Background: an optimization exercise with open tools, aiming at small area and a short achievable clock period. Do not read the settings as production practice.
Where RTL was checked, it was by simulation tests only, not by an equivalence proof against the original.
Some runs may be left out. An edit can pass the tests and still lose a function that they never use.
For runs 1 to 7, only the layout was checked, not whether the RTL still works.
With no activity given, the tool overestimates toggling in this design, so its power and IR-drop figures are unreliable.

## flow/design.v in outline (module list and top-level ports)
// module Filter: 2768 lines
module Filter(clk, rst, in, out);
  // ...
==> flow/run.sh <==
#!/bin/bash
# synth_recipe.tcl (not shown) runs the flow's synth.tcl, then flattens the netlist and writes it again
# the make line also repeats each setting of config.mk as NAME=value (left out here)
make -C /OpenROAD-flow-scripts/flow DESIGN_CONFIG=/design/flow/config.mk WORK_HOME=/design/flow/orfs CLKGATE_MAP_FILE= SYNTH_SCRIPT=/design/flow/synth_recipe.tcl finish
==> flow/config.mk <==
export PLATFORM = sky130hd
export DESIGN_NAME = Filter
export DESIGN_NICKNAME = Filter
export VERILOG_FILES = /design/flow/design.v
export SDC_FILE = /design/flow/constraint.sdc
export NUM_CORES = 4
export LEC_CHECK = 0
export CAP_MARGIN = 20
export CORE_MARGIN = 2
export CORE_UTILIZATION = 40
export SETUP_SLACK_MARGIN = 5
export SLEW_MARGIN = 20
==> flow/constraint.sdc <==
create_clock -name core_clock -period 14.0 [get_ports {clk}]
set_input_delay 2.8000 -clock core_clock [delete_from_list [all_inputs] [get_ports {clk}]]
set_output_delay 2.8000 -clock core_clock [all_outputs]
set_load 0.01 [all_outputs]
**Run 1: metal 3**

Drawn at 2 px/um.
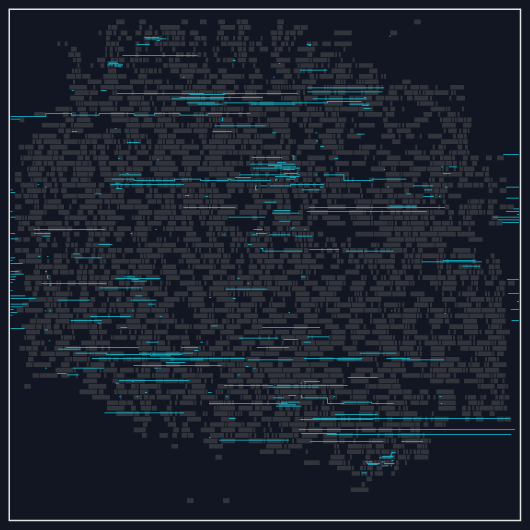
The layer carries 3240 um of wire. 204 nets have wire on it. The wires run mostly horizontal.

**Run 1: clock network drawn from the DEF**

Drawn at 2 px/um.
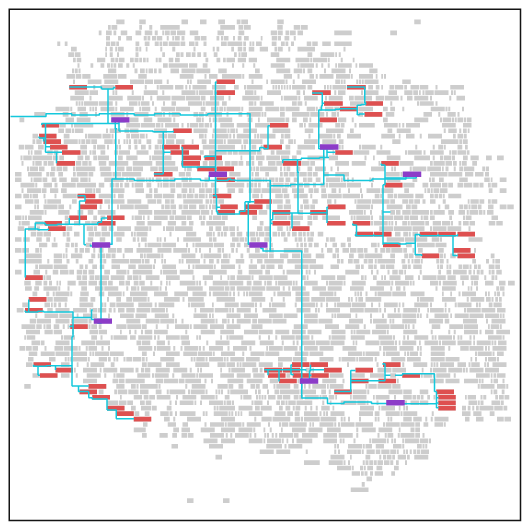
Key: clock wires = cyan [length 1860 um]; clock drivers = purple [count 9]; flip-flops = red [count 96]
There are 10 routed clock nets.

**Run 1: top view of the die**

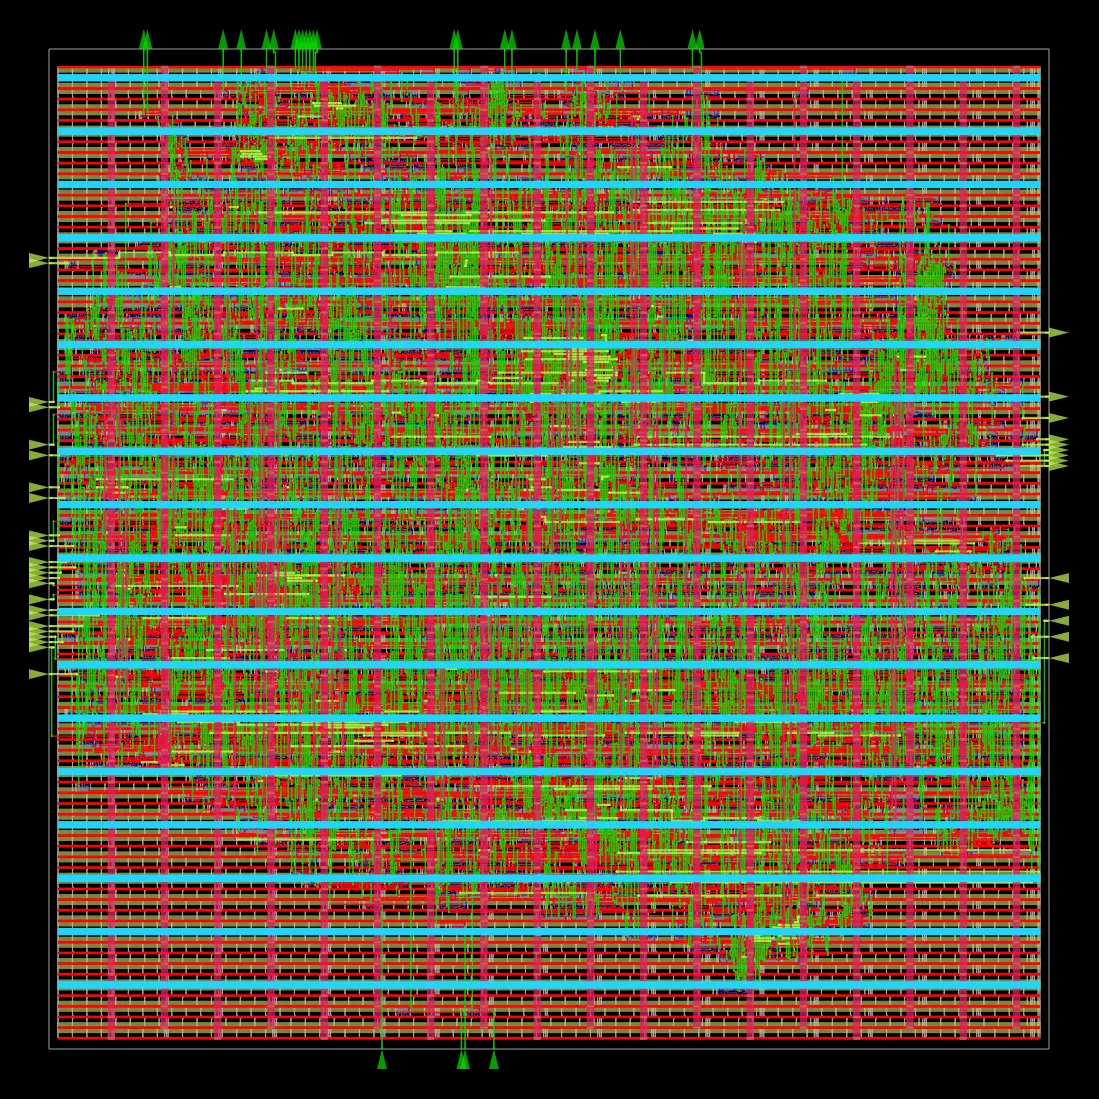
total wire length after detailed routing: 74900 um
number of standard cells in the final layout excluding fillers: 3674
I/O pin count: 66

==> results.txt, run 1 <==
Logic synthesis
By count the netlist is led by 787 x sky130_fd_sc_hd__inv_1, 526 x sky130_fd_sc_hd__fa_1, 262 x sky130_fd_sc_hd__ha_1. The netlist area before placement is roughly 0.025 mm2. The cell count after synthesis is roughly 2600.

The count of unique library cells instantiated by Yosys is 85. Ranked by total cell area, the synthesized netlist is headed by sky130_fd_sc_hd__fa_1 42%, sky130_fd_sc_hd__ha_1 13%, sky130_fd_sc_hd__inv_1 12%. The sequential-to-total area share from yosys stat is a little under a tenth.

Hold path
The path class of the tightest hold or removal check is flip-flop to flip-flop. The count of cells along the worst hold path is 4.

Clock network
The cell sitting at the root of the clock tree is a sky130_fd_sc_hd__clkbuf_16. The number of hold buffers added after cts is 0.

Outcome
The flow ran to the end and the layout has no timing, DRC or antenna violations.

Floorplan
The area inside the core boundary is 0.0619 mm2. The overall die area is 0.0649 mm2.

GRT
The first global-routing pass estimated roughly 110000 um of wire. Summed over all layers, the global routing overflow is 0. Across every metal layer, demand over resource in global routing totals about a quarter. The number of antenna violations at the first check in global routing was 1.

Timing
The final number of max-transition violations is 0. The worst pin sits at a relative slew slack of 31.9%. The count of final hold-check violations is 0. Derived from the worst setup path, the maximum achievable clock frequency is ~110 MHz.

Placement
The pre-CTS worst setup slack is between 2000 and 3000 ps.

Setup path
The kind of end point of the critical path is a flip-flop. For this run, the slowest stage of the critical path takes approximately 570 ps. The startpoint type of the worst setup path is a flip-flop.

Detailed routing
The number of optimization iterations in the first detailed-route pass is 5. The via count is 18600. The first-iteration detailed-routing DRC count is ~900. For this run, design rule violations remaining after detail routing come to 0.

Final layout
Leaving out fill and tap cells, the most frequent cells in the layout are 723 x sky130_fd_sc_hd__inv_1, 495 x sky130_fd_sc_hd__fa_1, 206 x sky130_fd_sc_hd__ha_1. From synthesis to final layout, the design area changed by 21.3%.

Run
The max-capacitance violation count is 0.
==> run 1: final cells by class <==
cell class | count | share of cell area (%)
inverter | 788 | 9.90
clock inverter | 6 | 0.160
multi-input combinational | 1681 | 70.6
antenna | 3 | 0.0246
tap | 837 | 3.43
sequential | 96 | 7.95
timing repair buffer | 253 | 7.17
clock buffer | 10 | 0.783
==> run 1: metal layers <==
| metal | global-route usage [%] | part of all wire (%) | up-vias |
|---|---|---|---|
| met5 | 0 | 0 | - |
| met4 | 11.4 | 5.1 | 0 |
| met3 | 3.38 | 4.3 | 140 |
| met2 | 41.4 | 50 | 427 |
| met1 | 29.4 | 41 | 9586 |
| li1 | - | - | 8441 |
==> run 1: worst max-delay path: cells and delay by family (launching register included) <==
family | cells | cell delay (ps)
flip-flops | 1 | 400
buffers and inverters | 11 | 1280
AND/OR/NAND/NOR | 2 | 220
AO/OA/AOI/OAI | 15 | 3540
adder cells (fa/ha/maj) | 9 | 3490
XOR/XNOR | 1 | 160
==> run 1: timing repair <==
item | 4_1_cts | 5_1_grt
pin swaps | 82 | 127
setup endpoints to repair | 66 | 55
cloned | 0 | 0
buffers inserted | 101 | 61
gates resized for setup | 254 | 202
==> run 1: kinds of logic (layout without fill, tap and decap cells) <==
logic type / after synthesis / in the layout / synth area share [%]
compound gates: 412 / 412 / 10.9
xor+xnor: 170 / 170 / 6.34
fa+ha+maj: 789 / 789 / 54.9
buf+inv: 804 / 1057 / 12.0
flops: 96 / 96 / 9.54
mux: 1 / 1 / 0.0398
other cells: 0 / 3 / 0
simple gates: 309 / 309 / 6.23
==> run 1: through the flow <==
stage               instance area, um2  instances  hold WS, ps  utilization (%)
floorplan                        25200       2581         1070                -
global placement                 27000       3493         1410             43.6
detailed placement               27000       3493         1430             43.6
CTS                              29300       3610         1370             47.3
global route                     30500       3671         1380             49.3
finish                           30500       3674         1340             49.3
**Run 1: drive-strength map**

Drawn at 2 px/um.
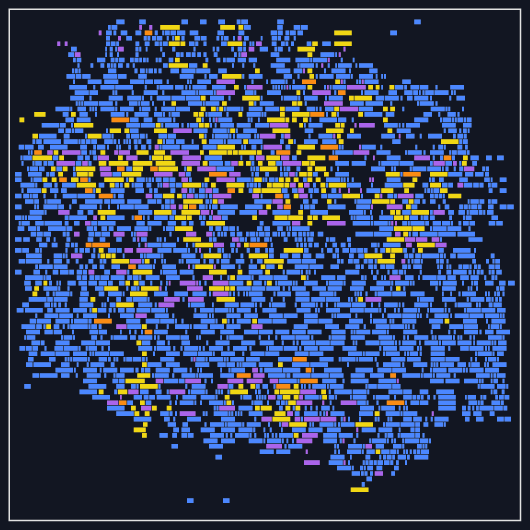

==> inputs of run 2 (changes only) <==
--- a/flow/config.mk
+++ b/flow/config.mk
@@ -8,5 +8,4 @@
 export CAP_MARGIN = 20
 export CORE_MARGIN = 2
 export CORE_UTILIZATION = 40
-export SETUP_SLACK_MARGIN = 5
 export SLEW_MARGIN = 20
**Run 2: drive-strength map**

Drawn at 2 px/um.
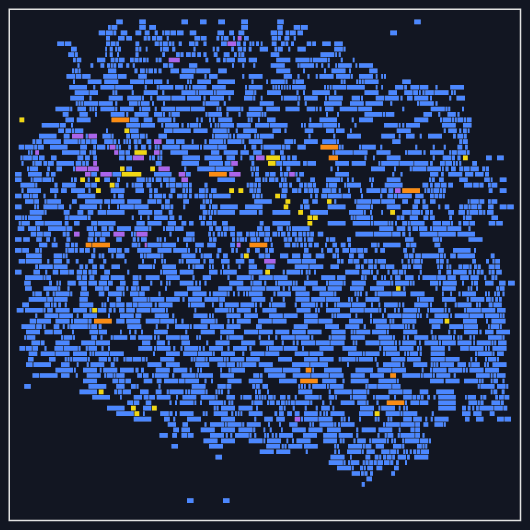
Key: _3 and _4 cells = yellow [cells 34]; _0 and _1 cells = blue [cells 2594]; _6 and larger = orange [cells 13]; _2 cells = purple [cells 31]

**Run 2: metal 3**

Drawn at 2 px/um.
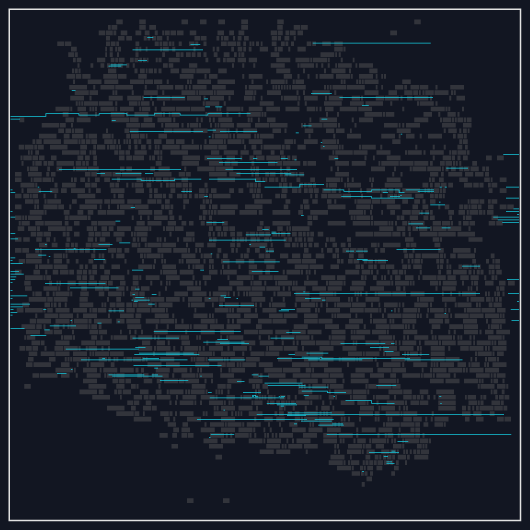
The layer carries 2720 um of wire. 165 nets have wire on it. The wires run mostly horizontal. The layer holds 3.9% of the routed length.

==> run 2 against run 1 <==
  * Design area shrank 11%
  * Clock skew is essentially flat
  * Critical path type unchanged
  * Wire length decreased by 6.3%
  * Register-to-register slack worse by 2100 ps
  * Worst setup slack lost 2100 ps
  * Critical endpoint is now v[30]
  * Area after synthesis unchanged
  * Utilization decreased by 5.2 points
  * Non-clock buffer count down 162
  * Worst hold slack improved by 93 ps
==> results.txt, run 2 <==
Outcome
Status: no timing/DRC/antenna violations (unchanged).

Logic synthesis
Most numerous cell types in the synthesized netlist: 787 x sky130_fd_sc_hd__inv_1, 526 x sky130_fd_sc_hd__fa_1, 262 x sky130_fd_sc_hd__ha_1 (unchanged). The main combinational cell family by area after synthesis is adder cells (unchanged). The count of unique library cells instantiated by Yosys came to 85 (unchanged). The compound-gate portion of the synthesized area is 10.9% (unchanged). The area share of xor/xnor cells in the synthesized design is 6.34% (unchanged). The adder-cell share of the synthesized area was 54.9% (unchanged). The netlist area before placement is 0.0252 mm2 (unchanged).

Leading cell types by total area after synthesis: sky130_fd_sc_hd__fa_1 42%, sky130_fd_sc_hd__ha_1 13%, sky130_fd_sc_hd__inv_1 12% (unchanged). The mux cell area share after synthesis was 0.0398% (unchanged).

Detailed routing
The post-route DRC violation count is 0 (unchanged). The final wirelength is 70200 um (was 74900 um). The via count came to 17700 (was 18600).

The first-iteration detailed-routing DRC count is 861 (was 914).

Run
The max-capacitance violation count is 0 (unchanged).

GRT
The overall fraction of global-route tracks in use is 22.9% (was 23.9%). The routing usage on met2 is 40.7% (was 41.4%). The met3 layer usage reported by global route is 2.76% (was 3.38%).

The met1 demand-to-capacity share in global routing came to 28.8% (was 29.4%). The wire length of the first global-routing pass is 111000 um (was 115000 um). The overall overflow remaining after global route is 0 (unchanged).

Hold path
The count of cells along the worst hold path came to 5 (was 4). The class of the worst hold path is flip-flop to flip-flop (unchanged).

Setup path
The startpoint type of the worst setup path was a flip-flop (unchanged). The kind of end point of the critical path is a flip-flop (unchanged). The biggest cell delay along the critical path is 670 ps (was 570 ps).

Clock network
The clock root buffer master was sky130_fd_sc_hd__clkbuf_16 (unchanged). The post-CTS setup repair buffer count was 0 (was 101). The number of hold buffers added after cts is 0 (unchanged).

Final layout
Commonest cells after routing, fill and taps aside: 787 x sky130_fd_sc_hd__inv_1, 526 x sky130_fd_sc_hd__fa_1, 262 x sky130_fd_sc_hd__ha_1 (was 723 x sky130_fd_sc_hd__inv_1, 495 x sky130_fd_sc_hd__fa_1, 206 x sky130_fd_sc_hd__ha_1). The final non-filler cell total was 3510 (was 3674).

Timing
The highest clock frequency the design can meet is 88.3 MHz (was 109 MHz). The final number of max-transition violations came to 0 (unchanged). The tightest slew margin relative to the limit came to 30.1% (was 31.9%).

Floorplan
The number of primary I/O pins came to 66 (unchanged). The overall die area is 0.0649 mm2 (unchanged). The area inside the core boundary is 0.0619 mm2 (unchanged).

Placement
The cell count after placement is 3493 (unchanged).
**Run 2: clock network drawn from the DEF**

Drawn at 2 px/um.
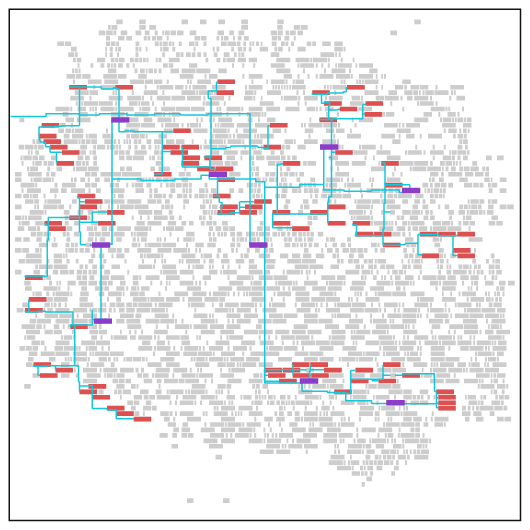
Key: clock drivers = purple [count 9]; clock wires = cyan [length 1870 um]; flip-flops = red [count 96]
There are 10 routed clock nets.

**Run 2: signal metal coverage by tile**

Drawn at 1.5 px/um. 25 x 25 tiles, from dark purple (low) to yellow (high), scaled to the fullest tile. Values are wire area over tile area, all layers added.
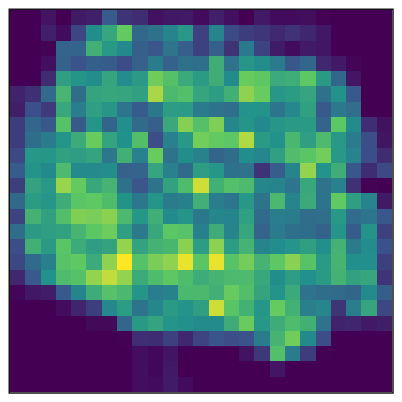
The mean over all tiles is 0.17. 19% of the tiles are nearly empty. The fullest tile reaches 0.46.

[run 2: changes by cell type in the layout (fill, tap and decap cells not counted), sizes merged]
| cell | before | now |
|---|---|---|
| buf | 193 | 27 |
| clkbuf | 12 | 10 |
| clkdlybuf4s50 | 54 | 64 |
| clkinvlp | 12 | 3 |
| diode | 3 | 1 |
| dlygate4sd2 | 1 | 0 |
| dlymetal6s2s | 3 | 0 |
| inv | 782 | 791 |
[run 2: cells by family (layout without fill, tap and decap cells)]
group / count (synthesis) / in the layout
flops: 96 / 96
buf+inv: 804 / 895
simple gates: 309 / 309
fa+ha+maj: 789 / 789
mux: 1 / 1
xor+xnor: 170 / 170
other cells: 0 / 1
compound gates: 412 / 412
[run 2: critical path: cells and delay by family (launching register included)]
kind	cells	cell delay [ps]
AO/OA/AOI/OAI	12	3430
AND/OR/NAND/NOR	5	1770
buffers and inverters	7	960
flip-flops	1	670
XOR/XNOR	1	130
adder cells (fa/ha/maj)	9	4280
[run 2: layout make-up]
cell class	count	share of cell area, %
repair buffers	91	3.09
clock inverters	6	0.179
inverters	788	10.8
clock buffers	10	0.876
flip-flops and latches	96	8.80
diodes	1	0.00917
well taps	837	3.84
multi-input cells	1681	72.4
[run 2: through the flow]
stage	hold slack, ps	instance area, um2	utilization (%)	worst slack (ps)
after floorplan	1070	25200	-	5020
after global placement	1410	27000	43.6	2730
after detailed placement	1430	27000	43.6	2720
after CTS	1440	27300	44.0	2650
after global routing	1500	27300	44.0	2040
final	1430	27300	44.1	2670
[run 2: routing by layer]
metal,vias up,part of all wire [%]
li1,8111,-
met1,9136,42
met2,355,51
met3,106,3.9
met4,0,3.4
met5,-,0
**Run 2: top view of the die**

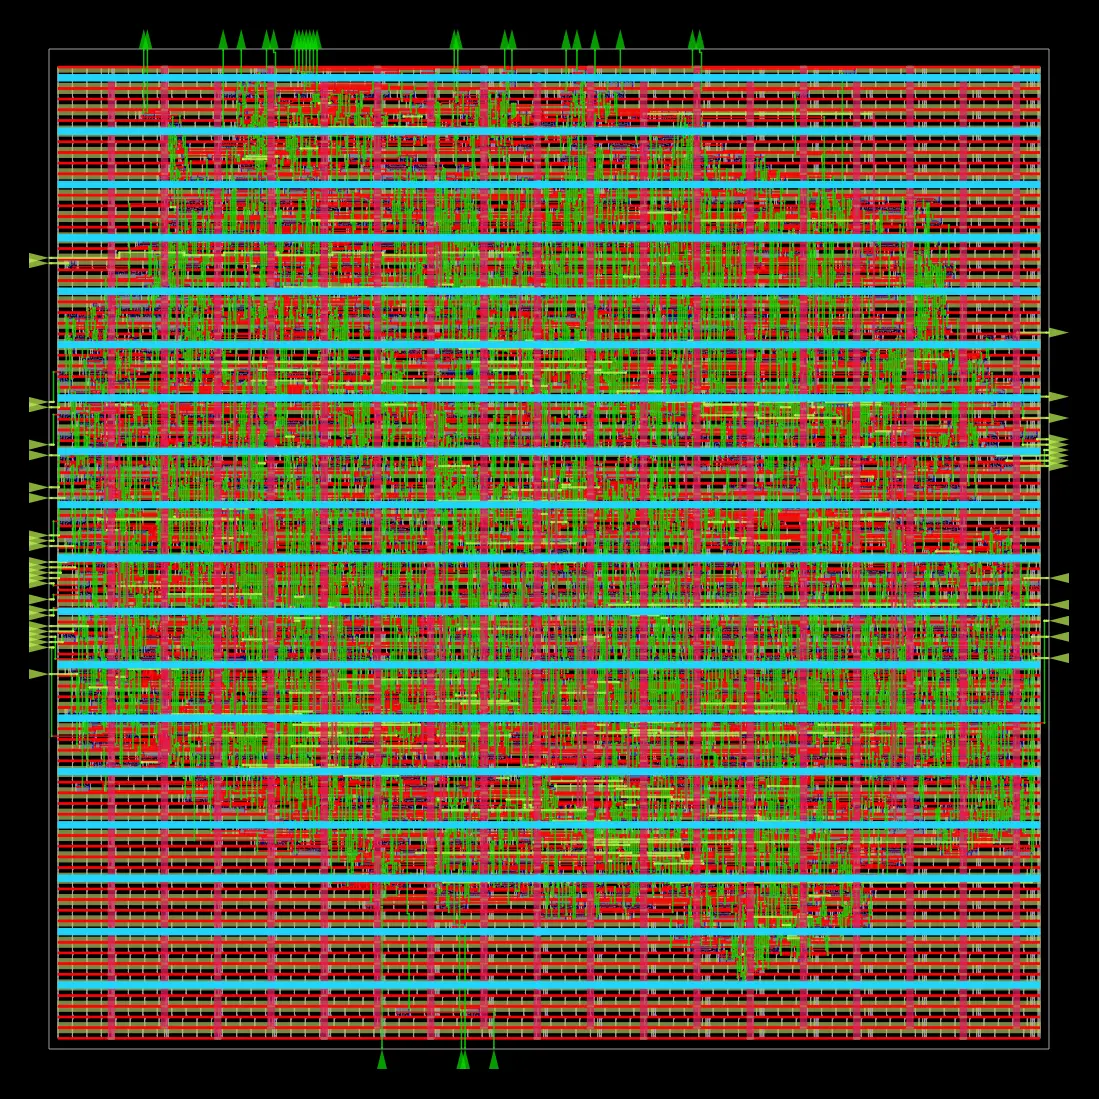

==> run 3: too many edits to list; what changed since run 2 <==
flow/design.v: 2768 -> 2433 lines; modules unchanged: 0
  Filter: edited, 2768 -> 2433 lines
--- a/flow/config.mk
+++ b/flow/config.mk
@@ -6,6 +6,8 @@
 export NUM_CORES = 4
 export LEC_CHECK = 0
+export ABC_CLOCK_PERIOD_IN_PS = 7000
 export CAP_MARGIN = 20
 export CORE_MARGIN = 2
 export CORE_UTILIZATION = 40
+export SETUP_SLACK_MARGIN = 5
 export SLEW_MARGIN = 20
**Run 3: top view of the die**

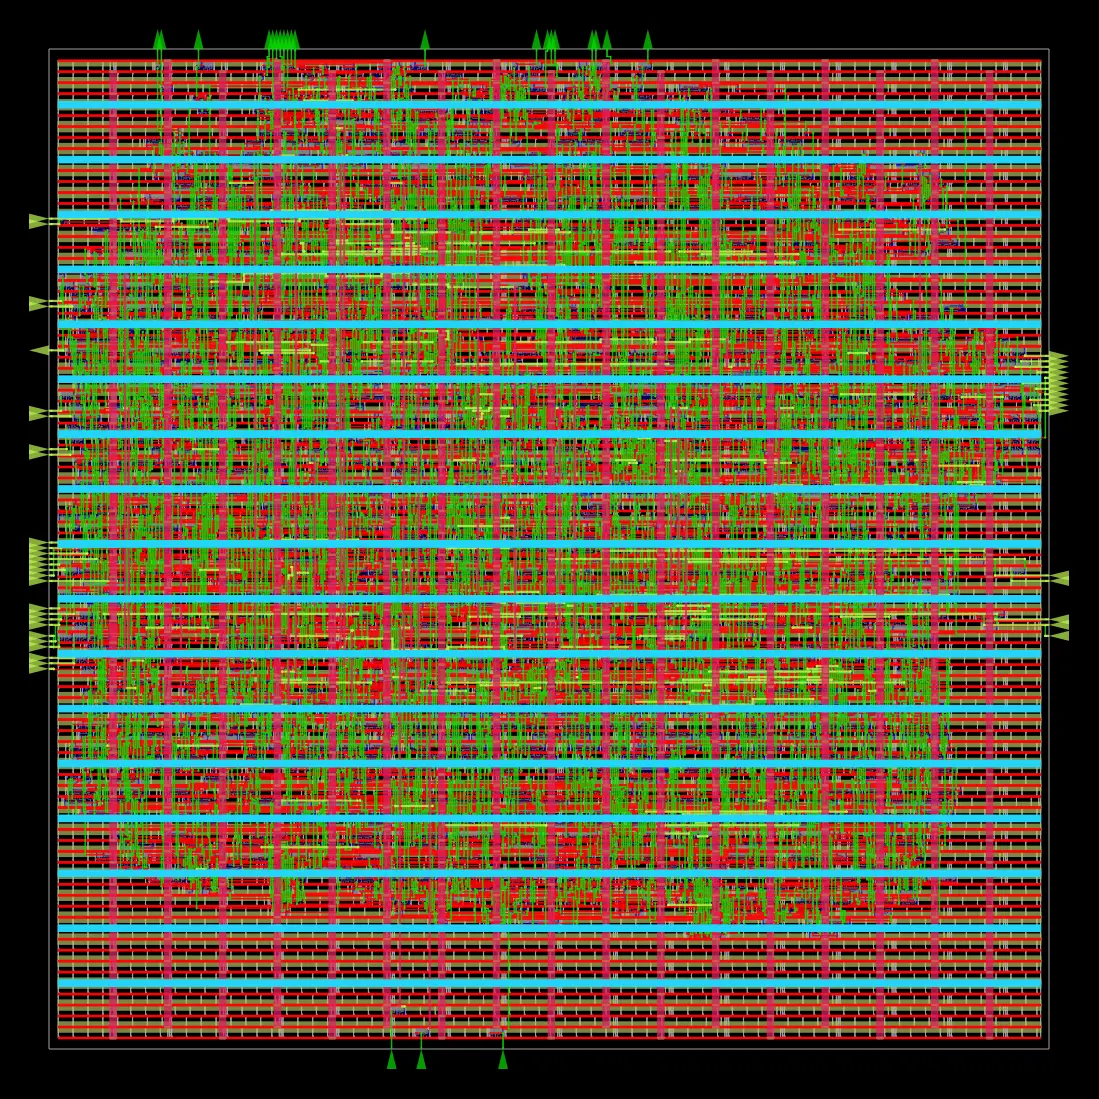
floorplan die area: 0.0614 mm2
end-of-flow core utilization: 47.2%
# rows: 89

**Run 3: clock network drawn from the DEF**

Drawn at 2 px/um.
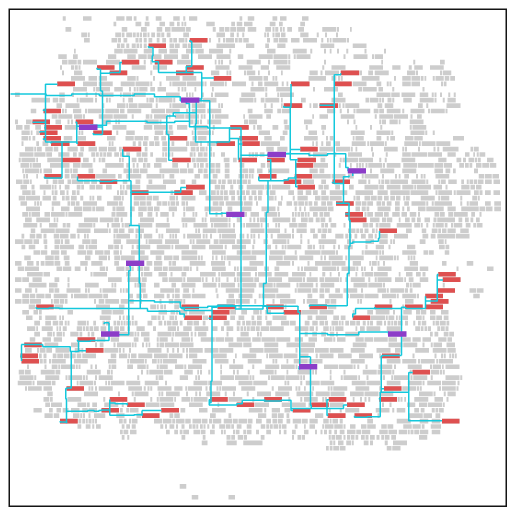
Key: flip-flops = red [count 96]; clock wires = cyan [length 2250 um]; clock drivers = purple [count 9]
There are 10 routed clock nets.

==> run 3 against run 2 <==
  * Still clean on timing, DRC and antenna
  * Fmax increased by 24%
  * Global-route usage grew 0.17 points
  * Via count shrank 1.2%
  * Die area is 5.5% lower
  * Flip-flop and latch count is the same
  * Worst setup slack improved by 2200 ps
  * Highest routed layer unchanged
  * First-iteration DRC count shrank 3.9%
  * Register-to-register slack improved by 2200 ps
  * Critical path depth increased by 6
==> results.txt, run 3 <==
Logic synthesis
Leading cell types by total area after synthesis: sky130_fd_sc_hd__fa_1 37%, sky130_fd_sc_hd__ha_1 15%, sky130_fd_sc_hd__inv_1 11% (was sky130_fd_sc_hd__fa_1 42%, sky130_fd_sc_hd__ha_1 13%, sky130_fd_sc_hd__inv_1 12%). The total nets after synthesis was 3244 (was 3403). The sequential-to-total area share from yosys stat is 10.1% (was 9.54%).

The count of unique library cells instantiated by Yosys was 76 (was 85). The cell count after synthesis is 2486 (was 2581). Most numerous cell types in the synthesized netlist: 681 x sky130_fd_sc_hd__inv_1, 443 x sky130_fd_sc_hd__fa_1, 281 x sky130_fd_sc_hd__ha_1 (was 787 x sky130_fd_sc_hd__inv_1, 526 x sky130_fd_sc_hd__fa_1, 262 x sky130_fd_sc_hd__ha_1).

The netlist area before placement is 0.0238 mm2 (was 0.0252 mm2).

Setup path
The biggest cell delay along the critical path is 530 ps (was 670 ps). The startpoint type of the worst setup path is a flip-flop (unchanged). The kind of end point of the critical path is a flip-flop (unchanged). The master of the slowest instance on the critical path is sky130_fd_sc_hd__fa_2 (was sky130_fd_sc_hd__dfrtp_1).

Detailed routing
The met3 layer wire length in the routed design is 2670 um (was 2720 um). The routed length on met1 came to 29700 um (was 29600 um). The final wirelength is 67400 um (was 70200 um). The post-route DRC violation count was 0 (unchanged). The first-iteration detailed-routing DRC count is 827 (was 861).

The via count is 17500 (was 17700).

Floorplan
The area inside the core boundary is 0.0589 mm2 (was 0.0619 mm2). The starting utilization of the core area was 40.3% (was 40.6%).

Hold path
The count of cells along the worst hold path came to 2 (was 5). The class of the worst hold path is flip-flop to flip-flop (unchanged).

Final layout
The number of inserted diodes came to 0 (was 1). Commonest cells after routing, fill and taps aside: 643 x sky130_fd_sc_hd__inv_1, 428 x sky130_fd_sc_hd__fa_1, 251 x sky130_fd_sc_hd__ha_1 (was 787 x sky130_fd_sc_hd__inv_1, 526 x sky130_fd_sc_hd__fa_1, 262 x sky130_fd_sc_hd__ha_1). The design area came to 0.0278 mm2 (was 0.0273 mm2). The layout overhead on the synthesized area is 17.1% (was 8.40%).

Placement
The placed cell area is 0.0255 mm2 (was 0.0270 mm2). The pre-CTS worst setup slack is 3530 ps (was 2720 ps).

Clock network
The clock root buffer master is sky130_fd_sc_hd__clkbuf_16 (unchanged).

Timing
The tightest hold margin is 1090 ps (was 1430 ps). The least setup slack across all paths after layout is 4890 ps (was 2670 ps). The final number of max-transition violations is 0 (unchanged). Setup repair after global routing missed its margin: true (was false). The tightest slew margin relative to the limit is 43.3% (was 30.1%).

The count of final hold-check violations is 0 (unchanged). The highest clock frequency the design can meet is 110 MHz (was 88.3 MHz).

GRT
The overall overflow remaining after global route came to 0 (unchanged). The overall fraction of global-route tracks in use is 23.1% (was 22.9%).

Run
The max-capacitance violation count is 0 (unchanged).

Outcome
Status: no timing/DRC/antenna violations (unchanged).
**Run 3: metal 3**

Drawn at 2 px/um.
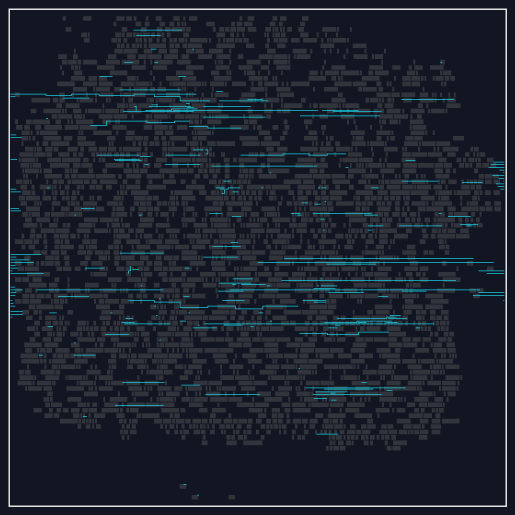
The longest straight run is 125 um. The wires run mostly horizontal. The layer carries 2670 um of wire.

**Run 3: drive-strength map**

Drawn at 2 px/um.
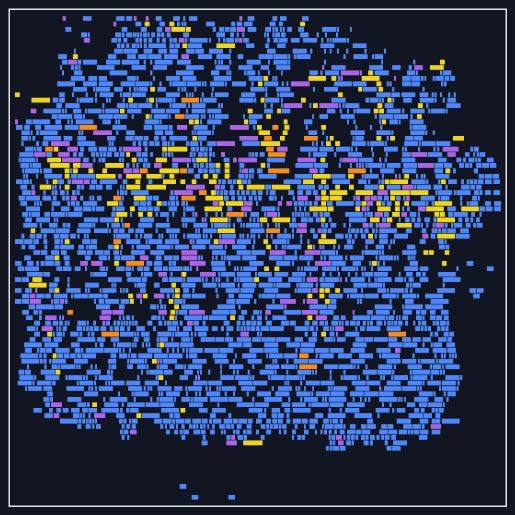
Key: _2 cells = purple [cells 145]; _0 and _1 cells = blue [cells 2308]; _6 and larger = orange [cells 26]; _3 and _4 cells = yellow [cells 213]

## run 3: cell count changes after synthesis, moves of 18 or more
cell | previous run | this run
sky130_fd_sc_hd__nor2_1 | 90 | 113
sky130_fd_sc_hd__inv_1 | 787 | 681
sky130_fd_sc_hd__xnor2_1 | 103 | 123
sky130_fd_sc_hd__fa_1 | 526 | 443
sky130_fd_sc_hd__ha_1 | 262 | 281
sky130_fd_sc_hd__o21a_1 | 12 | 30
## run 3: critical path: cells and delay by family (launching register included)
kind / cells / cell delay, ps
adder cells (fa/ha/maj): 10 / 3890
XOR/XNOR: 2 / 430
buffers and inverters: 9 / 690
AO/OA/AOI/OAI: 16 / 3070
flip-flops: 1 / 460
AND/OR/NAND/NOR: 3 / 430
## run 3: what timing repair did
item	CTS	global route
buffers inserted	72	48
pin swaps	46	91
gates cloned	0	0
hold buffers	0	0
gates resized for setup	155	138
endpoints found under the setup margin	62	49
## run 3: logic make-up after synthesis
| group | Yosys count | synth area share [%] |
|---|---|---|
| adder cells (fa/ha/maj) | 727 | 52.3 |
| buffers and inverters | 698 | 11.1 |
| AO/OA/AOI/OAI | 422 | 11.9 |
| AND/OR/NAND/NOR | 343 | 6.97 |
| XOR/XNOR | 200 | 7.68 |
| flip-flops | 96 | 10.1 |
## run 3: final cells by class
type / count / area (um2)
Inverter: 683 / 2630
Tap cell: 773 / 967
Timing Repair Buffer: 206 / 1750
Multi-Input combinational cell: 1692 / 19700
Clock inverter: 4 / 52.6
Sequential cell: 96 / 2420
Clock buffer: 11 / 253
Fill cell: 5537 / 31100
## run 3: stage by stage
| stage | cells | utilization, % |
|---|---|---|
| floorplan | 2486 | - |
| global placement | 3330 | 43.2 |
| detailed placement | 3330 | 43.2 |
| CTS | 3417 | 45.7 |
| global route | 3465 | 47.2 |
| finish | 3465 | 47.2 |
## run 3: routing by layer
metal	vias to the layer above	track usage (%)
met5	-	0
met4	0	6.27
met3	64	3.08
met2	320	39.7
met1	8968	30.4
li1	8145	-
==> inputs of run 4 (changes only) <==
--- a/flow/config.mk
+++ b/flow/config.mk
@@ -5,7 +5,6 @@
 export SDC_FILE = /design/flow/constraint.sdc
 export NUM_CORES = 4
 export LEC_CHECK = 0
-export ABC_CLOCK_PERIOD_IN_PS = 7000
 export CAP_MARGIN = 20
 export CORE_MARGIN = 2
 export CORE_UTILIZATION = 40
**Run 4: signal metal coverage by tile**

Drawn at 1.5 px/um. 25 x 25 tiles, from dark purple (low) to yellow (high), scaled to the fullest tile. Values are wire area over tile area, all layers added.
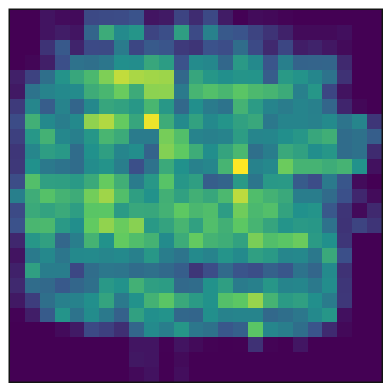
17% of the tiles are nearly empty. 33% of the tiles are over half the peak. The fullest tile reaches 0.48. The densest ninth of the die: middle. The mean over all tiles is 0.17.

==> run 4 against run 3 <==
  * Clock skew stayed put
  * Global-route usage stayed put
  * Count of clock-buffer cells in the layout stayed put
  * Area after synthesis stayed put
  * Via count stayed put
  * Sequential share of layout area stayed put
  * Fmax stayed put
  * Largest cell class unchanged
  * Highest routed layer unchanged
==> results.txt, run 4 <==
Final layout
The count of fill cells added during filler insertion is 5537 (unchanged). Commonest cells after routing, fill and taps aside: 643 x sky130_fd_sc_hd__inv_1, 428 x sky130_fd_sc_hd__fa_1, 251 x sky130_fd_sc_hd__ha_1 (unchanged). The layout overhead on the synthesized area was 17.1% (unchanged).

The final non-filler cell total came to 3465 (unchanged). The number of inserted diodes came to 0 (unchanged).

Logic synthesis
The total nets after synthesis is 3244 (unchanged). The sequential-to-total area share from yosys stat came to 10.1% (unchanged). The count of unique library cells instantiated by Yosys is 76 (unchanged). Leading cell types by total area after synthesis: sky130_fd_sc_hd__fa_1 37%, sky130_fd_sc_hd__ha_1 15%, sky130_fd_sc_hd__inv_1 11% (unchanged).

Setup path
The biggest cell delay along the critical path is 530 ps (about the same). The master of the slowest instance on the critical path was sky130_fd_sc_hd__fa_2 (unchanged). The startpoint type of the worst setup path was a flip-flop (unchanged).

Placement
The pre-CTS worst setup slack was 3530 ps (unchanged). The placed cell area is 0.0255 mm2 (unchanged).

Timing
The tightest hold margin is 1090 ps (unchanged). Setup repair after global routing missed its margin: true (unchanged). The least setup slack across all paths after layout is 4890 ps (unchanged).

Floorplan
The overall die area is 0.0614 mm2 (unchanged). The number of primary I/O pins was 66 (unchanged). The starting utilization of the core area is 40.3% (unchanged).

The area inside the core boundary is 0.0589 mm2 (unchanged).

Hold path
The class of the worst hold path is flip-flop to flip-flop (unchanged).

GRT
The overall overflow remaining after global route is 0 (unchanged). The wire length of the first global-routing pass is 106000 um (unchanged). The overall fraction of global-route tracks in use is 23.1% (unchanged).

The number of antenna violations at the first check in global routing is 0 (unchanged).

Detailed routing
The first-iteration detailed-routing DRC count is 827 (unchanged). The via count was 17500 (unchanged).

Clock network
The clock root buffer master is sky130_fd_sc_hd__clkbuf_16 (unchanged).

Outcome
Status: no timing/DRC/antenna violations (unchanged).
run 4: cell counts in the layout (fill, tap and decap cells not counted):
Identical to the previous run, type by type.
run 4: routing by layer:
| metal | GRT usage (%) | share of wire, % |
|---|---|---|
| met5 | 0 | 0 |
| met4 | 6.27 | 2.9 |
| met3 | 3.08 | 4.0 |
| met2 | 39.7 | 49 |
| met1 | 30.4 | 44 |
run 4: area by class of cell:
type	count	area [um2]	share of cell area [%]
sequential	96	2420	8.71
clock buffer	11	253	0.909
multi-input combinational	1692	19700	71.0
clock inverter	4	52.6	0.189
inverter	683	2630	9.46
tap	773	967	3.48
timing repair buffer	206	1750	6.30
run 4: timing repair:
action	in CTS	in global routing
resized for setup	155	138
endpoints found under the setup margin	62	49
hold buffers	0	0
setup buffers	72	48
pin swaps	46	91
run 4: worst max-delay path: cells and delay by family, from the launching register on:
kind | cells | cell delay [ps]
AND/OR/NAND/NOR | 3 | 430
adder cells (fa/ha/maj) | 10 | 3890
AO/OA/AOI/OAI | 16 | 3070
flip-flops | 1 | 460
XOR/XNOR | 2 | 430
buffers and inverters | 9 | 690
run 4: cell families after synthesis:
kind of cell | share of synthesized area (%)
fa+ha+maj | 52.3
buf+inv | 11.1
compound gates | 11.9
simple gates | 6.97
xor+xnor | 7.68
flops | 10.1
run 4: through the flow:
stage               utilization, %
floorplan                        -
global placement              43.2
detailed placement            43.2
CTS                           45.7
global route                  47.2
finish                        47.2
## Run 5: large edit since run 4, in outline
flow/design.v: 2433 -> 1932 lines; modules unchanged: 0
  FA: new, 6 lines
  Filter: edited, 2433 -> 1926 lines
==> module FA as of run 5 <==
module FA(a, b, c, s, co);
	input a, b, c;
	output s, co;
	assign s = a ^ b ^ c;
	assign co = (a & b) | (a & c) | (b & c);
endmodule
--- a/flow/config.mk
+++ b/flow/config.mk
@@ -11,2 +11,3 @@
 export SETUP_SLACK_MARGIN = 5
 export SLEW_MARGIN = 20
+export SYNTH_HIERARCHICAL = 1
**Run 5: signal metal coverage by tile**

Drawn at 1.5 px/um. 24 x 24 tiles, from dark purple (low) to yellow (high), scaled to the fullest tile. Values are wire area over tile area, all layers added.
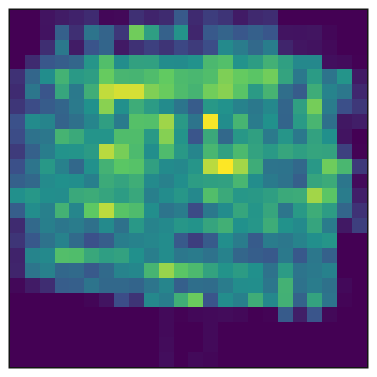
30% of the tiles are over half the peak. 21% of the tiles are nearly empty. The fullest tile reaches 0.50. The emptiest ninth of the die: bottom left.

**Run 5: top view of the die**

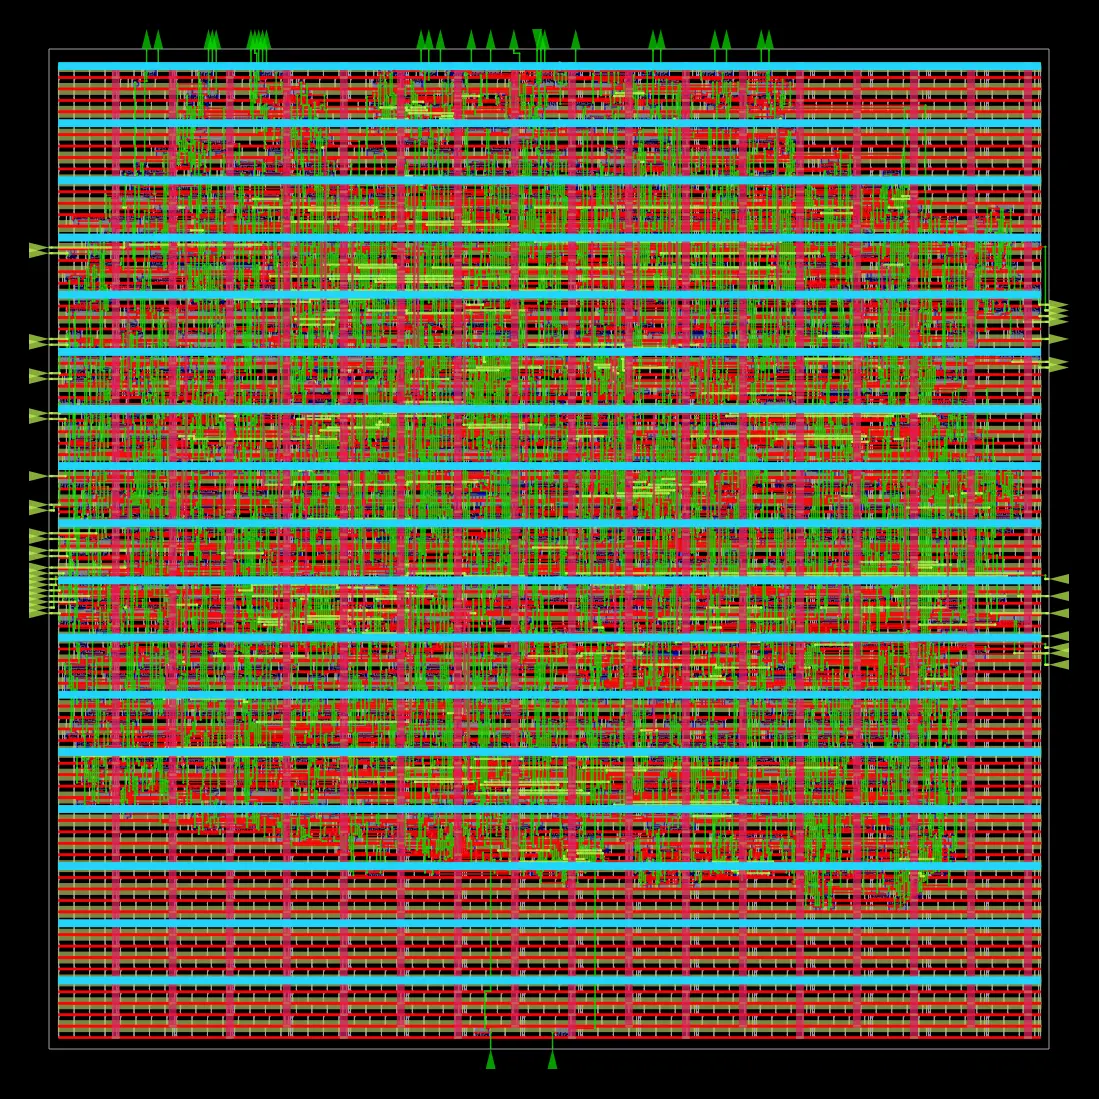
width of the die: 238 um
# rows: 85
summed area of non-filler cells in the final layout: 0.0259 mm2
Die Height: 238 um
end-of-flow core utilization: 47.9%

==> run 5 against run 4 <==
  * Still clean
  * Non-clock buffer count is 8 lower
  * Wire length is 9.7% lower
  * Worst setup slack better by 230 ps
  * Flip-flop and latch count stayed put
  * Die area is 7.7% lower
  * First-iteration DRC count is 0.73% lower
  * Count of clock-buffer cells in the layout is 2 lower
  * Critical path depth is 23 lower
  * Highest routed layer unchanged
==> results.txt, run 5 <==
Timing
The least setup slack across all paths after layout is 5120 ps (was 4890 ps). The count of final hold-check violations was 0 (unchanged). The final number of max-transition violations came to 0 (unchanged). The tightest slew margin relative to the limit is 26.2% (was 43.3%). The highest clock frequency the design can meet is 113 MHz (was 110 MHz).

GRT
The overall fraction of global-route tracks in use is 22.6% (was 23.1%). The wire length of the first global-routing pass is 95900 um (was 106000 um). The number of antenna violations at the first check in global routing was 0 (unchanged).

Setup path
The kind of end point of the critical path is a primary output (was flip-flop). The master of the slowest instance on the critical path is sky130_fd_sc_hd__clkdlybuf4s50_1 (was sky130_fd_sc_hd__fa_2). The logic depth of the worst path, buffers included is 17 (was 40). The startpoint type of the worst setup path is a flip-flop (unchanged). The biggest cell delay along the critical path was 550 ps (was 530 ps). The critical path buffer and inverter count is 2 (was 9). The gate family responsible for the most delay along the worst path is adder cells (unchanged).

Logic synthesis
The count of unique library cells instantiated by Yosys is 72 (was 76). The total nets after synthesis came to 2654 (was 3244). Leading cell types by total area after synthesis: sky130_fd_sc_hd__fa_1 47%, sky130_fd_sc_hd__ha_1 14%, sky130_fd_sc_hd__dfrtp_1 11% (was sky130_fd_sc_hd__fa_1 37%, sky130_fd_sc_hd__ha_1 15%, sky130_fd_sc_hd__inv_1 11%).

Final layout
Commonest cells after routing, fill and taps aside: 490 x sky130_fd_sc_hd__fa_1, 217 x sky130_fd_sc_hd__ha_1, 122 x sky130_fd_sc_hd__inv_1 (was 643 x sky130_fd_sc_hd__inv_1, 428 x sky130_fd_sc_hd__fa_1, 251 x sky130_fd_sc_hd__ha_1).

Placement
The placed cell area is 0.0238 mm2 (was 0.0255 mm2). The pre-CTS worst setup slack is 3760 ps (was 3530 ps).

Floorplan
The area inside the core boundary is 0.0540 mm2 (was 0.0589 mm2). The overall die area was 0.0566 mm2 (was 0.0614 mm2).

Detailed routing
The via count is 15300 (was 17500). The post-route DRC violation count is 0 (unchanged). The number of optimization iterations in the first detailed-route pass is 5 (was 6).

Hold path
The class of the worst hold path is flip-flop to flip-flop (unchanged).

Run
The max-capacitance violation count is 0 (unchanged).

Outcome
Status: no timing/DRC/antenna violations (unchanged).

Clock network
The clock root buffer master is sky130_fd_sc_hd__clkbuf_16 (unchanged).
**Run 5: drive-strength map**

Drawn at 2 px/um.
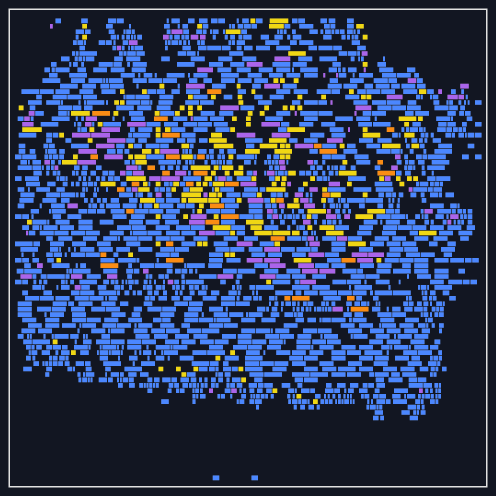
Key: _0 and _1 cells = blue [cells 1726]; _3 and _4 cells = yellow [cells 190]; _2 cells = purple [cells 122]; _6 and larger = orange [cells 35]

**Run 5: clock network drawn from the DEF**

Drawn at 2 px/um.
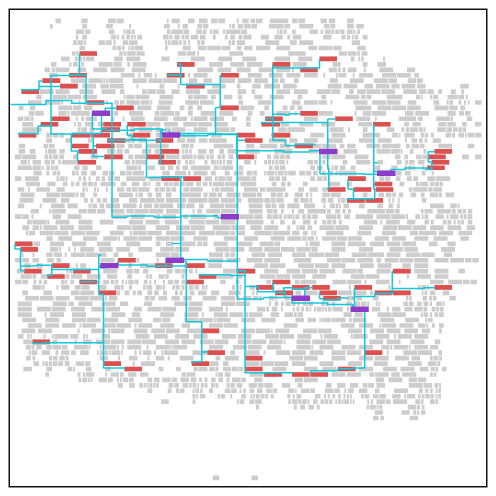
Key: clock wires = cyan [length 1920 um]; clock drivers = purple [count 9]; flip-flops = red [count 96]
There are 10 routed clock nets.

run 5: cell types whose count changed in the layout (fill, tap and decap cells not counted), sizes merged, moves of 18 or more:
cell,previous run,this run
inv,677,139
fa,443,517
ha,281,240
nor2,113,81
xnor2,126,97
a21o,81,63
run 5: cell families (layout without fill, tap and decap cells):
group	after synthesis	in the layout	synth area share (%)
other cells	0	1	0
flops	96	96	11.0
xor+xnor	153	153	6.15
buf+inv	148	358	2.54
simple gates	320	320	7.37
fa+ha+maj	757	757	61.0
compound gates	388	388	12.0
mux	1	1	0.0457
run 5: what timing repair did:
item,CTS,global route
cloned,0,0
setup buffers,58,39
pin swaps,26,64
resized for setup,113,124
endpoints found under the setup margin,52,42
run 5: layout make-up:
type / count / area [um2]
clock inverters: 7 / 68.8
fillers: 4946 / 28100
flip-flops and latches: 96 / 2420
multi-input cells: 1619 / 19900
well taps: 696 / 871
inverters: 144 / 587
clock buffers: 9 / 225
diodes: 1 / 2.50
repair buffers: 198 / 1800
run 5: stage by stage:
| stage | hold slack (ps) | std cells |
|---|---|---|
| after global routing | 1320 | 2769 |
| final | 1240 | 2770 |
| after CTS | 1270 | 2730 |
| after floorplan | 976 | 1863 |
| after global placement | 1250 | 2656 |
| after detailed placement | 1260 | 2656 |
run 5: routing by layer:
| layer | up-vias | part of all wire (%) | global-route usage (%) |
|---|---|---|---|
| li1 | 6828 | - | - |
| met1 | 8020 | 42 | 29.4 |
| met2 | 398 | 49 | 38.5 |
| met3 | 86 | 5.2 | 4.04 |
| met4 | 0 | 3.4 | 6.57 |
| met5 | - | 0 | 0 |
run 5: tightest hold or removal path: cells and delay by family (launching register included):
family     cells  cell delay, ps
buf+inv        1             110
fa+ha+maj      1             240
flops          1             490
xor+xnor       2             330
**Run 5: metal 3**

Drawn at 2 px/um.
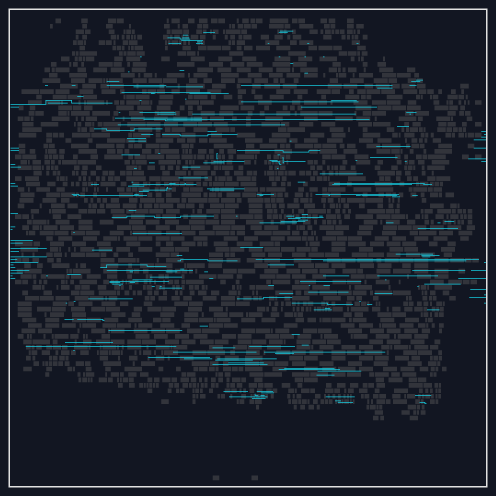

==> inputs of run 6 (changes only) <==
==> flow/flow/run.sh (new file) <==
#!/bin/bash
set -euo pipefail
bash standard.sh SETUP_SLACK_MARGIN=7 finish > standard_flow.log 2>&1
==> flow/standard.sh (new file) <==
#!/bin/bash
# synth_recipe.tcl (not shown) runs the flow's synth.tcl, then flattens the netlist and writes it again
# the make line also repeats each setting of config.mk as NAME=value (left out here)
make -C /OpenROAD-flow-scripts/flow DESIGN_CONFIG=/design/flow/config.mk WORK_HOME=/design/flow/orfs CLKGATE_MAP_FILE= SYNTH_SCRIPT=/design/flow/synth_recipe.tcl "${@:-finish}"
--- a/flow/config.mk
+++ b/flow/config.mk
@@ -8,6 +8,5 @@
 export CAP_MARGIN = 20
 export CORE_MARGIN = 2
 export CORE_UTILIZATION = 40
-export SETUP_SLACK_MARGIN = 5
 export SLEW_MARGIN = 20
 export SYNTH_HIERARCHICAL = 1
removed: flow/run.sh
**Run 6: metal 3**

Drawn at 2 px/um.
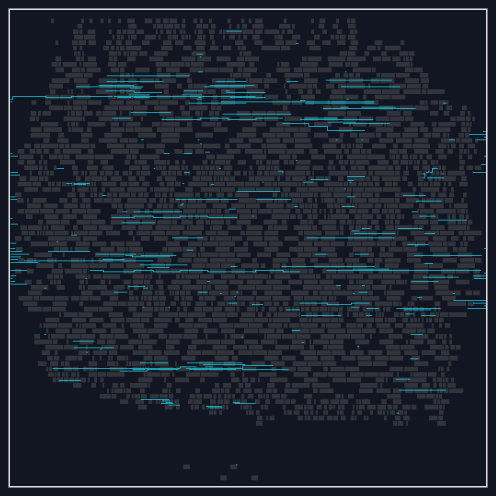
The layer carries 2680 um of wire. The layer holds 4.1% of the routed length.

**Run 6: signal metal coverage by tile**

Drawn at 1.5 px/um. 24 x 24 tiles, from dark purple (low) to yellow (high), scaled to the fullest tile. Values are wire area over tile area, all layers added.
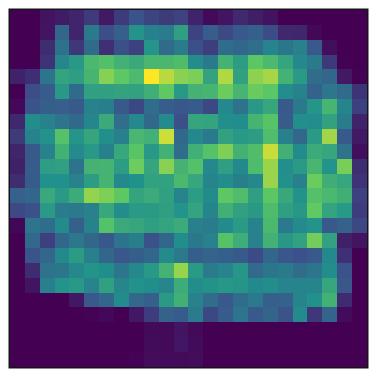
The emptiest ninth of the die: bottom left. The fullest tile reaches 0.51. 18% of the tiles are nearly empty. The mean over all tiles is 0.18. 32% of the tiles are over half the peak.

==> run 6 against run 5 <==
  * Still clean
  * Worst setup slack got worse by 120 ps
  * Non-clock buffer count increased by 137
  * Utilization increased by 5.0 points
  * Worst hold slack got worse by 53 ps
  * Synthesized cell count unchanged
  * Global-route usage increased by 1.7 points
  * First-iteration DRC count increased by 9.5%
  * Sequential share of layout area decreased by 0.88 points
  * Die area unchanged
  * Via count increased by 4.8%
  * Wire length increased by 7.0%
  * Critical endpoint is now v[29]
==> results.txt, run 6 <==
Outcome
Status: no timing/DRC/antenna violations (unchanged).

Floorplan
The number of primary I/O pins is 66 (unchanged). The area inside the core boundary is 0.0540 mm2 (unchanged). The height of the die is 238 um (unchanged). The x dimension of the die is 238 um (unchanged). The count of standard-cell rows is 85 (unchanged).

Detailed routing
The number of optimization iterations in the first detailed-route pass came to 6 (was 5). The via count is 16100 (was 15300). The first-iteration detailed-routing DRC count is 899 (was 821).

The final wirelength is 65100 um (was 60900 um).

GRT
The overall overflow remaining after global route is 0 (unchanged). The wire length of the first global-routing pass is 103000 um (was 95900 um). The number of antenna violations at the first check in global routing was 0 (unchanged).

Clock network
The clock root buffer master is sky130_fd_sc_hd__clkbuf_16 (unchanged). The number of hold buffers added after cts was 0 (unchanged).

Setup path
The kind of end point of the critical path is a flip-flop (was primary output). The master of the slowest instance on the critical path is sky130_fd_sc_hd__fa_2 (was sky130_fd_sc_hd__clkdlybuf4s50_1). The critical path buffer and inverter count is 5 (was 2). The gate family responsible for the most delay along the worst path is adder cells (unchanged). The startpoint type of the worst setup path was a flip-flop (unchanged).

Timing
The final number of max-transition violations was 0 (unchanged). The tightest hold margin is 1180 ps (was 1240 ps). The least setup slack across all paths after layout is 5000 ps (was 5120 ps). Setup repair after global routing missed its margin: true (unchanged). The highest clock frequency the design can meet was 111 MHz (was 113 MHz). The tightest slew margin relative to the limit is 30.7% (was 26.2%). The count of final hold-check violations is 0 (unchanged).

Final layout
The final non-filler cell total is 2906 (was 2770). The end-of-flow core utilization is 52.9% (was 47.9%). The count of fill cells added during filler insertion is 4578 (was 4946).

Logic synthesis
Leading cell types by total area after synthesis: sky130_fd_sc_hd__fa_1 47%, sky130_fd_sc_hd__ha_1 14%, sky130_fd_sc_hd__dfrtp_1 11% (unchanged). The cell count after synthesis is 1863 (unchanged). The main combinational cell family by area after synthesis is adder cells (unchanged). The count of unique library cells instantiated by Yosys is 72 (unchanged). The adder-cell share of the synthesized area is 61.0% (unchanged). The total nets after synthesis was 2654 (unchanged).

The mux cell area share after synthesis was 0.0457% (unchanged). The netlist area before placement is 0.0219 mm2 (unchanged).

Run
The max-capacitance violation count is 0 (unchanged).
**Run 6: drive-strength map**

Drawn at 2 px/um.
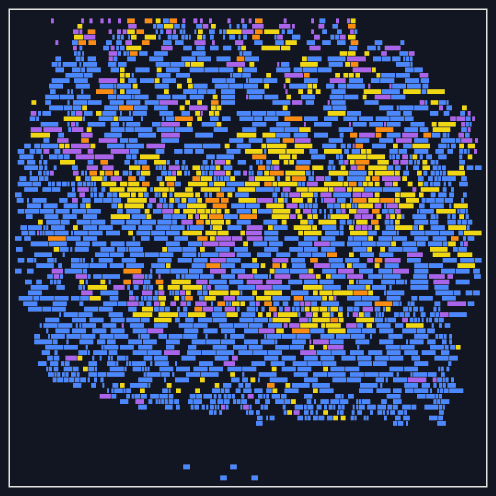
Key: _2 cells = purple [cells 248]; _3 and _4 cells = yellow [cells 378]; _6 and larger = orange [cells 80]; _0 and _1 cells = blue [cells 1504]

**Run 6: clock network drawn from the DEF**

Drawn at 2 px/um.
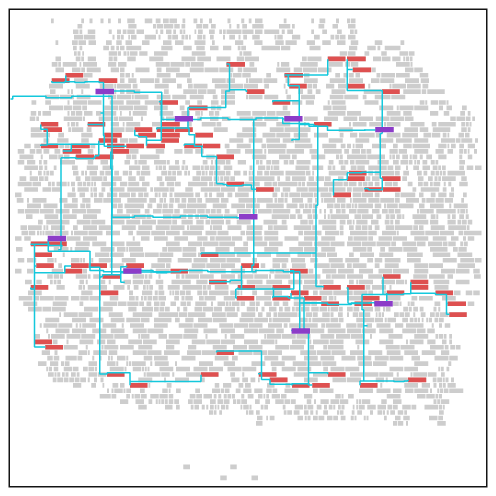
Key: clock drivers = purple [count 9]; clock wires = cyan [length 2150 um]; flip-flops = red [count 96]
There are 10 routed clock nets.

==> run 6: tightest hold or removal path: stages, from the launching register on <==
cell,delay [ps]
sky130_fd_sc_hd__dfrtp_2,500
sky130_fd_sc_hd__fa_1,290
sky130_fd_sc_hd__xor2_1,160
sky130_fd_sc_hd__xnor2_2,180
==> run 6: cell type report <==
class,count,area (um2),share of cell area (%)
flip-flops and latches,96,2430,8.49
inverters,144,587,2.05
multi-input cells,1619,21500,75.2
well taps,696,871,3.05
clock buffers,10,239,0.836
repair buffers,335,2900,10.1
clock inverters,6,62.6,0.219
==> run 6: logic make-up (layout without fill, tap and decap cells) <==
kind of cell	count (synthesis)	count (layout)
xor gates and xnor gates	153	153
DFF	96	96
adders and majority gates	757	757
buffers and inverters	148	495
and+or+nand+nor	320	320
AOI/OAI and AO/OA	388	388
muxes	1	1
==> run 6: through the flow <==
step / cell area, um2
CTS: 27800
global route: 28600
floorplan: 22700
finish: 28600
global placement: 24400
detailed placement: 24400
==> run 6: metal layers <==
layer | part of all wire (%) | track usage [%] | up-vias
met1 | 42 | 31.2 | 8534
met3 | 4.1 | 3.55 | 89
li1 | - | - | 7091
met4 | 3.0 | 6.40 | 0
met2 | 51 | 42.8 | 356
met5 | 0 | 0 | -
==> run 6: what timing repair did <==
| action | CTS | global route |
|---|---|---|
| setup buffers | 186 | 51 |
| gates resized for setup | 447 | 86 |
| pin swaps | 126 | 76 |
| endpoints found under the setup margin | 88 | 87 |
| gates cloned | 0 | 0 |
**Run 6: top view of the die**

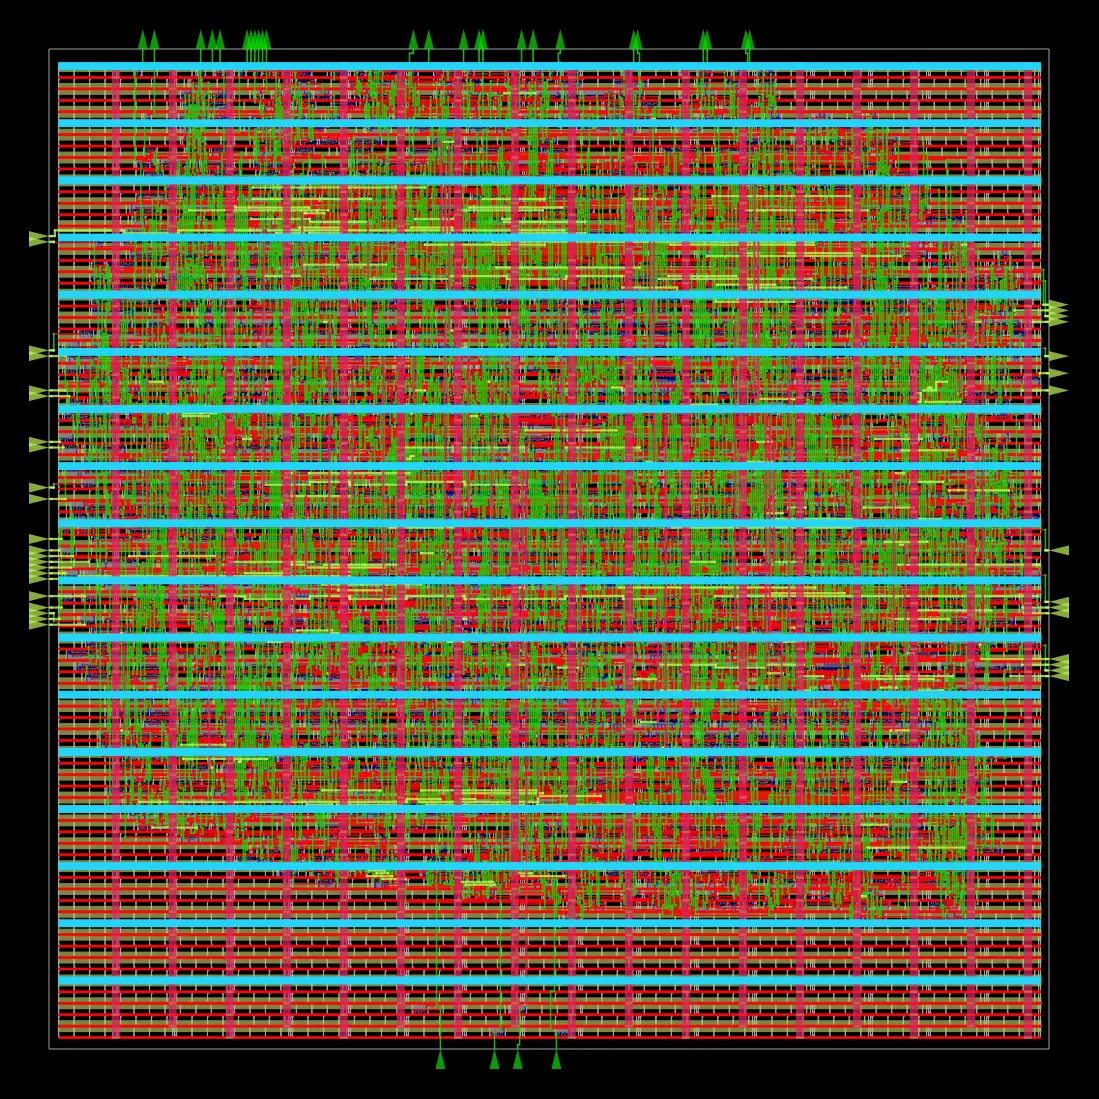

==> run 7: too many edits to list; what changed since run 6 <==
flow/design.v: 1932 -> 1902 lines; modules unchanged: 1
  Filter: edited, 1926 -> 1896 lines
==> flow/run.sh (new file) <==
#!/bin/bash
# synth_recipe.tcl (not shown) runs the flow's synth.tcl, then flattens the netlist and writes it again
# the make line also repeats each setting of config.mk as NAME=value (left out here)
make -C /OpenROAD-flow-scripts/flow DESIGN_CONFIG=/design/flow/config.mk WORK_HOME=/design/flow/orfs CLKGATE_MAP_FILE= SYNTH_SCRIPT=/design/flow/synth_recipe.tcl finish
--- a/flow/config.mk
+++ b/flow/config.mk
@@ -9,4 +9,5 @@
 export CORE_MARGIN = 2
 export CORE_UTILIZATION = 40
+export SETUP_SLACK_MARGIN = 5
 export SLEW_MARGIN = 20
 export SYNTH_HIERARCHICAL = 1
removed: flow/flow/run.sh
removed: flow/standard.sh
**Run 7: top view of the die**

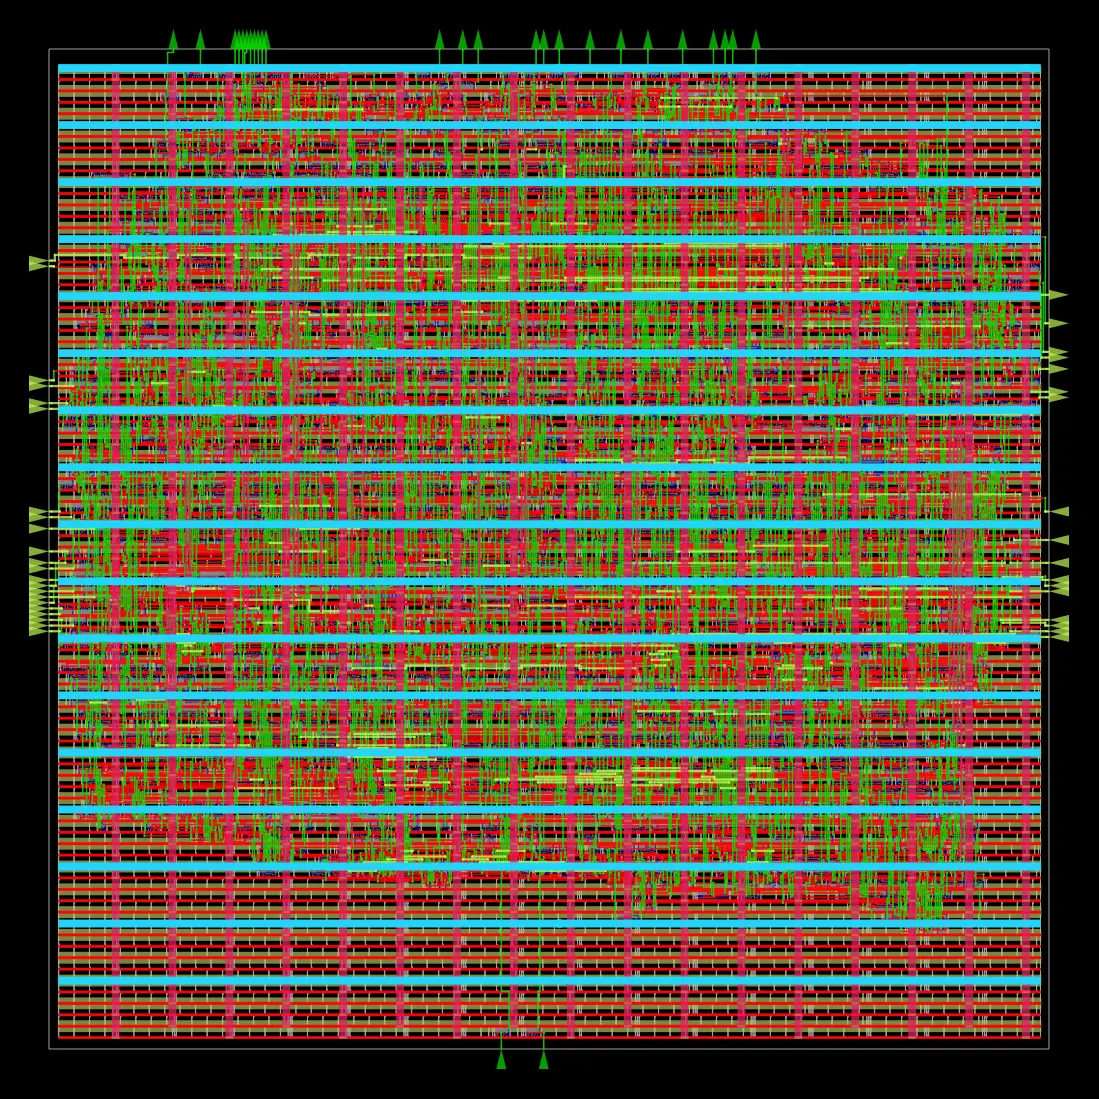
number of standard cells in the final layout excluding fillers: 2792
end-of-flow core utilization: 47.8%
total wire length after detailed routing: 57900 um

**Run 7: signal metal coverage by tile**

Drawn at 1.5 px/um. 24 x 24 tiles, from dark purple (low) to yellow (high), scaled to the fullest tile. Values are wire area over tile area, all layers added.
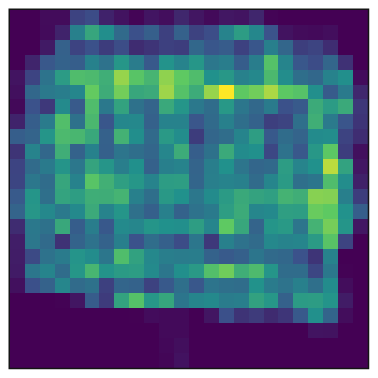
The fullest tile reaches 0.50. The mean over all tiles is 0.16. 19% of the tiles are nearly empty. 23% of the tiles are over half the peak. The emptiest ninth of the die: bottom left.

**Run 7: clock network drawn from the DEF**

Drawn at 2 px/um.
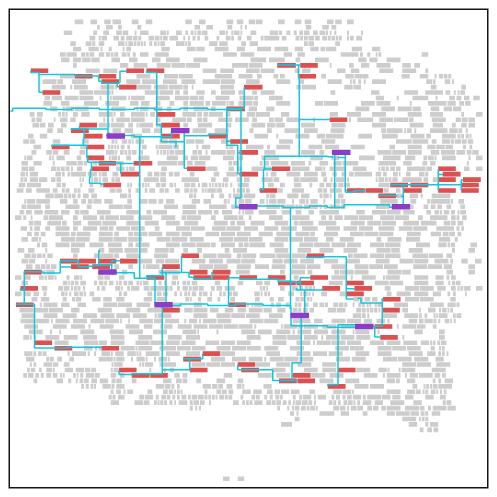
Key: flip-flops = red [count 96]; clock drivers = purple [count 9]; clock wires = cyan [length 1840 um]
There are 10 routed clock nets.

**Run 7: drive-strength map**

Drawn at 2 px/um.
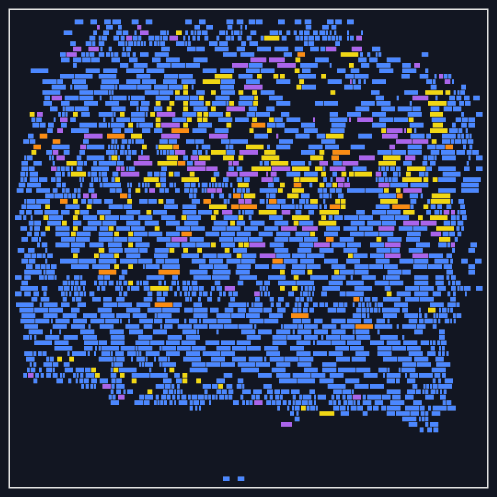
Key: _6 and larger = orange [cells 32]; _3 and _4 cells = yellow [cells 201]; _2 cells = purple [cells 108]; _0 and _1 cells = blue [cells 1755]

==> run 7 against run 6 <==
  * Design area shrank 9.6%
  * First-iteration DRC count decreased by 3.6%
  * Die area up 0.41%
  * Utilization down 5.2 points
  * Largest cell class unchanged
  * Area after synthesis rose by 0.42%
  * Worst hold slack improved by 70 ps
  * Global-route usage down 2.7 points
==> results.txt, run 7 <==
Outcome
Status: no timing/DRC/antenna violations (unchanged).

Run
The max-capacitance violation count is 0 (unchanged).

Detailed routing
The via count is 15000 (was 16100). The first-iteration detailed-routing DRC count is 867 (was 899). The routed length on met1 came to 24600 um (was 27100 um). The topmost layer with routed signal wires is met4 (unchanged). The post-route DRC violation count was 0 (unchanged). The number of optimization iterations in the first detailed-route pass is 5 (was 6).

The met3 layer wire length in the routed design is 2610 um (was 2680 um). The met2 routed wirelength was 28700 um (was 33400 um).

GRT
The number of antenna violations at the first check in global routing came to 0 (unchanged). The via count of the first global-routing pass is 16600 (was 18200). The overall overflow remaining after global route is 0 (unchanged).

The overall fraction of global-route tracks in use came to 21.5% (was 24.2%). The wire length of the first global-routing pass came to 91800 um (was 103000 um).

Hold path
The class of the worst hold path is flip-flop to flip-flop (unchanged).

Logic synthesis
The sequential-to-total area share from yosys stat is 10.9% (was 11.0%). The total nets after synthesis is 2662 (was 2654). Most numerous cell types in the synthesized netlist: 512 x sky130_fd_sc_hd__fa_1, 243 x sky130_fd_sc_hd__ha_1, 136 x sky130_fd_sc_hd__inv_1 (was 517 x sky130_fd_sc_hd__fa_1, 240 x sky130_fd_sc_hd__ha_1, 144 x sky130_fd_sc_hd__inv_1).

Leading cell types by total area after synthesis: sky130_fd_sc_hd__fa_1 47%, sky130_fd_sc_hd__ha_1 14%, sky130_fd_sc_hd__dfrtp_1 11% (unchanged). The mean instance size in the synthesized netlist is 11.7 um2 (was 11.8 um2). The count of unique library cells instantiated by Yosys was 70 (was 72). The netlist area before placement came to 0.0220 mm2 (was 0.0219 mm2).

Setup path
The gate family responsible for the most delay along the worst path is adder cells (unchanged). The critical path buffer and inverter count was 2 (was 5). The required time at the endpoint of the critical path is 11200 ps (was 14280 ps). The master of the slowest instance on the critical path is sky130_fd_sc_hd__fa_2 (unchanged). The startpoint type of the worst setup path is a flip-flop (unchanged). The biggest cell delay along the critical path came to 600 ps (was 580 ps). The logic depth of the worst path, buffers included is 19 (was 34).

Timing
The count of final hold-check violations is 0 (unchanged). Setup repair after global routing missed its margin: true (unchanged). The tightest slew margin relative to the limit is 26.9% (was 30.7%). The least setup slack across all paths after layout is 5060 ps (was 5000 ps). The actual slew at the worst max-slew pin came to 1090 ps (was 1030 ps). The highest clock frequency the design can meet is 112 MHz (was 111 MHz).

Final layout
Commonest cells after routing, fill and taps aside: 488 x sky130_fd_sc_hd__fa_1, 216 x sky130_fd_sc_hd__ha_1, 127 x sky130_fd_sc_hd__buf_4 (was 478 x sky130_fd_sc_hd__fa_1, 207 x sky130_fd_sc_hd__buf_4, 194 x sky130_fd_sc_hd__ha_1). The number of inserted diodes was 0 (unchanged). The area taken by flip-flops and latches came to 0.00242 mm2 (was 0.00243 mm2).

The count of fill cells added during filler insertion is 4912 (was 4578). The layout overhead on the synthesized area came to 17.5% (was 30.5%).

Floorplan
The area inside the core boundary was 0.0541 mm2 (was 0.0540 mm2). The overall die area is 0.0569 mm2 (was 0.0566 mm2). The count of standard-cell rows was 85 (unchanged).

The number of primary I/O pins is 66 (unchanged). The x dimension of the die is 238 um (about the same). The starting utilization of the core area came to 40.6% (was 40.5%).

The height of the die is 238 um (about the same).

Clock network
The clock root buffer master is sky130_fd_sc_hd__clkbuf_16 (unchanged). The number of hold buffers added after cts is 0 (unchanged).

Placement
The pre-CTS worst setup slack came to 3970 ps (was 4250 ps). The estimated wirelength of the detail-placed design is 50500 um (was 52600 um). The cell count after placement is 2672 (was 2653).
-- run 7: changes by cell type after synthesis, moves of 7 or more --
cell                       delta
sky130_fd_sc_hd__a21oi_1      +7
sky130_fd_sc_hd__a21o_1      +18
sky130_fd_sc_hd__inv_1        -8
sky130_fd_sc_hd__nor2_1      +14
sky130_fd_sc_hd__nand3_1     -10
sky130_fd_sc_hd__a211o_1      -7
sky130_fd_sc_hd__a211oi_1     -9
sky130_fd_sc_hd__o21a_1      +12
-- run 7: worst reg2reg max path: cells and delay by family (launching register included) --
family	cells	cell delay [ps]
AOI/OAI and AO/OA	15	3150
xor gates and xnor gates	2	320
adders and majority gates	9	3920
buffers and inverters	4	610
DFF	1	460
and+or+nand+nor	2	250
-- run 7: repair_timing --
item / 4_1_cts / 5_1_grt
setup endpoints to repair: 44 / 32
pin swaps: 13 / 52
resized for setup: 69 / 134
setup buffers: 26 / 78
-- run 7: routing by layer --
metal,global-route usage (%),vias up
li1,-,6854
met1,27.7,7726
met2,36.5,314
met3,4.04,64
met4,7.10,0
met5,0,-
-- run 7: cell type report --
type                            count  area share (%)
Clock buffer                        9           0.871
Timing Repair Buffer              209            7.03
Multi-Input combinational cell   1639            76.9
Inverter                          136            2.17
Clock inverter                      7           0.329
Tap cell                          696            3.37
Sequential cell                    96            9.37
-- run 7: through the flow --
stage               util, %  hold WS [ps]  area (um2)
floorplan                 -           925       22000
global placement       44.1          1220       23900
detailed placement     44.1          1250       23900
CTS                    45.5          1260       24600
global route           47.8          1330       25800
finish                 47.8          1250       25800
-- run 7: cells by family (layout without fill, tap and decap cells) --
group	count (synthesis)	in the layout	synth area share (%)
buffers and inverters	138	361	2.36
DFF	96	96	10.9
xor gates and xnor gates	157	157	6.25
adders and majority gates	755	755	60.4
AOI/OAI and AO/OA	407	407	12.8
muxes	2	2	0.0910
and+or+nand+nor	318	318	7.15
**Run 7: metal 3**

Drawn at 2 px/um.
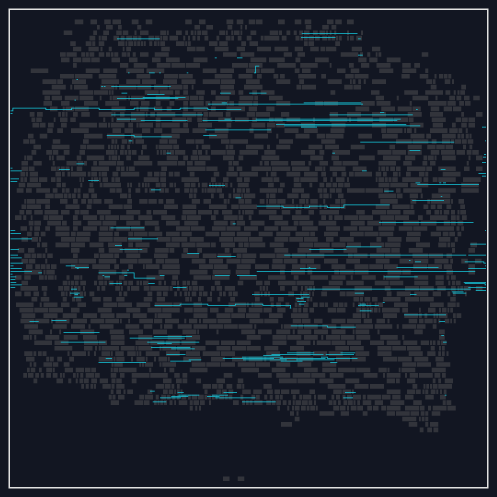

## Run 8: large edit since run 7, in outline
flow/design.v: 1902 -> 1926 lines; modules unchanged: 1
  Filter: edited, 1896 -> 1920 lines
--- a/flow/config.mk
+++ b/flow/config.mk
@@ -9,5 +9,5 @@
 export CORE_MARGIN = 2
 export CORE_UTILIZATION = 40
-export SETUP_SLACK_MARGIN = 5
+export SETUP_SLACK_MARGIN = 3
 export SLEW_MARGIN = 20
 export SYNTH_HIERARCHICAL = 1
**Run 8: metal 3**

Drawn at 2 px/um.
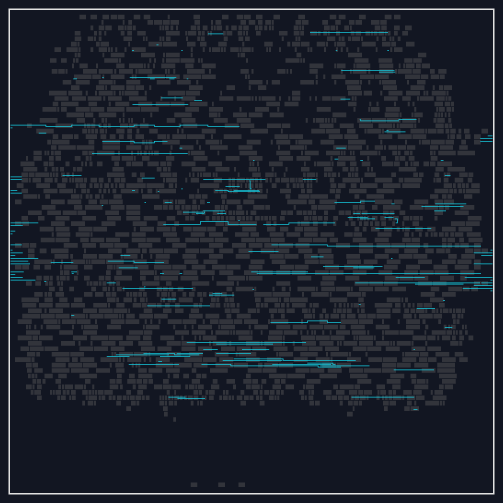
The longest straight run is 112 um. The layer carries 2120 um of wire. 122 nets have wire on it. The layer holds 3.7% of the routed length.

**Run 8: signal metal coverage by tile**

Drawn at 1.5 px/um. 24 x 24 tiles, from dark purple (low) to yellow (high), scaled to the fullest tile. Values are wire area over tile area, all layers added.
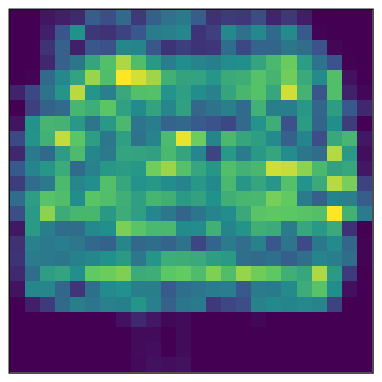
The mean over all tiles is 0.15. 20% of the tiles are nearly empty. The fullest tile reaches 0.41. 34% of the tiles are over half the peak.

**Run 8: clock network drawn from the DEF**

Drawn at 2 px/um.
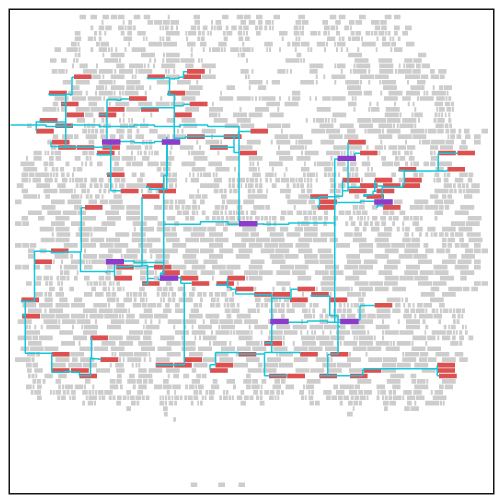
Key: flip-flops = red [count 96]; clock drivers = purple [count 9]; clock wires = cyan [length 1780 um]
There are 10 routed clock nets.

**Run 8: drive-strength map**

Drawn at 2 px/um.
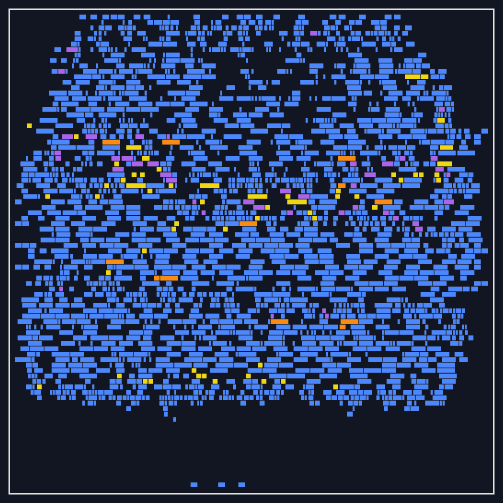
Key: _2 cells = purple [cells 43]; _0 and _1 cells = blue [cells 2049]; _6 and larger = orange [cells 12]; _3 and _4 cells = yellow [cells 57]

==> run 8 against run 7 <==
  * Register-to-register slack lost 1500 ps
  * Flip-flop and latch count is the same
  * Sequential share of layout area grew 0.28 points
  * Worst setup slack lost 1400 ps
  * Area after synthesis grew 2.6%
==> results.txt, run 8 <==
Logic synthesis
The sequential-to-total area share from yosys stat is 10.6% (was 10.9%). The main combinational cell family by area after synthesis is adder cells (unchanged). The adder-cell share of the synthesized area is 59.2% (was 60.4%). The mean instance size in the synthesized netlist was 11.0 um2 (was 11.7 um2). The count of unique library cells instantiated by Yosys came to 72 (was 70). The compound-gate portion of the synthesized area was 11.7% (was 12.8%).

The total nets after synthesis came to 2833 (was 2662). The netlist area before placement is 0.0226 mm2 (was 0.0220 mm2). The cell count after synthesis is 2044 (was 1873). The area share of xor/xnor cells in the synthesized design is 5.85% (was 6.25%). The mux cell area share after synthesis is 0.0444% (was 0.0910%).

Timing
The highest clock frequency the design can meet was 96.7 MHz (was 112 MHz). Setup repair after global routing missed its margin: false (was true). The tightest slew margin relative to the limit is 31.8% (was 26.9%).

Detailed routing
The first-iteration detailed-routing DRC count was 759 (was 867). The final wirelength is 57000 um (was 57900 um).

Outcome
Status: no timing/DRC/antenna violations (unchanged).

Setup path
The kind of end point of the critical path was a flip-flop (was primary output). The required time at the endpoint of the critical path was 14270 ps (was 11200 ps). The critical path buffer and inverter count is 2 (unchanged).

Clock network
The number of instances resized during post-cts repair is 0 (was 69). The number of hold buffers added after cts is 0 (unchanged). The post-CTS setup repair buffer count came to 0 (was 26).

Floorplan
The overall die area is 0.0583 mm2 (was 0.0569 mm2). The count of standard-cell rows is 87 (was 85). The x dimension of the die is 241 um (was 238 um).

The area inside the core boundary is 0.0561 mm2 (was 0.0541 mm2). The number of primary I/O pins is 66 (unchanged).

Final layout
Commonest cells after routing, fill and taps aside: 522 x sky130_fd_sc_hd__fa_1, 356 x sky130_fd_sc_hd__inv_1, 233 x sky130_fd_sc_hd__ha_1 (was 488 x sky130_fd_sc_hd__fa_1, 216 x sky130_fd_sc_hd__ha_1, 127 x sky130_fd_sc_hd__buf_4).

Hold path
The class of the worst hold path is flip-flop to flip-flop (unchanged).

GRT
The wire length of the first global-routing pass is 91900 um (was 91800 um). The overall overflow remaining after global route is 0 (unchanged).
==> run 8: cell count changes in the layout (fill, tap and decap cells not counted), moves of 11 or more <==
cell | previous run | this run
sky130_fd_sc_hd__inv_1 | 116 | 356
sky130_fd_sc_hd__buf_4 | 127 | 44
sky130_fd_sc_hd__fa_1 | 488 | 522
sky130_fd_sc_hd__fa_2 | 24 | 0
sky130_fd_sc_hd__ha_4 | 22 | 0
sky130_fd_sc_hd__ha_1 | 216 | 233
sky130_fd_sc_hd__dfrtp_1 | 81 | 96
sky130_fd_sc_hd__dfrtp_2 | 15 | 0
sky130_fd_sc_hd__buf_6 | 14 | 0
sky130_fd_sc_hd__nor2b_1 | 28 | 14
sky130_fd_sc_hd__nor2_1 | 92 | 79
sky130_fd_sc_hd__clkinvlp_4 | 12 | 1
==> run 8: through the flow <==
step	setup WS (ps)	area, um2	util (%)	cells	hold WS, ps
detailed placement	3330	24600	43.8	2899	1270
finish	3660	24900	44.4	2917	1290
CTS	3280	24900	44.3	2915	1290
global route	3180	24900	44.4	2917	1350
global placement	3410	24600	43.8	2899	1260
floorplan	4090	22600	-	2044	1050
==> run 8: cell families after synthesis <==
kind of cell               count (synthesis)
AOI/OAI and AO/OA                        386
xor gates and xnor gates                 149
adders and majority gates                755
buffers and inverters                    363
DFF                                       96
muxes                                      1
and+or+nand+nor                          294
==> run 8: cell type report <==
type | count | area, um2 | share of cell area [%]
multi-input combinational | 1585 | 19000 | 76.2
inverter | 356 | 1340 | 5.36
clock inverter | 7 | 55.1 | 0.221
clock buffer | 9 | 225 | 0.904
timing repair buffer | 108 | 971 | 3.90
tap | 756 | 946 | 3.80
sequential | 96 | 2400 | 9.64
==> run 8: metal layers <==
layer | GRT usage [%] | wire length (um) | share of wire [%]
met3 | 2.92 | 2120 | 3.7
met4 | 5.18 | 1330 | 2.3
met1 | 27.7 | 24400 | 43
met2 | 37.0 | 29200 | 51
met5 | 0 | 0 | 0
**Run 8: top view of the die**

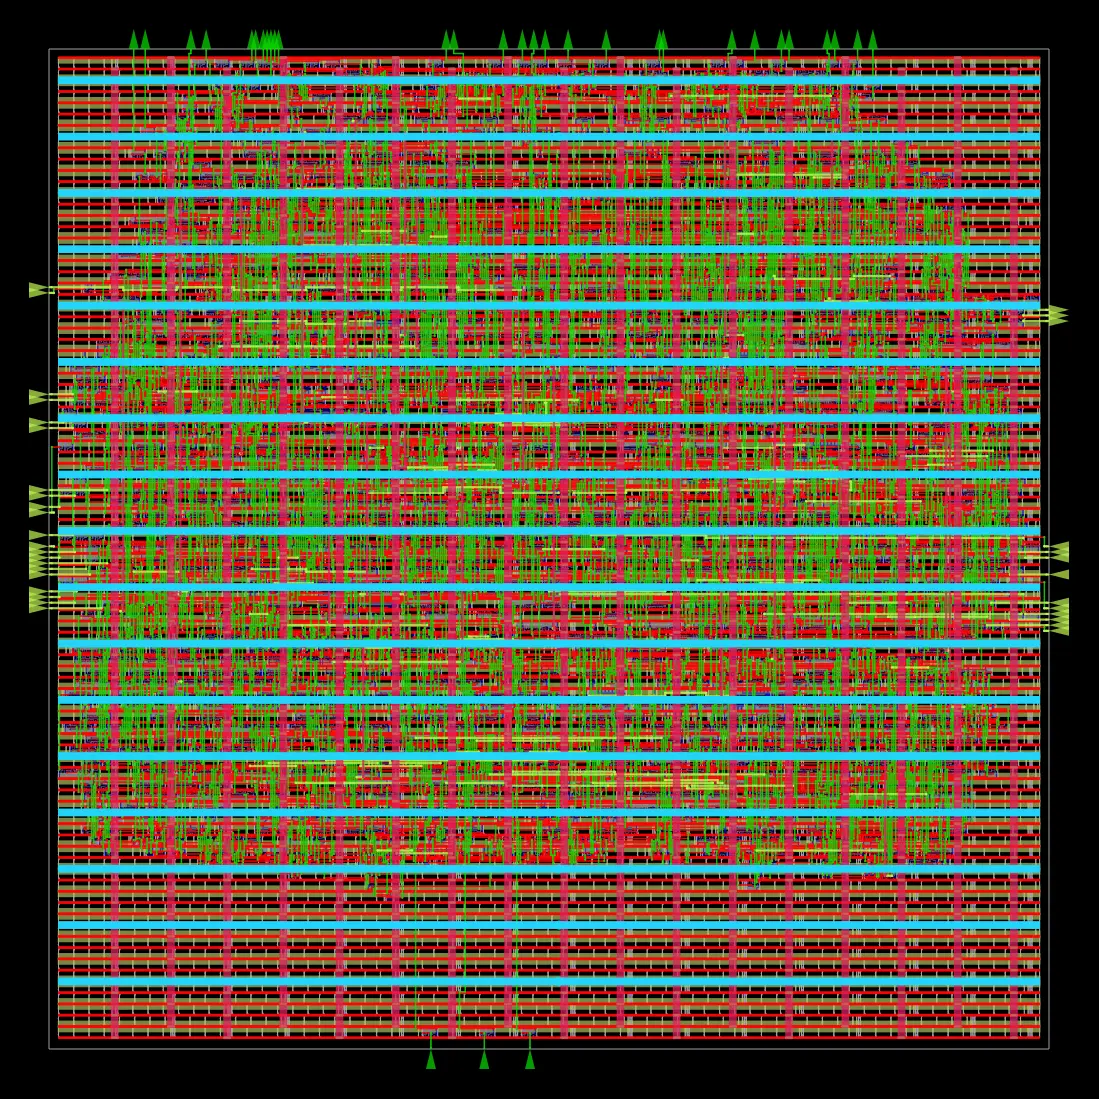

==> inputs of run 9 (changes only) <==
--- a/flow/config.mk
+++ b/flow/config.mk
@@ -7,7 +7,7 @@
 export LEC_CHECK = 0
 export CAP_MARGIN = 20
 export CORE_MARGIN = 2
-export CORE_UTILIZATION = 40
-export SETUP_SLACK_MARGIN = 3
+export CORE_UTILIZATION = 60
+export SETUP_SLACK_MARGIN = 5
 export SLEW_MARGIN = 20
 export SYNTH_HIERARCHICAL = 1
**Run 9: top view of the die**

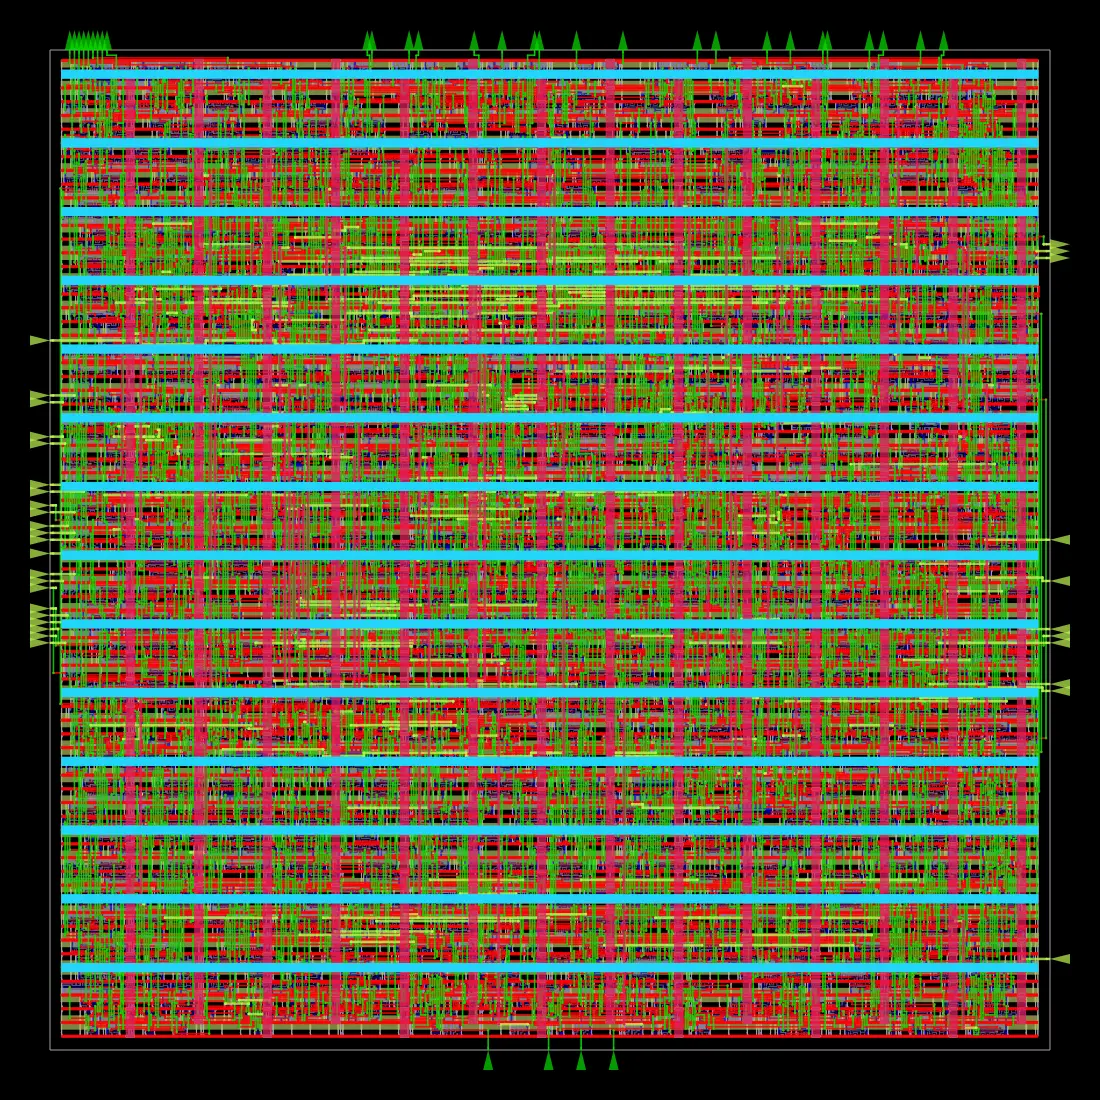
# rows: 71
end-of-flow core utilization: 69.4%

**Run 9: drive-strength map**

Drawn at 3 px/um.
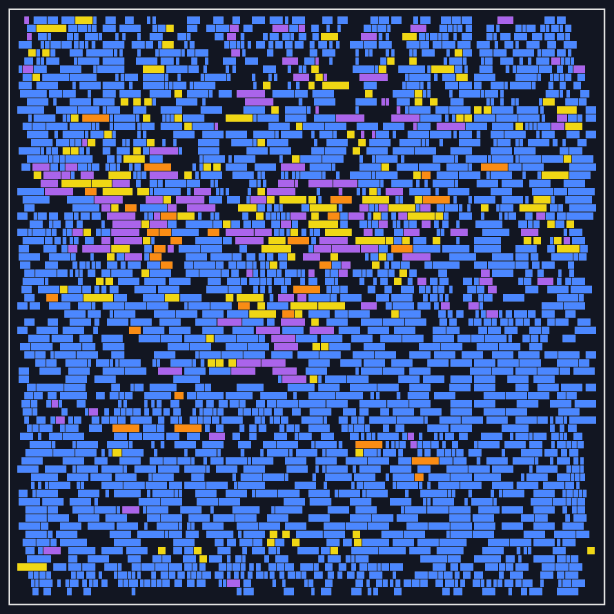
Key: _6 and larger = orange [cells 31]; _0 and _1 cells = blue [cells 1925]; _2 cells = purple [cells 132]; _3 and _4 cells = yellow [cells 154]

**Run 9: signal metal coverage by tile**

Drawn at 2 px/um. 40 x 40 tiles, from dark purple (low) to yellow (high), scaled to the fullest tile. Values are wire area over tile area, all layers added.
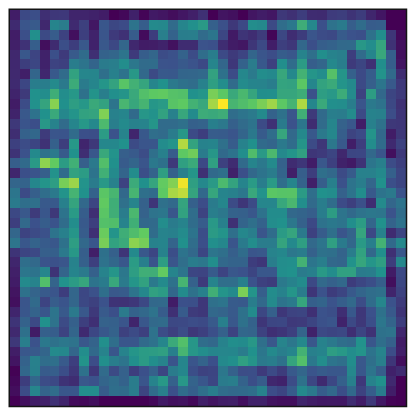
The fullest tile reaches 0.67. The mean over all tiles is 0.23. 16% of the tiles are over half the peak. 1.3% of the tiles are nearly empty.

**Run 9: clock network drawn from the DEF**

Drawn at 3 px/um.
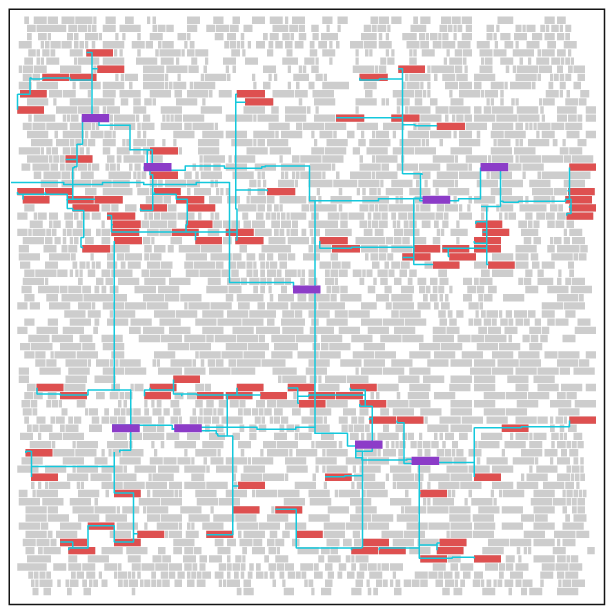
Key: clock drivers = purple [count 9]; clock wires = cyan [length 1800 um]; flip-flops = red [count 96]
Position of the flops: spread over the die. There are 10 routed clock nets.

==> run 9 against run 8 <==
  * Sequential share of layout area shrank 0.25 points
  * Still clean
  * Die area is 33% lower
  * Critical path depth decreased by 2
  * Cell count is 6.9% lower
==> results.txt, run 9 <==
Outcome
Status: no timing/DRC/antenna violations (unchanged).

Hold path
The count of cells along the worst hold path is 4 (unchanged).

Setup path
The critical path buffer and inverter count is 2 (unchanged). The required time at the endpoint of the critical path is 14280 ps (was 14270 ps). The kind of end point of the critical path is a flip-flop (unchanged). The startpoint type of the worst setup path is a flip-flop (unchanged).

GRT
The via count of the first global-routing pass is 17200 (was 16800). The overall overflow remaining after global route is 0 (unchanged). The number of antenna violations at the first check in global routing was 0 (unchanged). The overall fraction of global-route tracks in use is 31.5% (was 21.1%). The met1 demand-to-capacity share in global routing was 40.1% (was 27.7%).

Logic synthesis
The sequential-to-total area share from yosys stat was 10.6% (unchanged). The count of unique library cells instantiated by Yosys is 72 (unchanged). The cell count after synthesis came to 2044 (unchanged). The mean instance size in the synthesized netlist is 11.0 um2 (unchanged). Most numerous cell types in the synthesized netlist: 522 x sky130_fd_sc_hd__fa_1, 356 x sky130_fd_sc_hd__inv_1, 233 x sky130_fd_sc_hd__ha_1 (unchanged). The netlist area before placement is 0.0226 mm2 (unchanged).

Floorplan
The number of primary I/O pins was 66 (unchanged). The height of the die came to 198 um (was 241 um). The starting utilization of the core area came to 60.5% (was 40.2%). The area inside the core boundary is 0.0373 mm2 (was 0.0561 mm2).

Final layout
The count of fill cells added during filler insertion is 2845 (was 5325). Commonest cells after routing, fill and taps aside: 507 x sky130_fd_sc_hd__fa_1, 342 x sky130_fd_sc_hd__inv_1, 211 x sky130_fd_sc_hd__ha_1 (was 522 x sky130_fd_sc_hd__fa_1, 356 x sky130_fd_sc_hd__inv_1, 233 x sky130_fd_sc_hd__ha_1). The number of inserted diodes came to 0 (unchanged).

Timing
Setup repair after global routing missed its margin: true (was false). The tightest slew margin relative to the limit came to 35.0% (was 31.8%). The highest clock frequency the design can meet is 108 MHz (was 96.7 MHz).

Detailed routing
The via count is 15800 (was 15200). The number of optimization iterations in the first detailed-route pass is 5 (unchanged).
[run 9: cell counts after synthesis]
Identical to the previous run, type by type.
[run 9: kinds of logic after synthesis]
kind of cell             share of synthesized area [%]
AO/OA/AOI/OAI                                     11.7
XOR/XNOR                                          5.85
adder cells (fa/ha/maj)                           59.2
buffers and inverters                             6.04
flip-flops                                        10.6
multiplexers                                    0.0444
AND/OR/NAND/NOR                                   6.48
[run 9: area by class of cell]
| type | count | area share, % |
|---|---|---|
| tap | 474 | 2.29 |
| sequential | 96 | 9.39 |
| clock buffer | 9 | 0.870 |
| inverter | 356 | 5.18 |
| clock inverter | 7 | 0.213 |
| timing repair buffer | 189 | 6.53 |
| multi-input combinational | 1585 | 75.5 |
[run 9: repair_timing]
action                     in CTS  in global routing
hold buffers                    0                  0
resized for setup              78                 78
setup endpoints to repair      45                 40
pin swaps                      48                 33
setup buffers                  59                 29
[run 9: stage by stage]
step                      hold slack [ps]  util [%]  setup WS, ps
after CTS                            1320      68.0          4810
after global routing                 1390      69.4          4490
after detailed placement             1290      65.2          3940
final                                1290      69.4          4740
after floorplan                      1050         -          4950
after global placement               1290      65.2          4080
[run 9: worst register-to-register path: cells and delay by family, from the launching register on]
family	cells	cell delay, ps
simple gates	4	820
buf+inv	2	200
xor+xnor	2	450
flops	1	460
compound gates	13	3040
fa+ha+maj	10	4180
[run 9: per-layer routing]
metal  vias up  share of wire (%)
met1      8176                 40
met2       403                 52
li1       7087                  -
met4         0                3.8
met3       111                4.6
met5         -                  0
**Run 9: metal 3**

Drawn at 2 px/um.
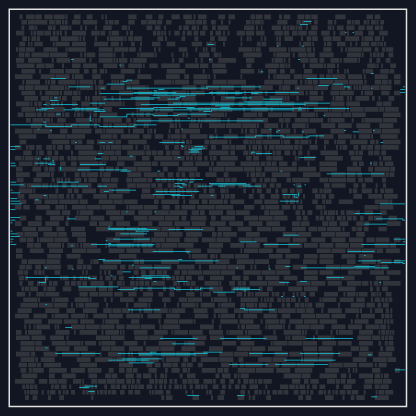

==> inputs of run 10 (changes only) <==
--- a/flow/config.mk
+++ b/flow/config.mk
@@ -5,9 +5,10 @@
 export SDC_FILE = /design/flow/constraint.sdc
 export NUM_CORES = 4
 export LEC_CHECK = 0
+export ABC_AREA = 1
 export CAP_MARGIN = 20
 export CORE_MARGIN = 2
-export CORE_UTILIZATION = 60
+export CORE_UTILIZATION = 40
 export SETUP_SLACK_MARGIN = 5
 export SLEW_MARGIN = 20
 export SYNTH_HIERARCHICAL = 1
**Run 10: metal 3**

Drawn at 2 px/um.
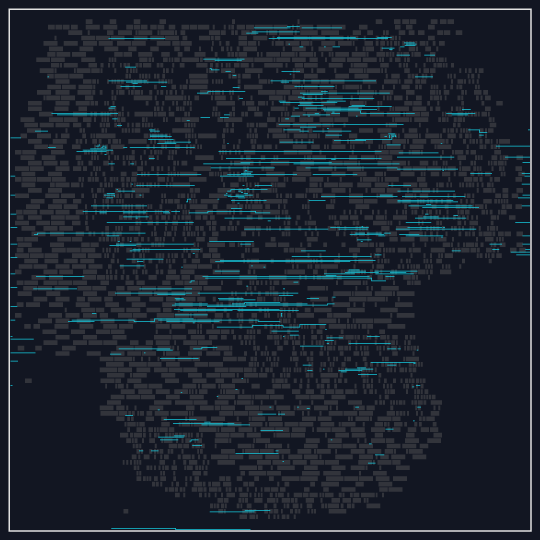
The layer carries 4780 um of wire. The layer holds 5.6% of the routed length. The longest straight run is 83.3 um. The wires run mostly horizontal.

**Run 10: drive-strength map**

Drawn at 2 px/um.
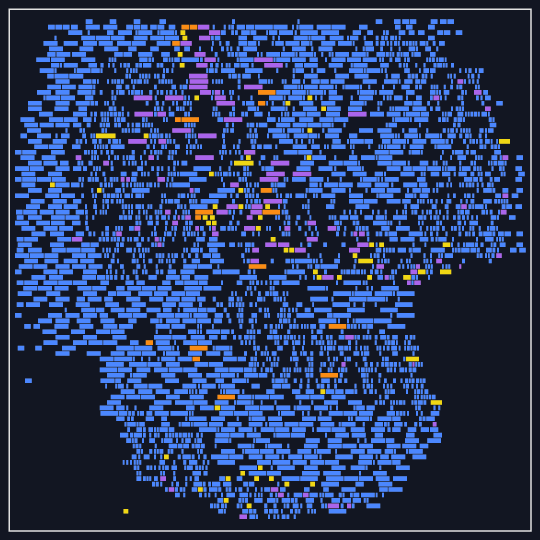
Key: _6 and larger = orange [cells 18]; _3 and _4 cells = yellow [cells 59]; _0 and _1 cells = blue [cells 3008]; _2 cells = purple [cells 103]

**Run 10: clock network drawn from the DEF**

Drawn at 2 px/um.
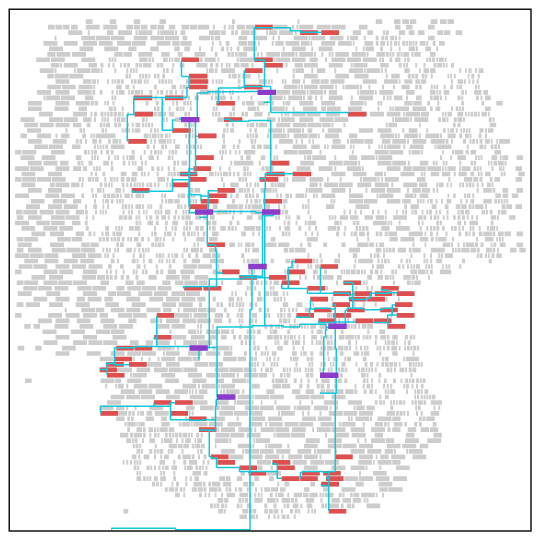
Key: clock wires = cyan [length 1870 um]; clock drivers = purple [count 9]; flip-flops = red [count 96]
There are 10 routed clock nets.

**Run 10: top view of the die**

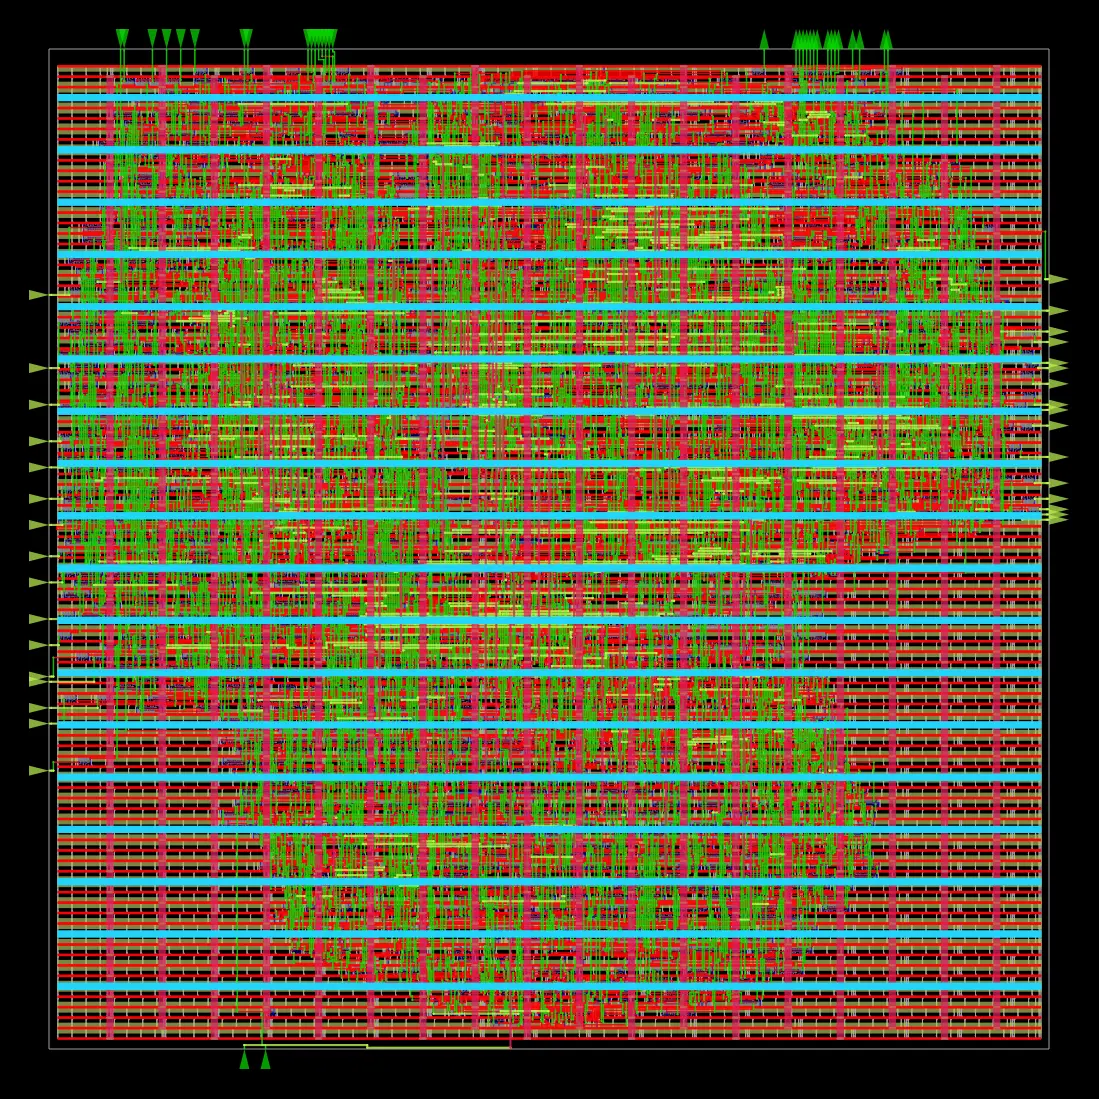
width of the die: 260 um
summed area of non-filler cells in the final layout: 0.0290 mm2
# rows: 93

==> run 10 against run 9 <==
  * Still clean on timing, DRC and antenna
  * Die area up 73%
  * Fmax increased by 5.7%
  * First-iteration DRC count up 120%
  * Sequential share of layout area down 1.0 points
  * Register-to-register slack improved by 570 ps
  * Non-clock buffer count decreased by 76
  * Critical path depth shrank 10
  * Worst setup slack better by 500 ps
  * Via count grew 36%
  * Critical path type is now flip-flop to primary output
  * Largest cell class unchanged
==> results.txt, run 10 <==
Logic synthesis
Leading cell types by total area after synthesis: sky130_fd_sc_hd__fa_1 40%, sky130_fd_sc_hd__ha_1 11%, sky130_fd_sc_hd__inv_1 9.4% (was sky130_fd_sc_hd__fa_1 46%, sky130_fd_sc_hd__ha_1 13%, sky130_fd_sc_hd__dfrtp_1 11%). The adder-cell share of the synthesized area is 50.9% (was 59.2%). The main combinational cell family by area after synthesis is adder cells (unchanged). The area fraction in and, or, nand and nor cells after synthesis came to 12.8% (was 6.48%). The area share of xor/xnor cells in the synthesized design is 4.76% (was 5.85%).

The mux cell area share after synthesis was 0% (was 0.0444%). The cell count after synthesis is 3060 (was 2044).

GRT
The via count of the first global-routing pass came to 22700 (was 17200). The overall fraction of global-route tracks in use is 26.1% (was 31.5%).

Placement
The pre-CTS worst setup slack is 4300 ps (was 3940 ps).

Timing
The tightest hold margin is 1170 ps (was 1290 ps). Setup repair after global routing missed its margin: true (unchanged). The least setup slack across all paths after layout is 5240 ps (was 4740 ps).

Final layout
The count of fill cells added during filler insertion is 6571 (was 2845). The end-of-flow core utilization is 44.8% (was 69.4%). The multi-input gate area in the final layout came to 0.0217 mm2 (was 0.0196 mm2).

Setup path
The kind of end point of the critical path is a primary output (was flip-flop).

Detailed routing
The final wirelength came to 84800 um (was 57300 um). The first-iteration detailed-routing DRC count is 1739 (was 786).

Floorplan
The starting utilization of the core area is 40.6% (was 60.5%). The number of primary I/O pins came to 66 (unchanged).

Run
The max-capacitance violation count is 0 (unchanged).

Outcome
Status: no timing/DRC/antenna violations (unchanged).

## run 10: cell count changes after synthesis, sizes merged, moves of 14 or more
cell,delta
o21ai,+88
nor2b,-14
nand2,+349
a21o,-71
nand3,+44
inv,+305
nor2,+192
xnor2,-43
a21oi,+166
xor2,+36
a31oi,+62
## run 10: cells by family after synthesis
group | after synthesis
buffers and inverters | 662
and+or+nand+nor | 820
adders and majority gates | 755
xor gates and xnor gates | 141
AOI/OAI and AO/OA | 586
DFF | 96
## run 10: final cells by class
type / instances / share of cell area [%]
timing repair buffer: 113 / 3.53
multi-input combinational: 2302 / 74.8
clock buffer: 9 / 0.777
tap: 855 / 3.69
sequential: 96 / 8.38
inverter: 661 / 8.59
clock inverter: 7 / 0.251
## run 10: timing repair
| action | 4_1_cts | 5_1_grt |
|---|---|---|
| buffers inserted | 4 | 5 |
| setup endpoints to repair | 29 | 37 |
| gates resized for setup | 10 | 48 |
| pin swaps | 1 | 2 |
## run 10: metal layers
layer	track usage (%)	wire length, um	share of wire (%)
met1	35.1	37000	44
met2	43.7	40200	47
met3	3.51	4780	5.6
met5	0	0	0
met4	7.76	2730	3.2
## run 10: critical path, cell delays in order, from the launching register on
cell	delay [ps]
sky130_fd_sc_hd__dfrtp_2	440
sky130_fd_sc_hd__clkinvlp_4	190
sky130_fd_sc_hd__ha_1	360
sky130_fd_sc_hd__fa_1	360
sky130_fd_sc_hd__inv_1	80
sky130_fd_sc_hd__fa_1	430
sky130_fd_sc_hd__fa_1	480
sky130_fd_sc_hd__fa_1	580
sky130_fd_sc_hd__inv_1	60
sky130_fd_sc_hd__ha_1	360
sky130_fd_sc_hd__a21oi_1	160
sky130_fd_sc_hd__inv_1	80
sky130_fd_sc_hd__a21oi_1	230
sky130_fd_sc_hd__o21a_1	160
sky130_fd_sc_hd__nand2_1	40
sky130_fd_sc_hd__a21oi_1	310
sky130_fd_sc_hd__inv_1	110
sky130_fd_sc_hd__a21oi_2	250
sky130_fd_sc_hd__nor2_1	60
sky130_fd_sc_hd__nor2_1	130
sky130_fd_sc_hd__xnor2_1	130
sky130_fd_sc_hd__clkdlybuf4s50_1	560
**Run 10: signal metal coverage by tile**

Drawn at 1.5 px/um. 26 x 26 tiles, from dark purple (low) to yellow (high), scaled to the fullest tile. Values are wire area over tile area, all layers added.
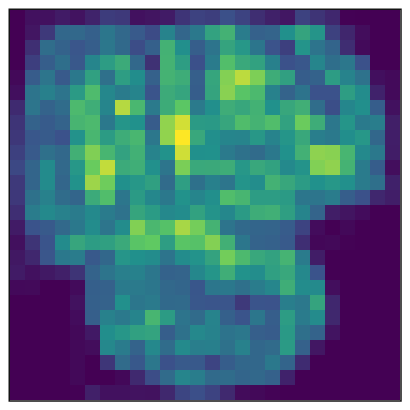

==> inputs of run 11 (changes only) <==
--- a/flow/config.mk
+++ b/flow/config.mk
@@ -5,7 +5,6 @@
 export SDC_FILE = /design/flow/constraint.sdc
 export NUM_CORES = 4
 export LEC_CHECK = 0
-export ABC_AREA = 1
 export CAP_MARGIN = 20
 export CORE_MARGIN = 2
 export CORE_UTILIZATION = 40
**Run 11: signal metal coverage by tile**

Drawn at 1.5 px/um. 24 x 24 tiles, from dark purple (low) to yellow (high), scaled to the fullest tile. Values are wire area over tile area, all layers added.
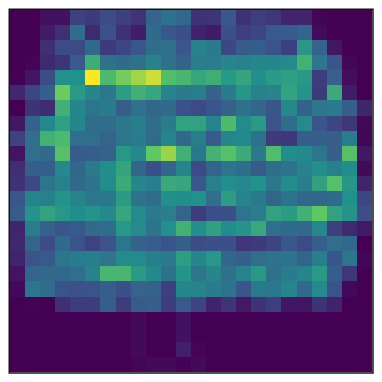
14% of the tiles are over half the peak. 21% of the tiles are nearly empty. The densest ninth of the die: middle. The mean over all tiles is 0.16. The fullest tile reaches 0.55.

**Run 11: clock network drawn from the DEF**

Drawn at 2 px/um.
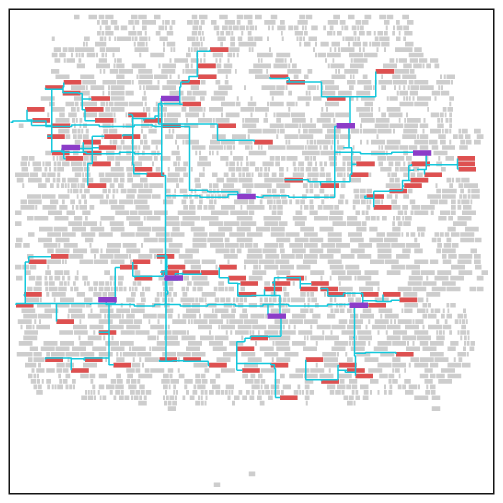
Key: clock drivers = purple [count 9]; flip-flops = red [count 96]; clock wires = cyan [length 1900 um]
There are 10 routed clock nets.

==> run 11 against run 10 <==
  * Non-clock buffer count increased by 68
  * Synthesized cell count decreased by 33%
  * Cell count decreased by 26%
  * Design area decreased by 9.2%
  * Critical path type is now flip-flop to flip-flop
  * Worst setup slack got worse by 280 ps
  * Critical path depth increased by 12
  * Via count decreased by 27%
  * Wire length decreased by 31%
  * Register-to-register slack got worse by 350 ps
==> results.txt, run 11 <==
Outcome
Status: no timing/DRC/antenna violations (unchanged).

Hold path
The count of cells along the worst hold path came to 4 (was 6). The class of the worst hold path is flip-flop to flip-flop (unchanged).

Setup path
The critical path buffer and inverter count was 3 (was 6). The kind of critical path was flip-flop to flip-flop (was flip-flop to primary output). The master of the slowest instance on the critical path is sky130_fd_sc_hd__fa_1 (unchanged). The logic depth of the worst path, buffers included is 33 (was 21). The gate family responsible for the most delay along the worst path is adder cells (unchanged). The biggest cell delay along the critical path is 540 ps (was 580 ps). In this design, the critical path's most frequently occurring cell is sky130_fd_sc_hd__fa_1. The kind of end point of the critical path is a flip-flop (was primary output). The required time at the endpoint of the critical path was 14280 ps (was 11200 ps). The startpoint type of the worst setup path is a flip-flop (unchanged).

Timing
The actual slew at the worst max-slew pin came to 1060 ps (was 1090 ps). The clock period minus worst slack came to 9040 ps (was 8760 ps). The final setup violation count is 0 (unchanged). The tightest slew margin relative to the limit is 28.7% (was 27.4%). Setup repair after global routing missed its margin: true (unchanged). The count of final hold-check violations came to 0 (unchanged).

The final number of max-transition violations came to 0 (unchanged). The highest clock frequency the design can meet is 111 MHz (was 114 MHz).

Logic synthesis
Most numerous cell types in the synthesized netlist: 522 x sky130_fd_sc_hd__fa_1, 356 x sky130_fd_sc_hd__inv_1, 233 x sky130_fd_sc_hd__ha_1 (was 658 x sky130_fd_sc_hd__inv_1, 522 x sky130_fd_sc_hd__fa_1, 402 x sky130_fd_sc_hd__nand2_1). Leading cell types by total area after synthesis: sky130_fd_sc_hd__fa_1 46%, sky130_fd_sc_hd__ha_1 13%, sky130_fd_sc_hd__dfrtp_1 11% (was sky130_fd_sc_hd__fa_1 40%, sky130_fd_sc_hd__ha_1 11%, sky130_fd_sc_hd__inv_1 9.4%). The number of warnings reported in the yosys synthesis log is 7 (unchanged). The mean instance size in the synthesized netlist is 11.0 um2 (was 8.58 um2).

The sequential-to-total area share from yosys stat is 10.6% (was 9.15%). The total nets after synthesis is 2833 (was 3849). The netlist area before placement is 0.0226 mm2 (was 0.0262 mm2).

The cell count after synthesis came to 2044 (was 3060).

GRT
The number of antenna violations at the first check in global routing is 0 (was 1). The via count of the first global-routing pass came to 17100 (was 22700). The wire length of the first global-routing pass is 92200 um (was 132000 um). The overall fraction of global-route tracks in use is 21.3% (was 26.1%). The overall overflow remaining after global route is 0 (unchanged).

Clock network
The clock root buffer master is sky130_fd_sc_hd__clkbuf_16 (unchanged).

Final layout
The number of inserted diodes is 0 (unchanged). The area taken by flip-flops and latches came to 0.00243 mm2 (about the same). The count of fill cells added during filler insertion is 5202 (was 6571). Commonest cells after routing, fill and taps aside: 508 x sky130_fd_sc_hd__fa_1, 345 x sky130_fd_sc_hd__inv_1, 205 x sky130_fd_sc_hd__ha_1 (was 656 x sky130_fd_sc_hd__inv_1, 522 x sky130_fd_sc_hd__fa_1, 402 x sky130_fd_sc_hd__nand2_1).

The layout overhead on the synthesized area is 16.5% (was 10.4%). The multi-input gate area in the final layout is 0.0196 mm2 (was 0.0217 mm2).

Run
The max-capacitance violation count is 0 (unchanged).

Placement
The estimated wirelength of the detail-placed design came to 49900 um (was 74100 um). The placed cell area came to 0.0247 mm2 (was 0.0284 mm2).

Detailed routing
The post-route DRC violation count came to 0 (unchanged). The via count came to 15600 (was 21400). The number of optimization iterations in the first detailed-route pass is 7 (unchanged). The first-iteration detailed-routing DRC count was 886 (was 1739).

Floorplan
The area inside the core boundary came to 0.0561 mm2 (was 0.0647 mm2). The starting utilization of the core area is 40.2% (was 40.6%). The count of standard-cell rows came to 87 (was 93). The number of primary I/O pins is 66 (unchanged).

Pwr
**Run 11: top view of the die**

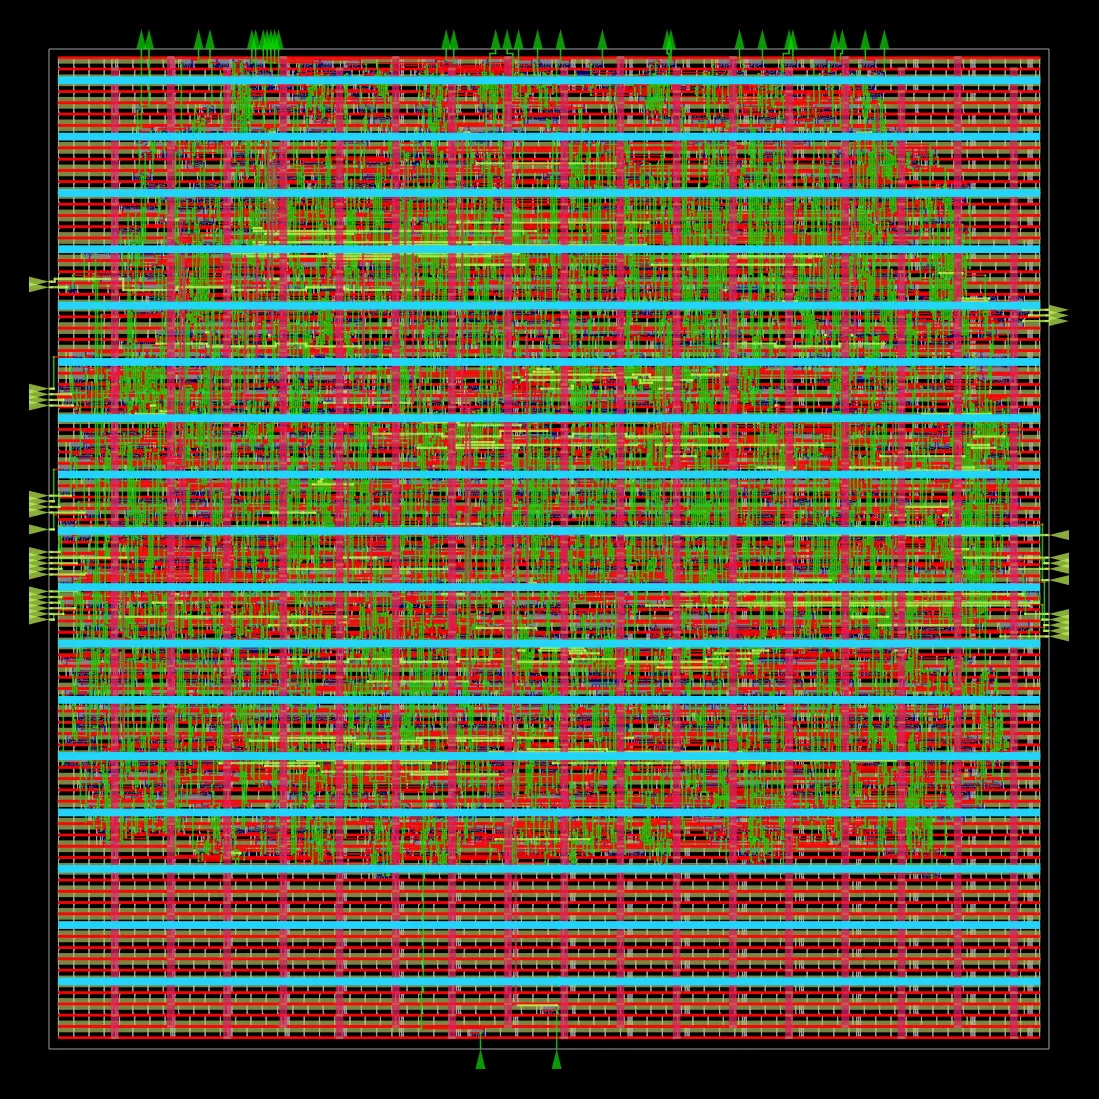
floorplan die area: 0.0583 mm2
summed area of non-filler cells in the final layout: 0.0263 mm2
width of the die: 241 um
total wire length after detailed routing: 58500 um

**Run 11: metal 3**

Drawn at 2 px/um.
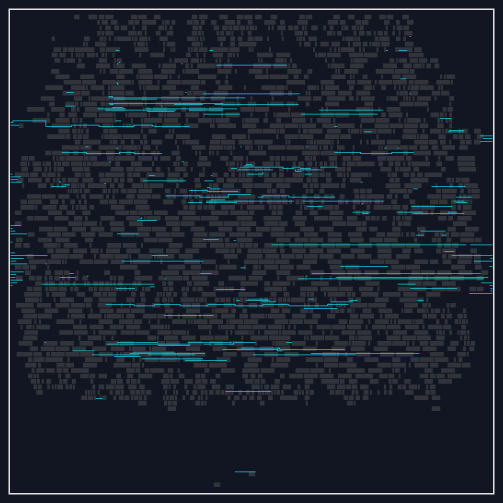
The longest straight run is 97.1 um. 147 nets have wire on it. The layer holds 4.7% of the routed length. The wires run mostly horizontal.

## run 11: per-layer routing
| metal | GRT usage [%] | share of wire (%) | up-vias | wire length (um) |
|---|---|---|---|---|
| met5 | 0 | 0 | - | 0 |
| met4 | 5.13 | 2.4 | 0 | 1390 |
| met3 | 4.03 | 4.7 | 58 | 2750 |
| met2 | 37.2 | 51 | 312 | 29800 |
| met1 | 27.3 | 42 | 8145 | 24600 |
| li1 | - | - | 7066 | - |
## run 11: worst register-to-register path: cells and delay by family (launching register included)
| kind | cells | cell delay [ps] |
|---|---|---|
| adder cells (fa/ha/maj) | 10 | 4000 |
| AO/OA/AOI/OAI | 12 | 2630 |
| AND/OR/NAND/NOR | 6 | 1240 |
| flip-flops | 1 | 460 |
| XOR/XNOR | 2 | 430 |
| buffers and inverters | 3 | 170 |
## run 11: kinds of logic after synthesis
group | share of synthesized area (%)
adder cells (fa/ha/maj) | 59.2
XOR/XNOR | 5.85
buffers and inverters | 6.04
multiplexers | 0.0444
AO/OA/AOI/OAI | 11.7
flip-flops | 10.6
AND/OR/NAND/NOR | 6.48
## run 11: timing repair
action | CTS | global route
endpoints found under the setup margin | 41 | 38
buffers inserted | 55 | 20
hold buffers | 0 | 0
gates resized for setup | 90 | 76
pin swaps | 46 | 39
## run 11: through the flow
stage                     utilization [%]  std cells  hold WS [ps]  setup slack (ps)
after floorplan                         -       2044          1050              4950
after global placement               44.1       2899          1260              4060
after detailed placement             44.1       2899          1280              3970
after CTS                            46.0       2970          1300              4880
after global routing                 46.9       2990          1330              4600
final                                46.9       2990          1250              4960
## run 11: cell type report
class,instances,share of cell area [%]
Sequential cell,96,9.26
Inverter,356,5.12
Clock inverter,7,0.319
Clock buffer,9,0.857
Tap cell,756,3.60
Timing Repair Buffer,181,6.19
Multi-Input combinational cell,1585,74.7

## afterwards: timing with drivers on the ports
The flow's constraints put no driver on any port. The routed layouts listed below were extracted and timed again, unchanged, in two steps.
Step 1 assumes that a clkbuf_16 drives the clock port and a buf_2 every other input.
Step 2 times the ports against the registers' clock, not the clock port: input delays grow and output delays shrink by t, the midpoint of the rising clock arrivals with the driver on.
Three values: ideal ports, drivers, drivers and shift; two values: the first two.
| run | t (ns) | slack for setup (ns) | worst setup path after step 2 | worst slew at a driven data input, ns |
|---|---|---|---|---|
| run 1 | 0.452 | 4.789 / 4.789 / 4.789 | register to register | 0.07 |
| run 2 | 0.448 | 2.672 / 2.672 / 2.672 | register to register | 0.06 |
| run 3 | 0.458 | 4.889 / 4.889 / 4.889 | register to register | 0.04 |
| run 4 | 0.458 | 4.889 / 4.889 / 4.889 | register to register | 0.04 |
| run 5 | 0.436 | 5.120 / 5.067 / 5.171 | register to register | 0.04 |
| run 6 | 0.452 | 4.995 / 4.995 / 4.995 | register to register | 0.04 |
| run 7 | 0.433 | 5.061 / 5.009 / 5.179 | register to register | 0.04 |
| run 8 | 0.425 | 3.655 / 3.655 / 3.655 | register to register | 0.04 |
| run 9 | 0.428 | 4.742 / 4.742 / 4.742 | register to register | 0.05 |
| run 10 | 0.432 | 5.242 / 5.189 / 5.315 | register to register | 0.04 |
| run 11 | 0.438 | 4.959 / 4.959 / 4.959 | register to register | 0.04 |
After both steps every run listed still meets setup and hold.
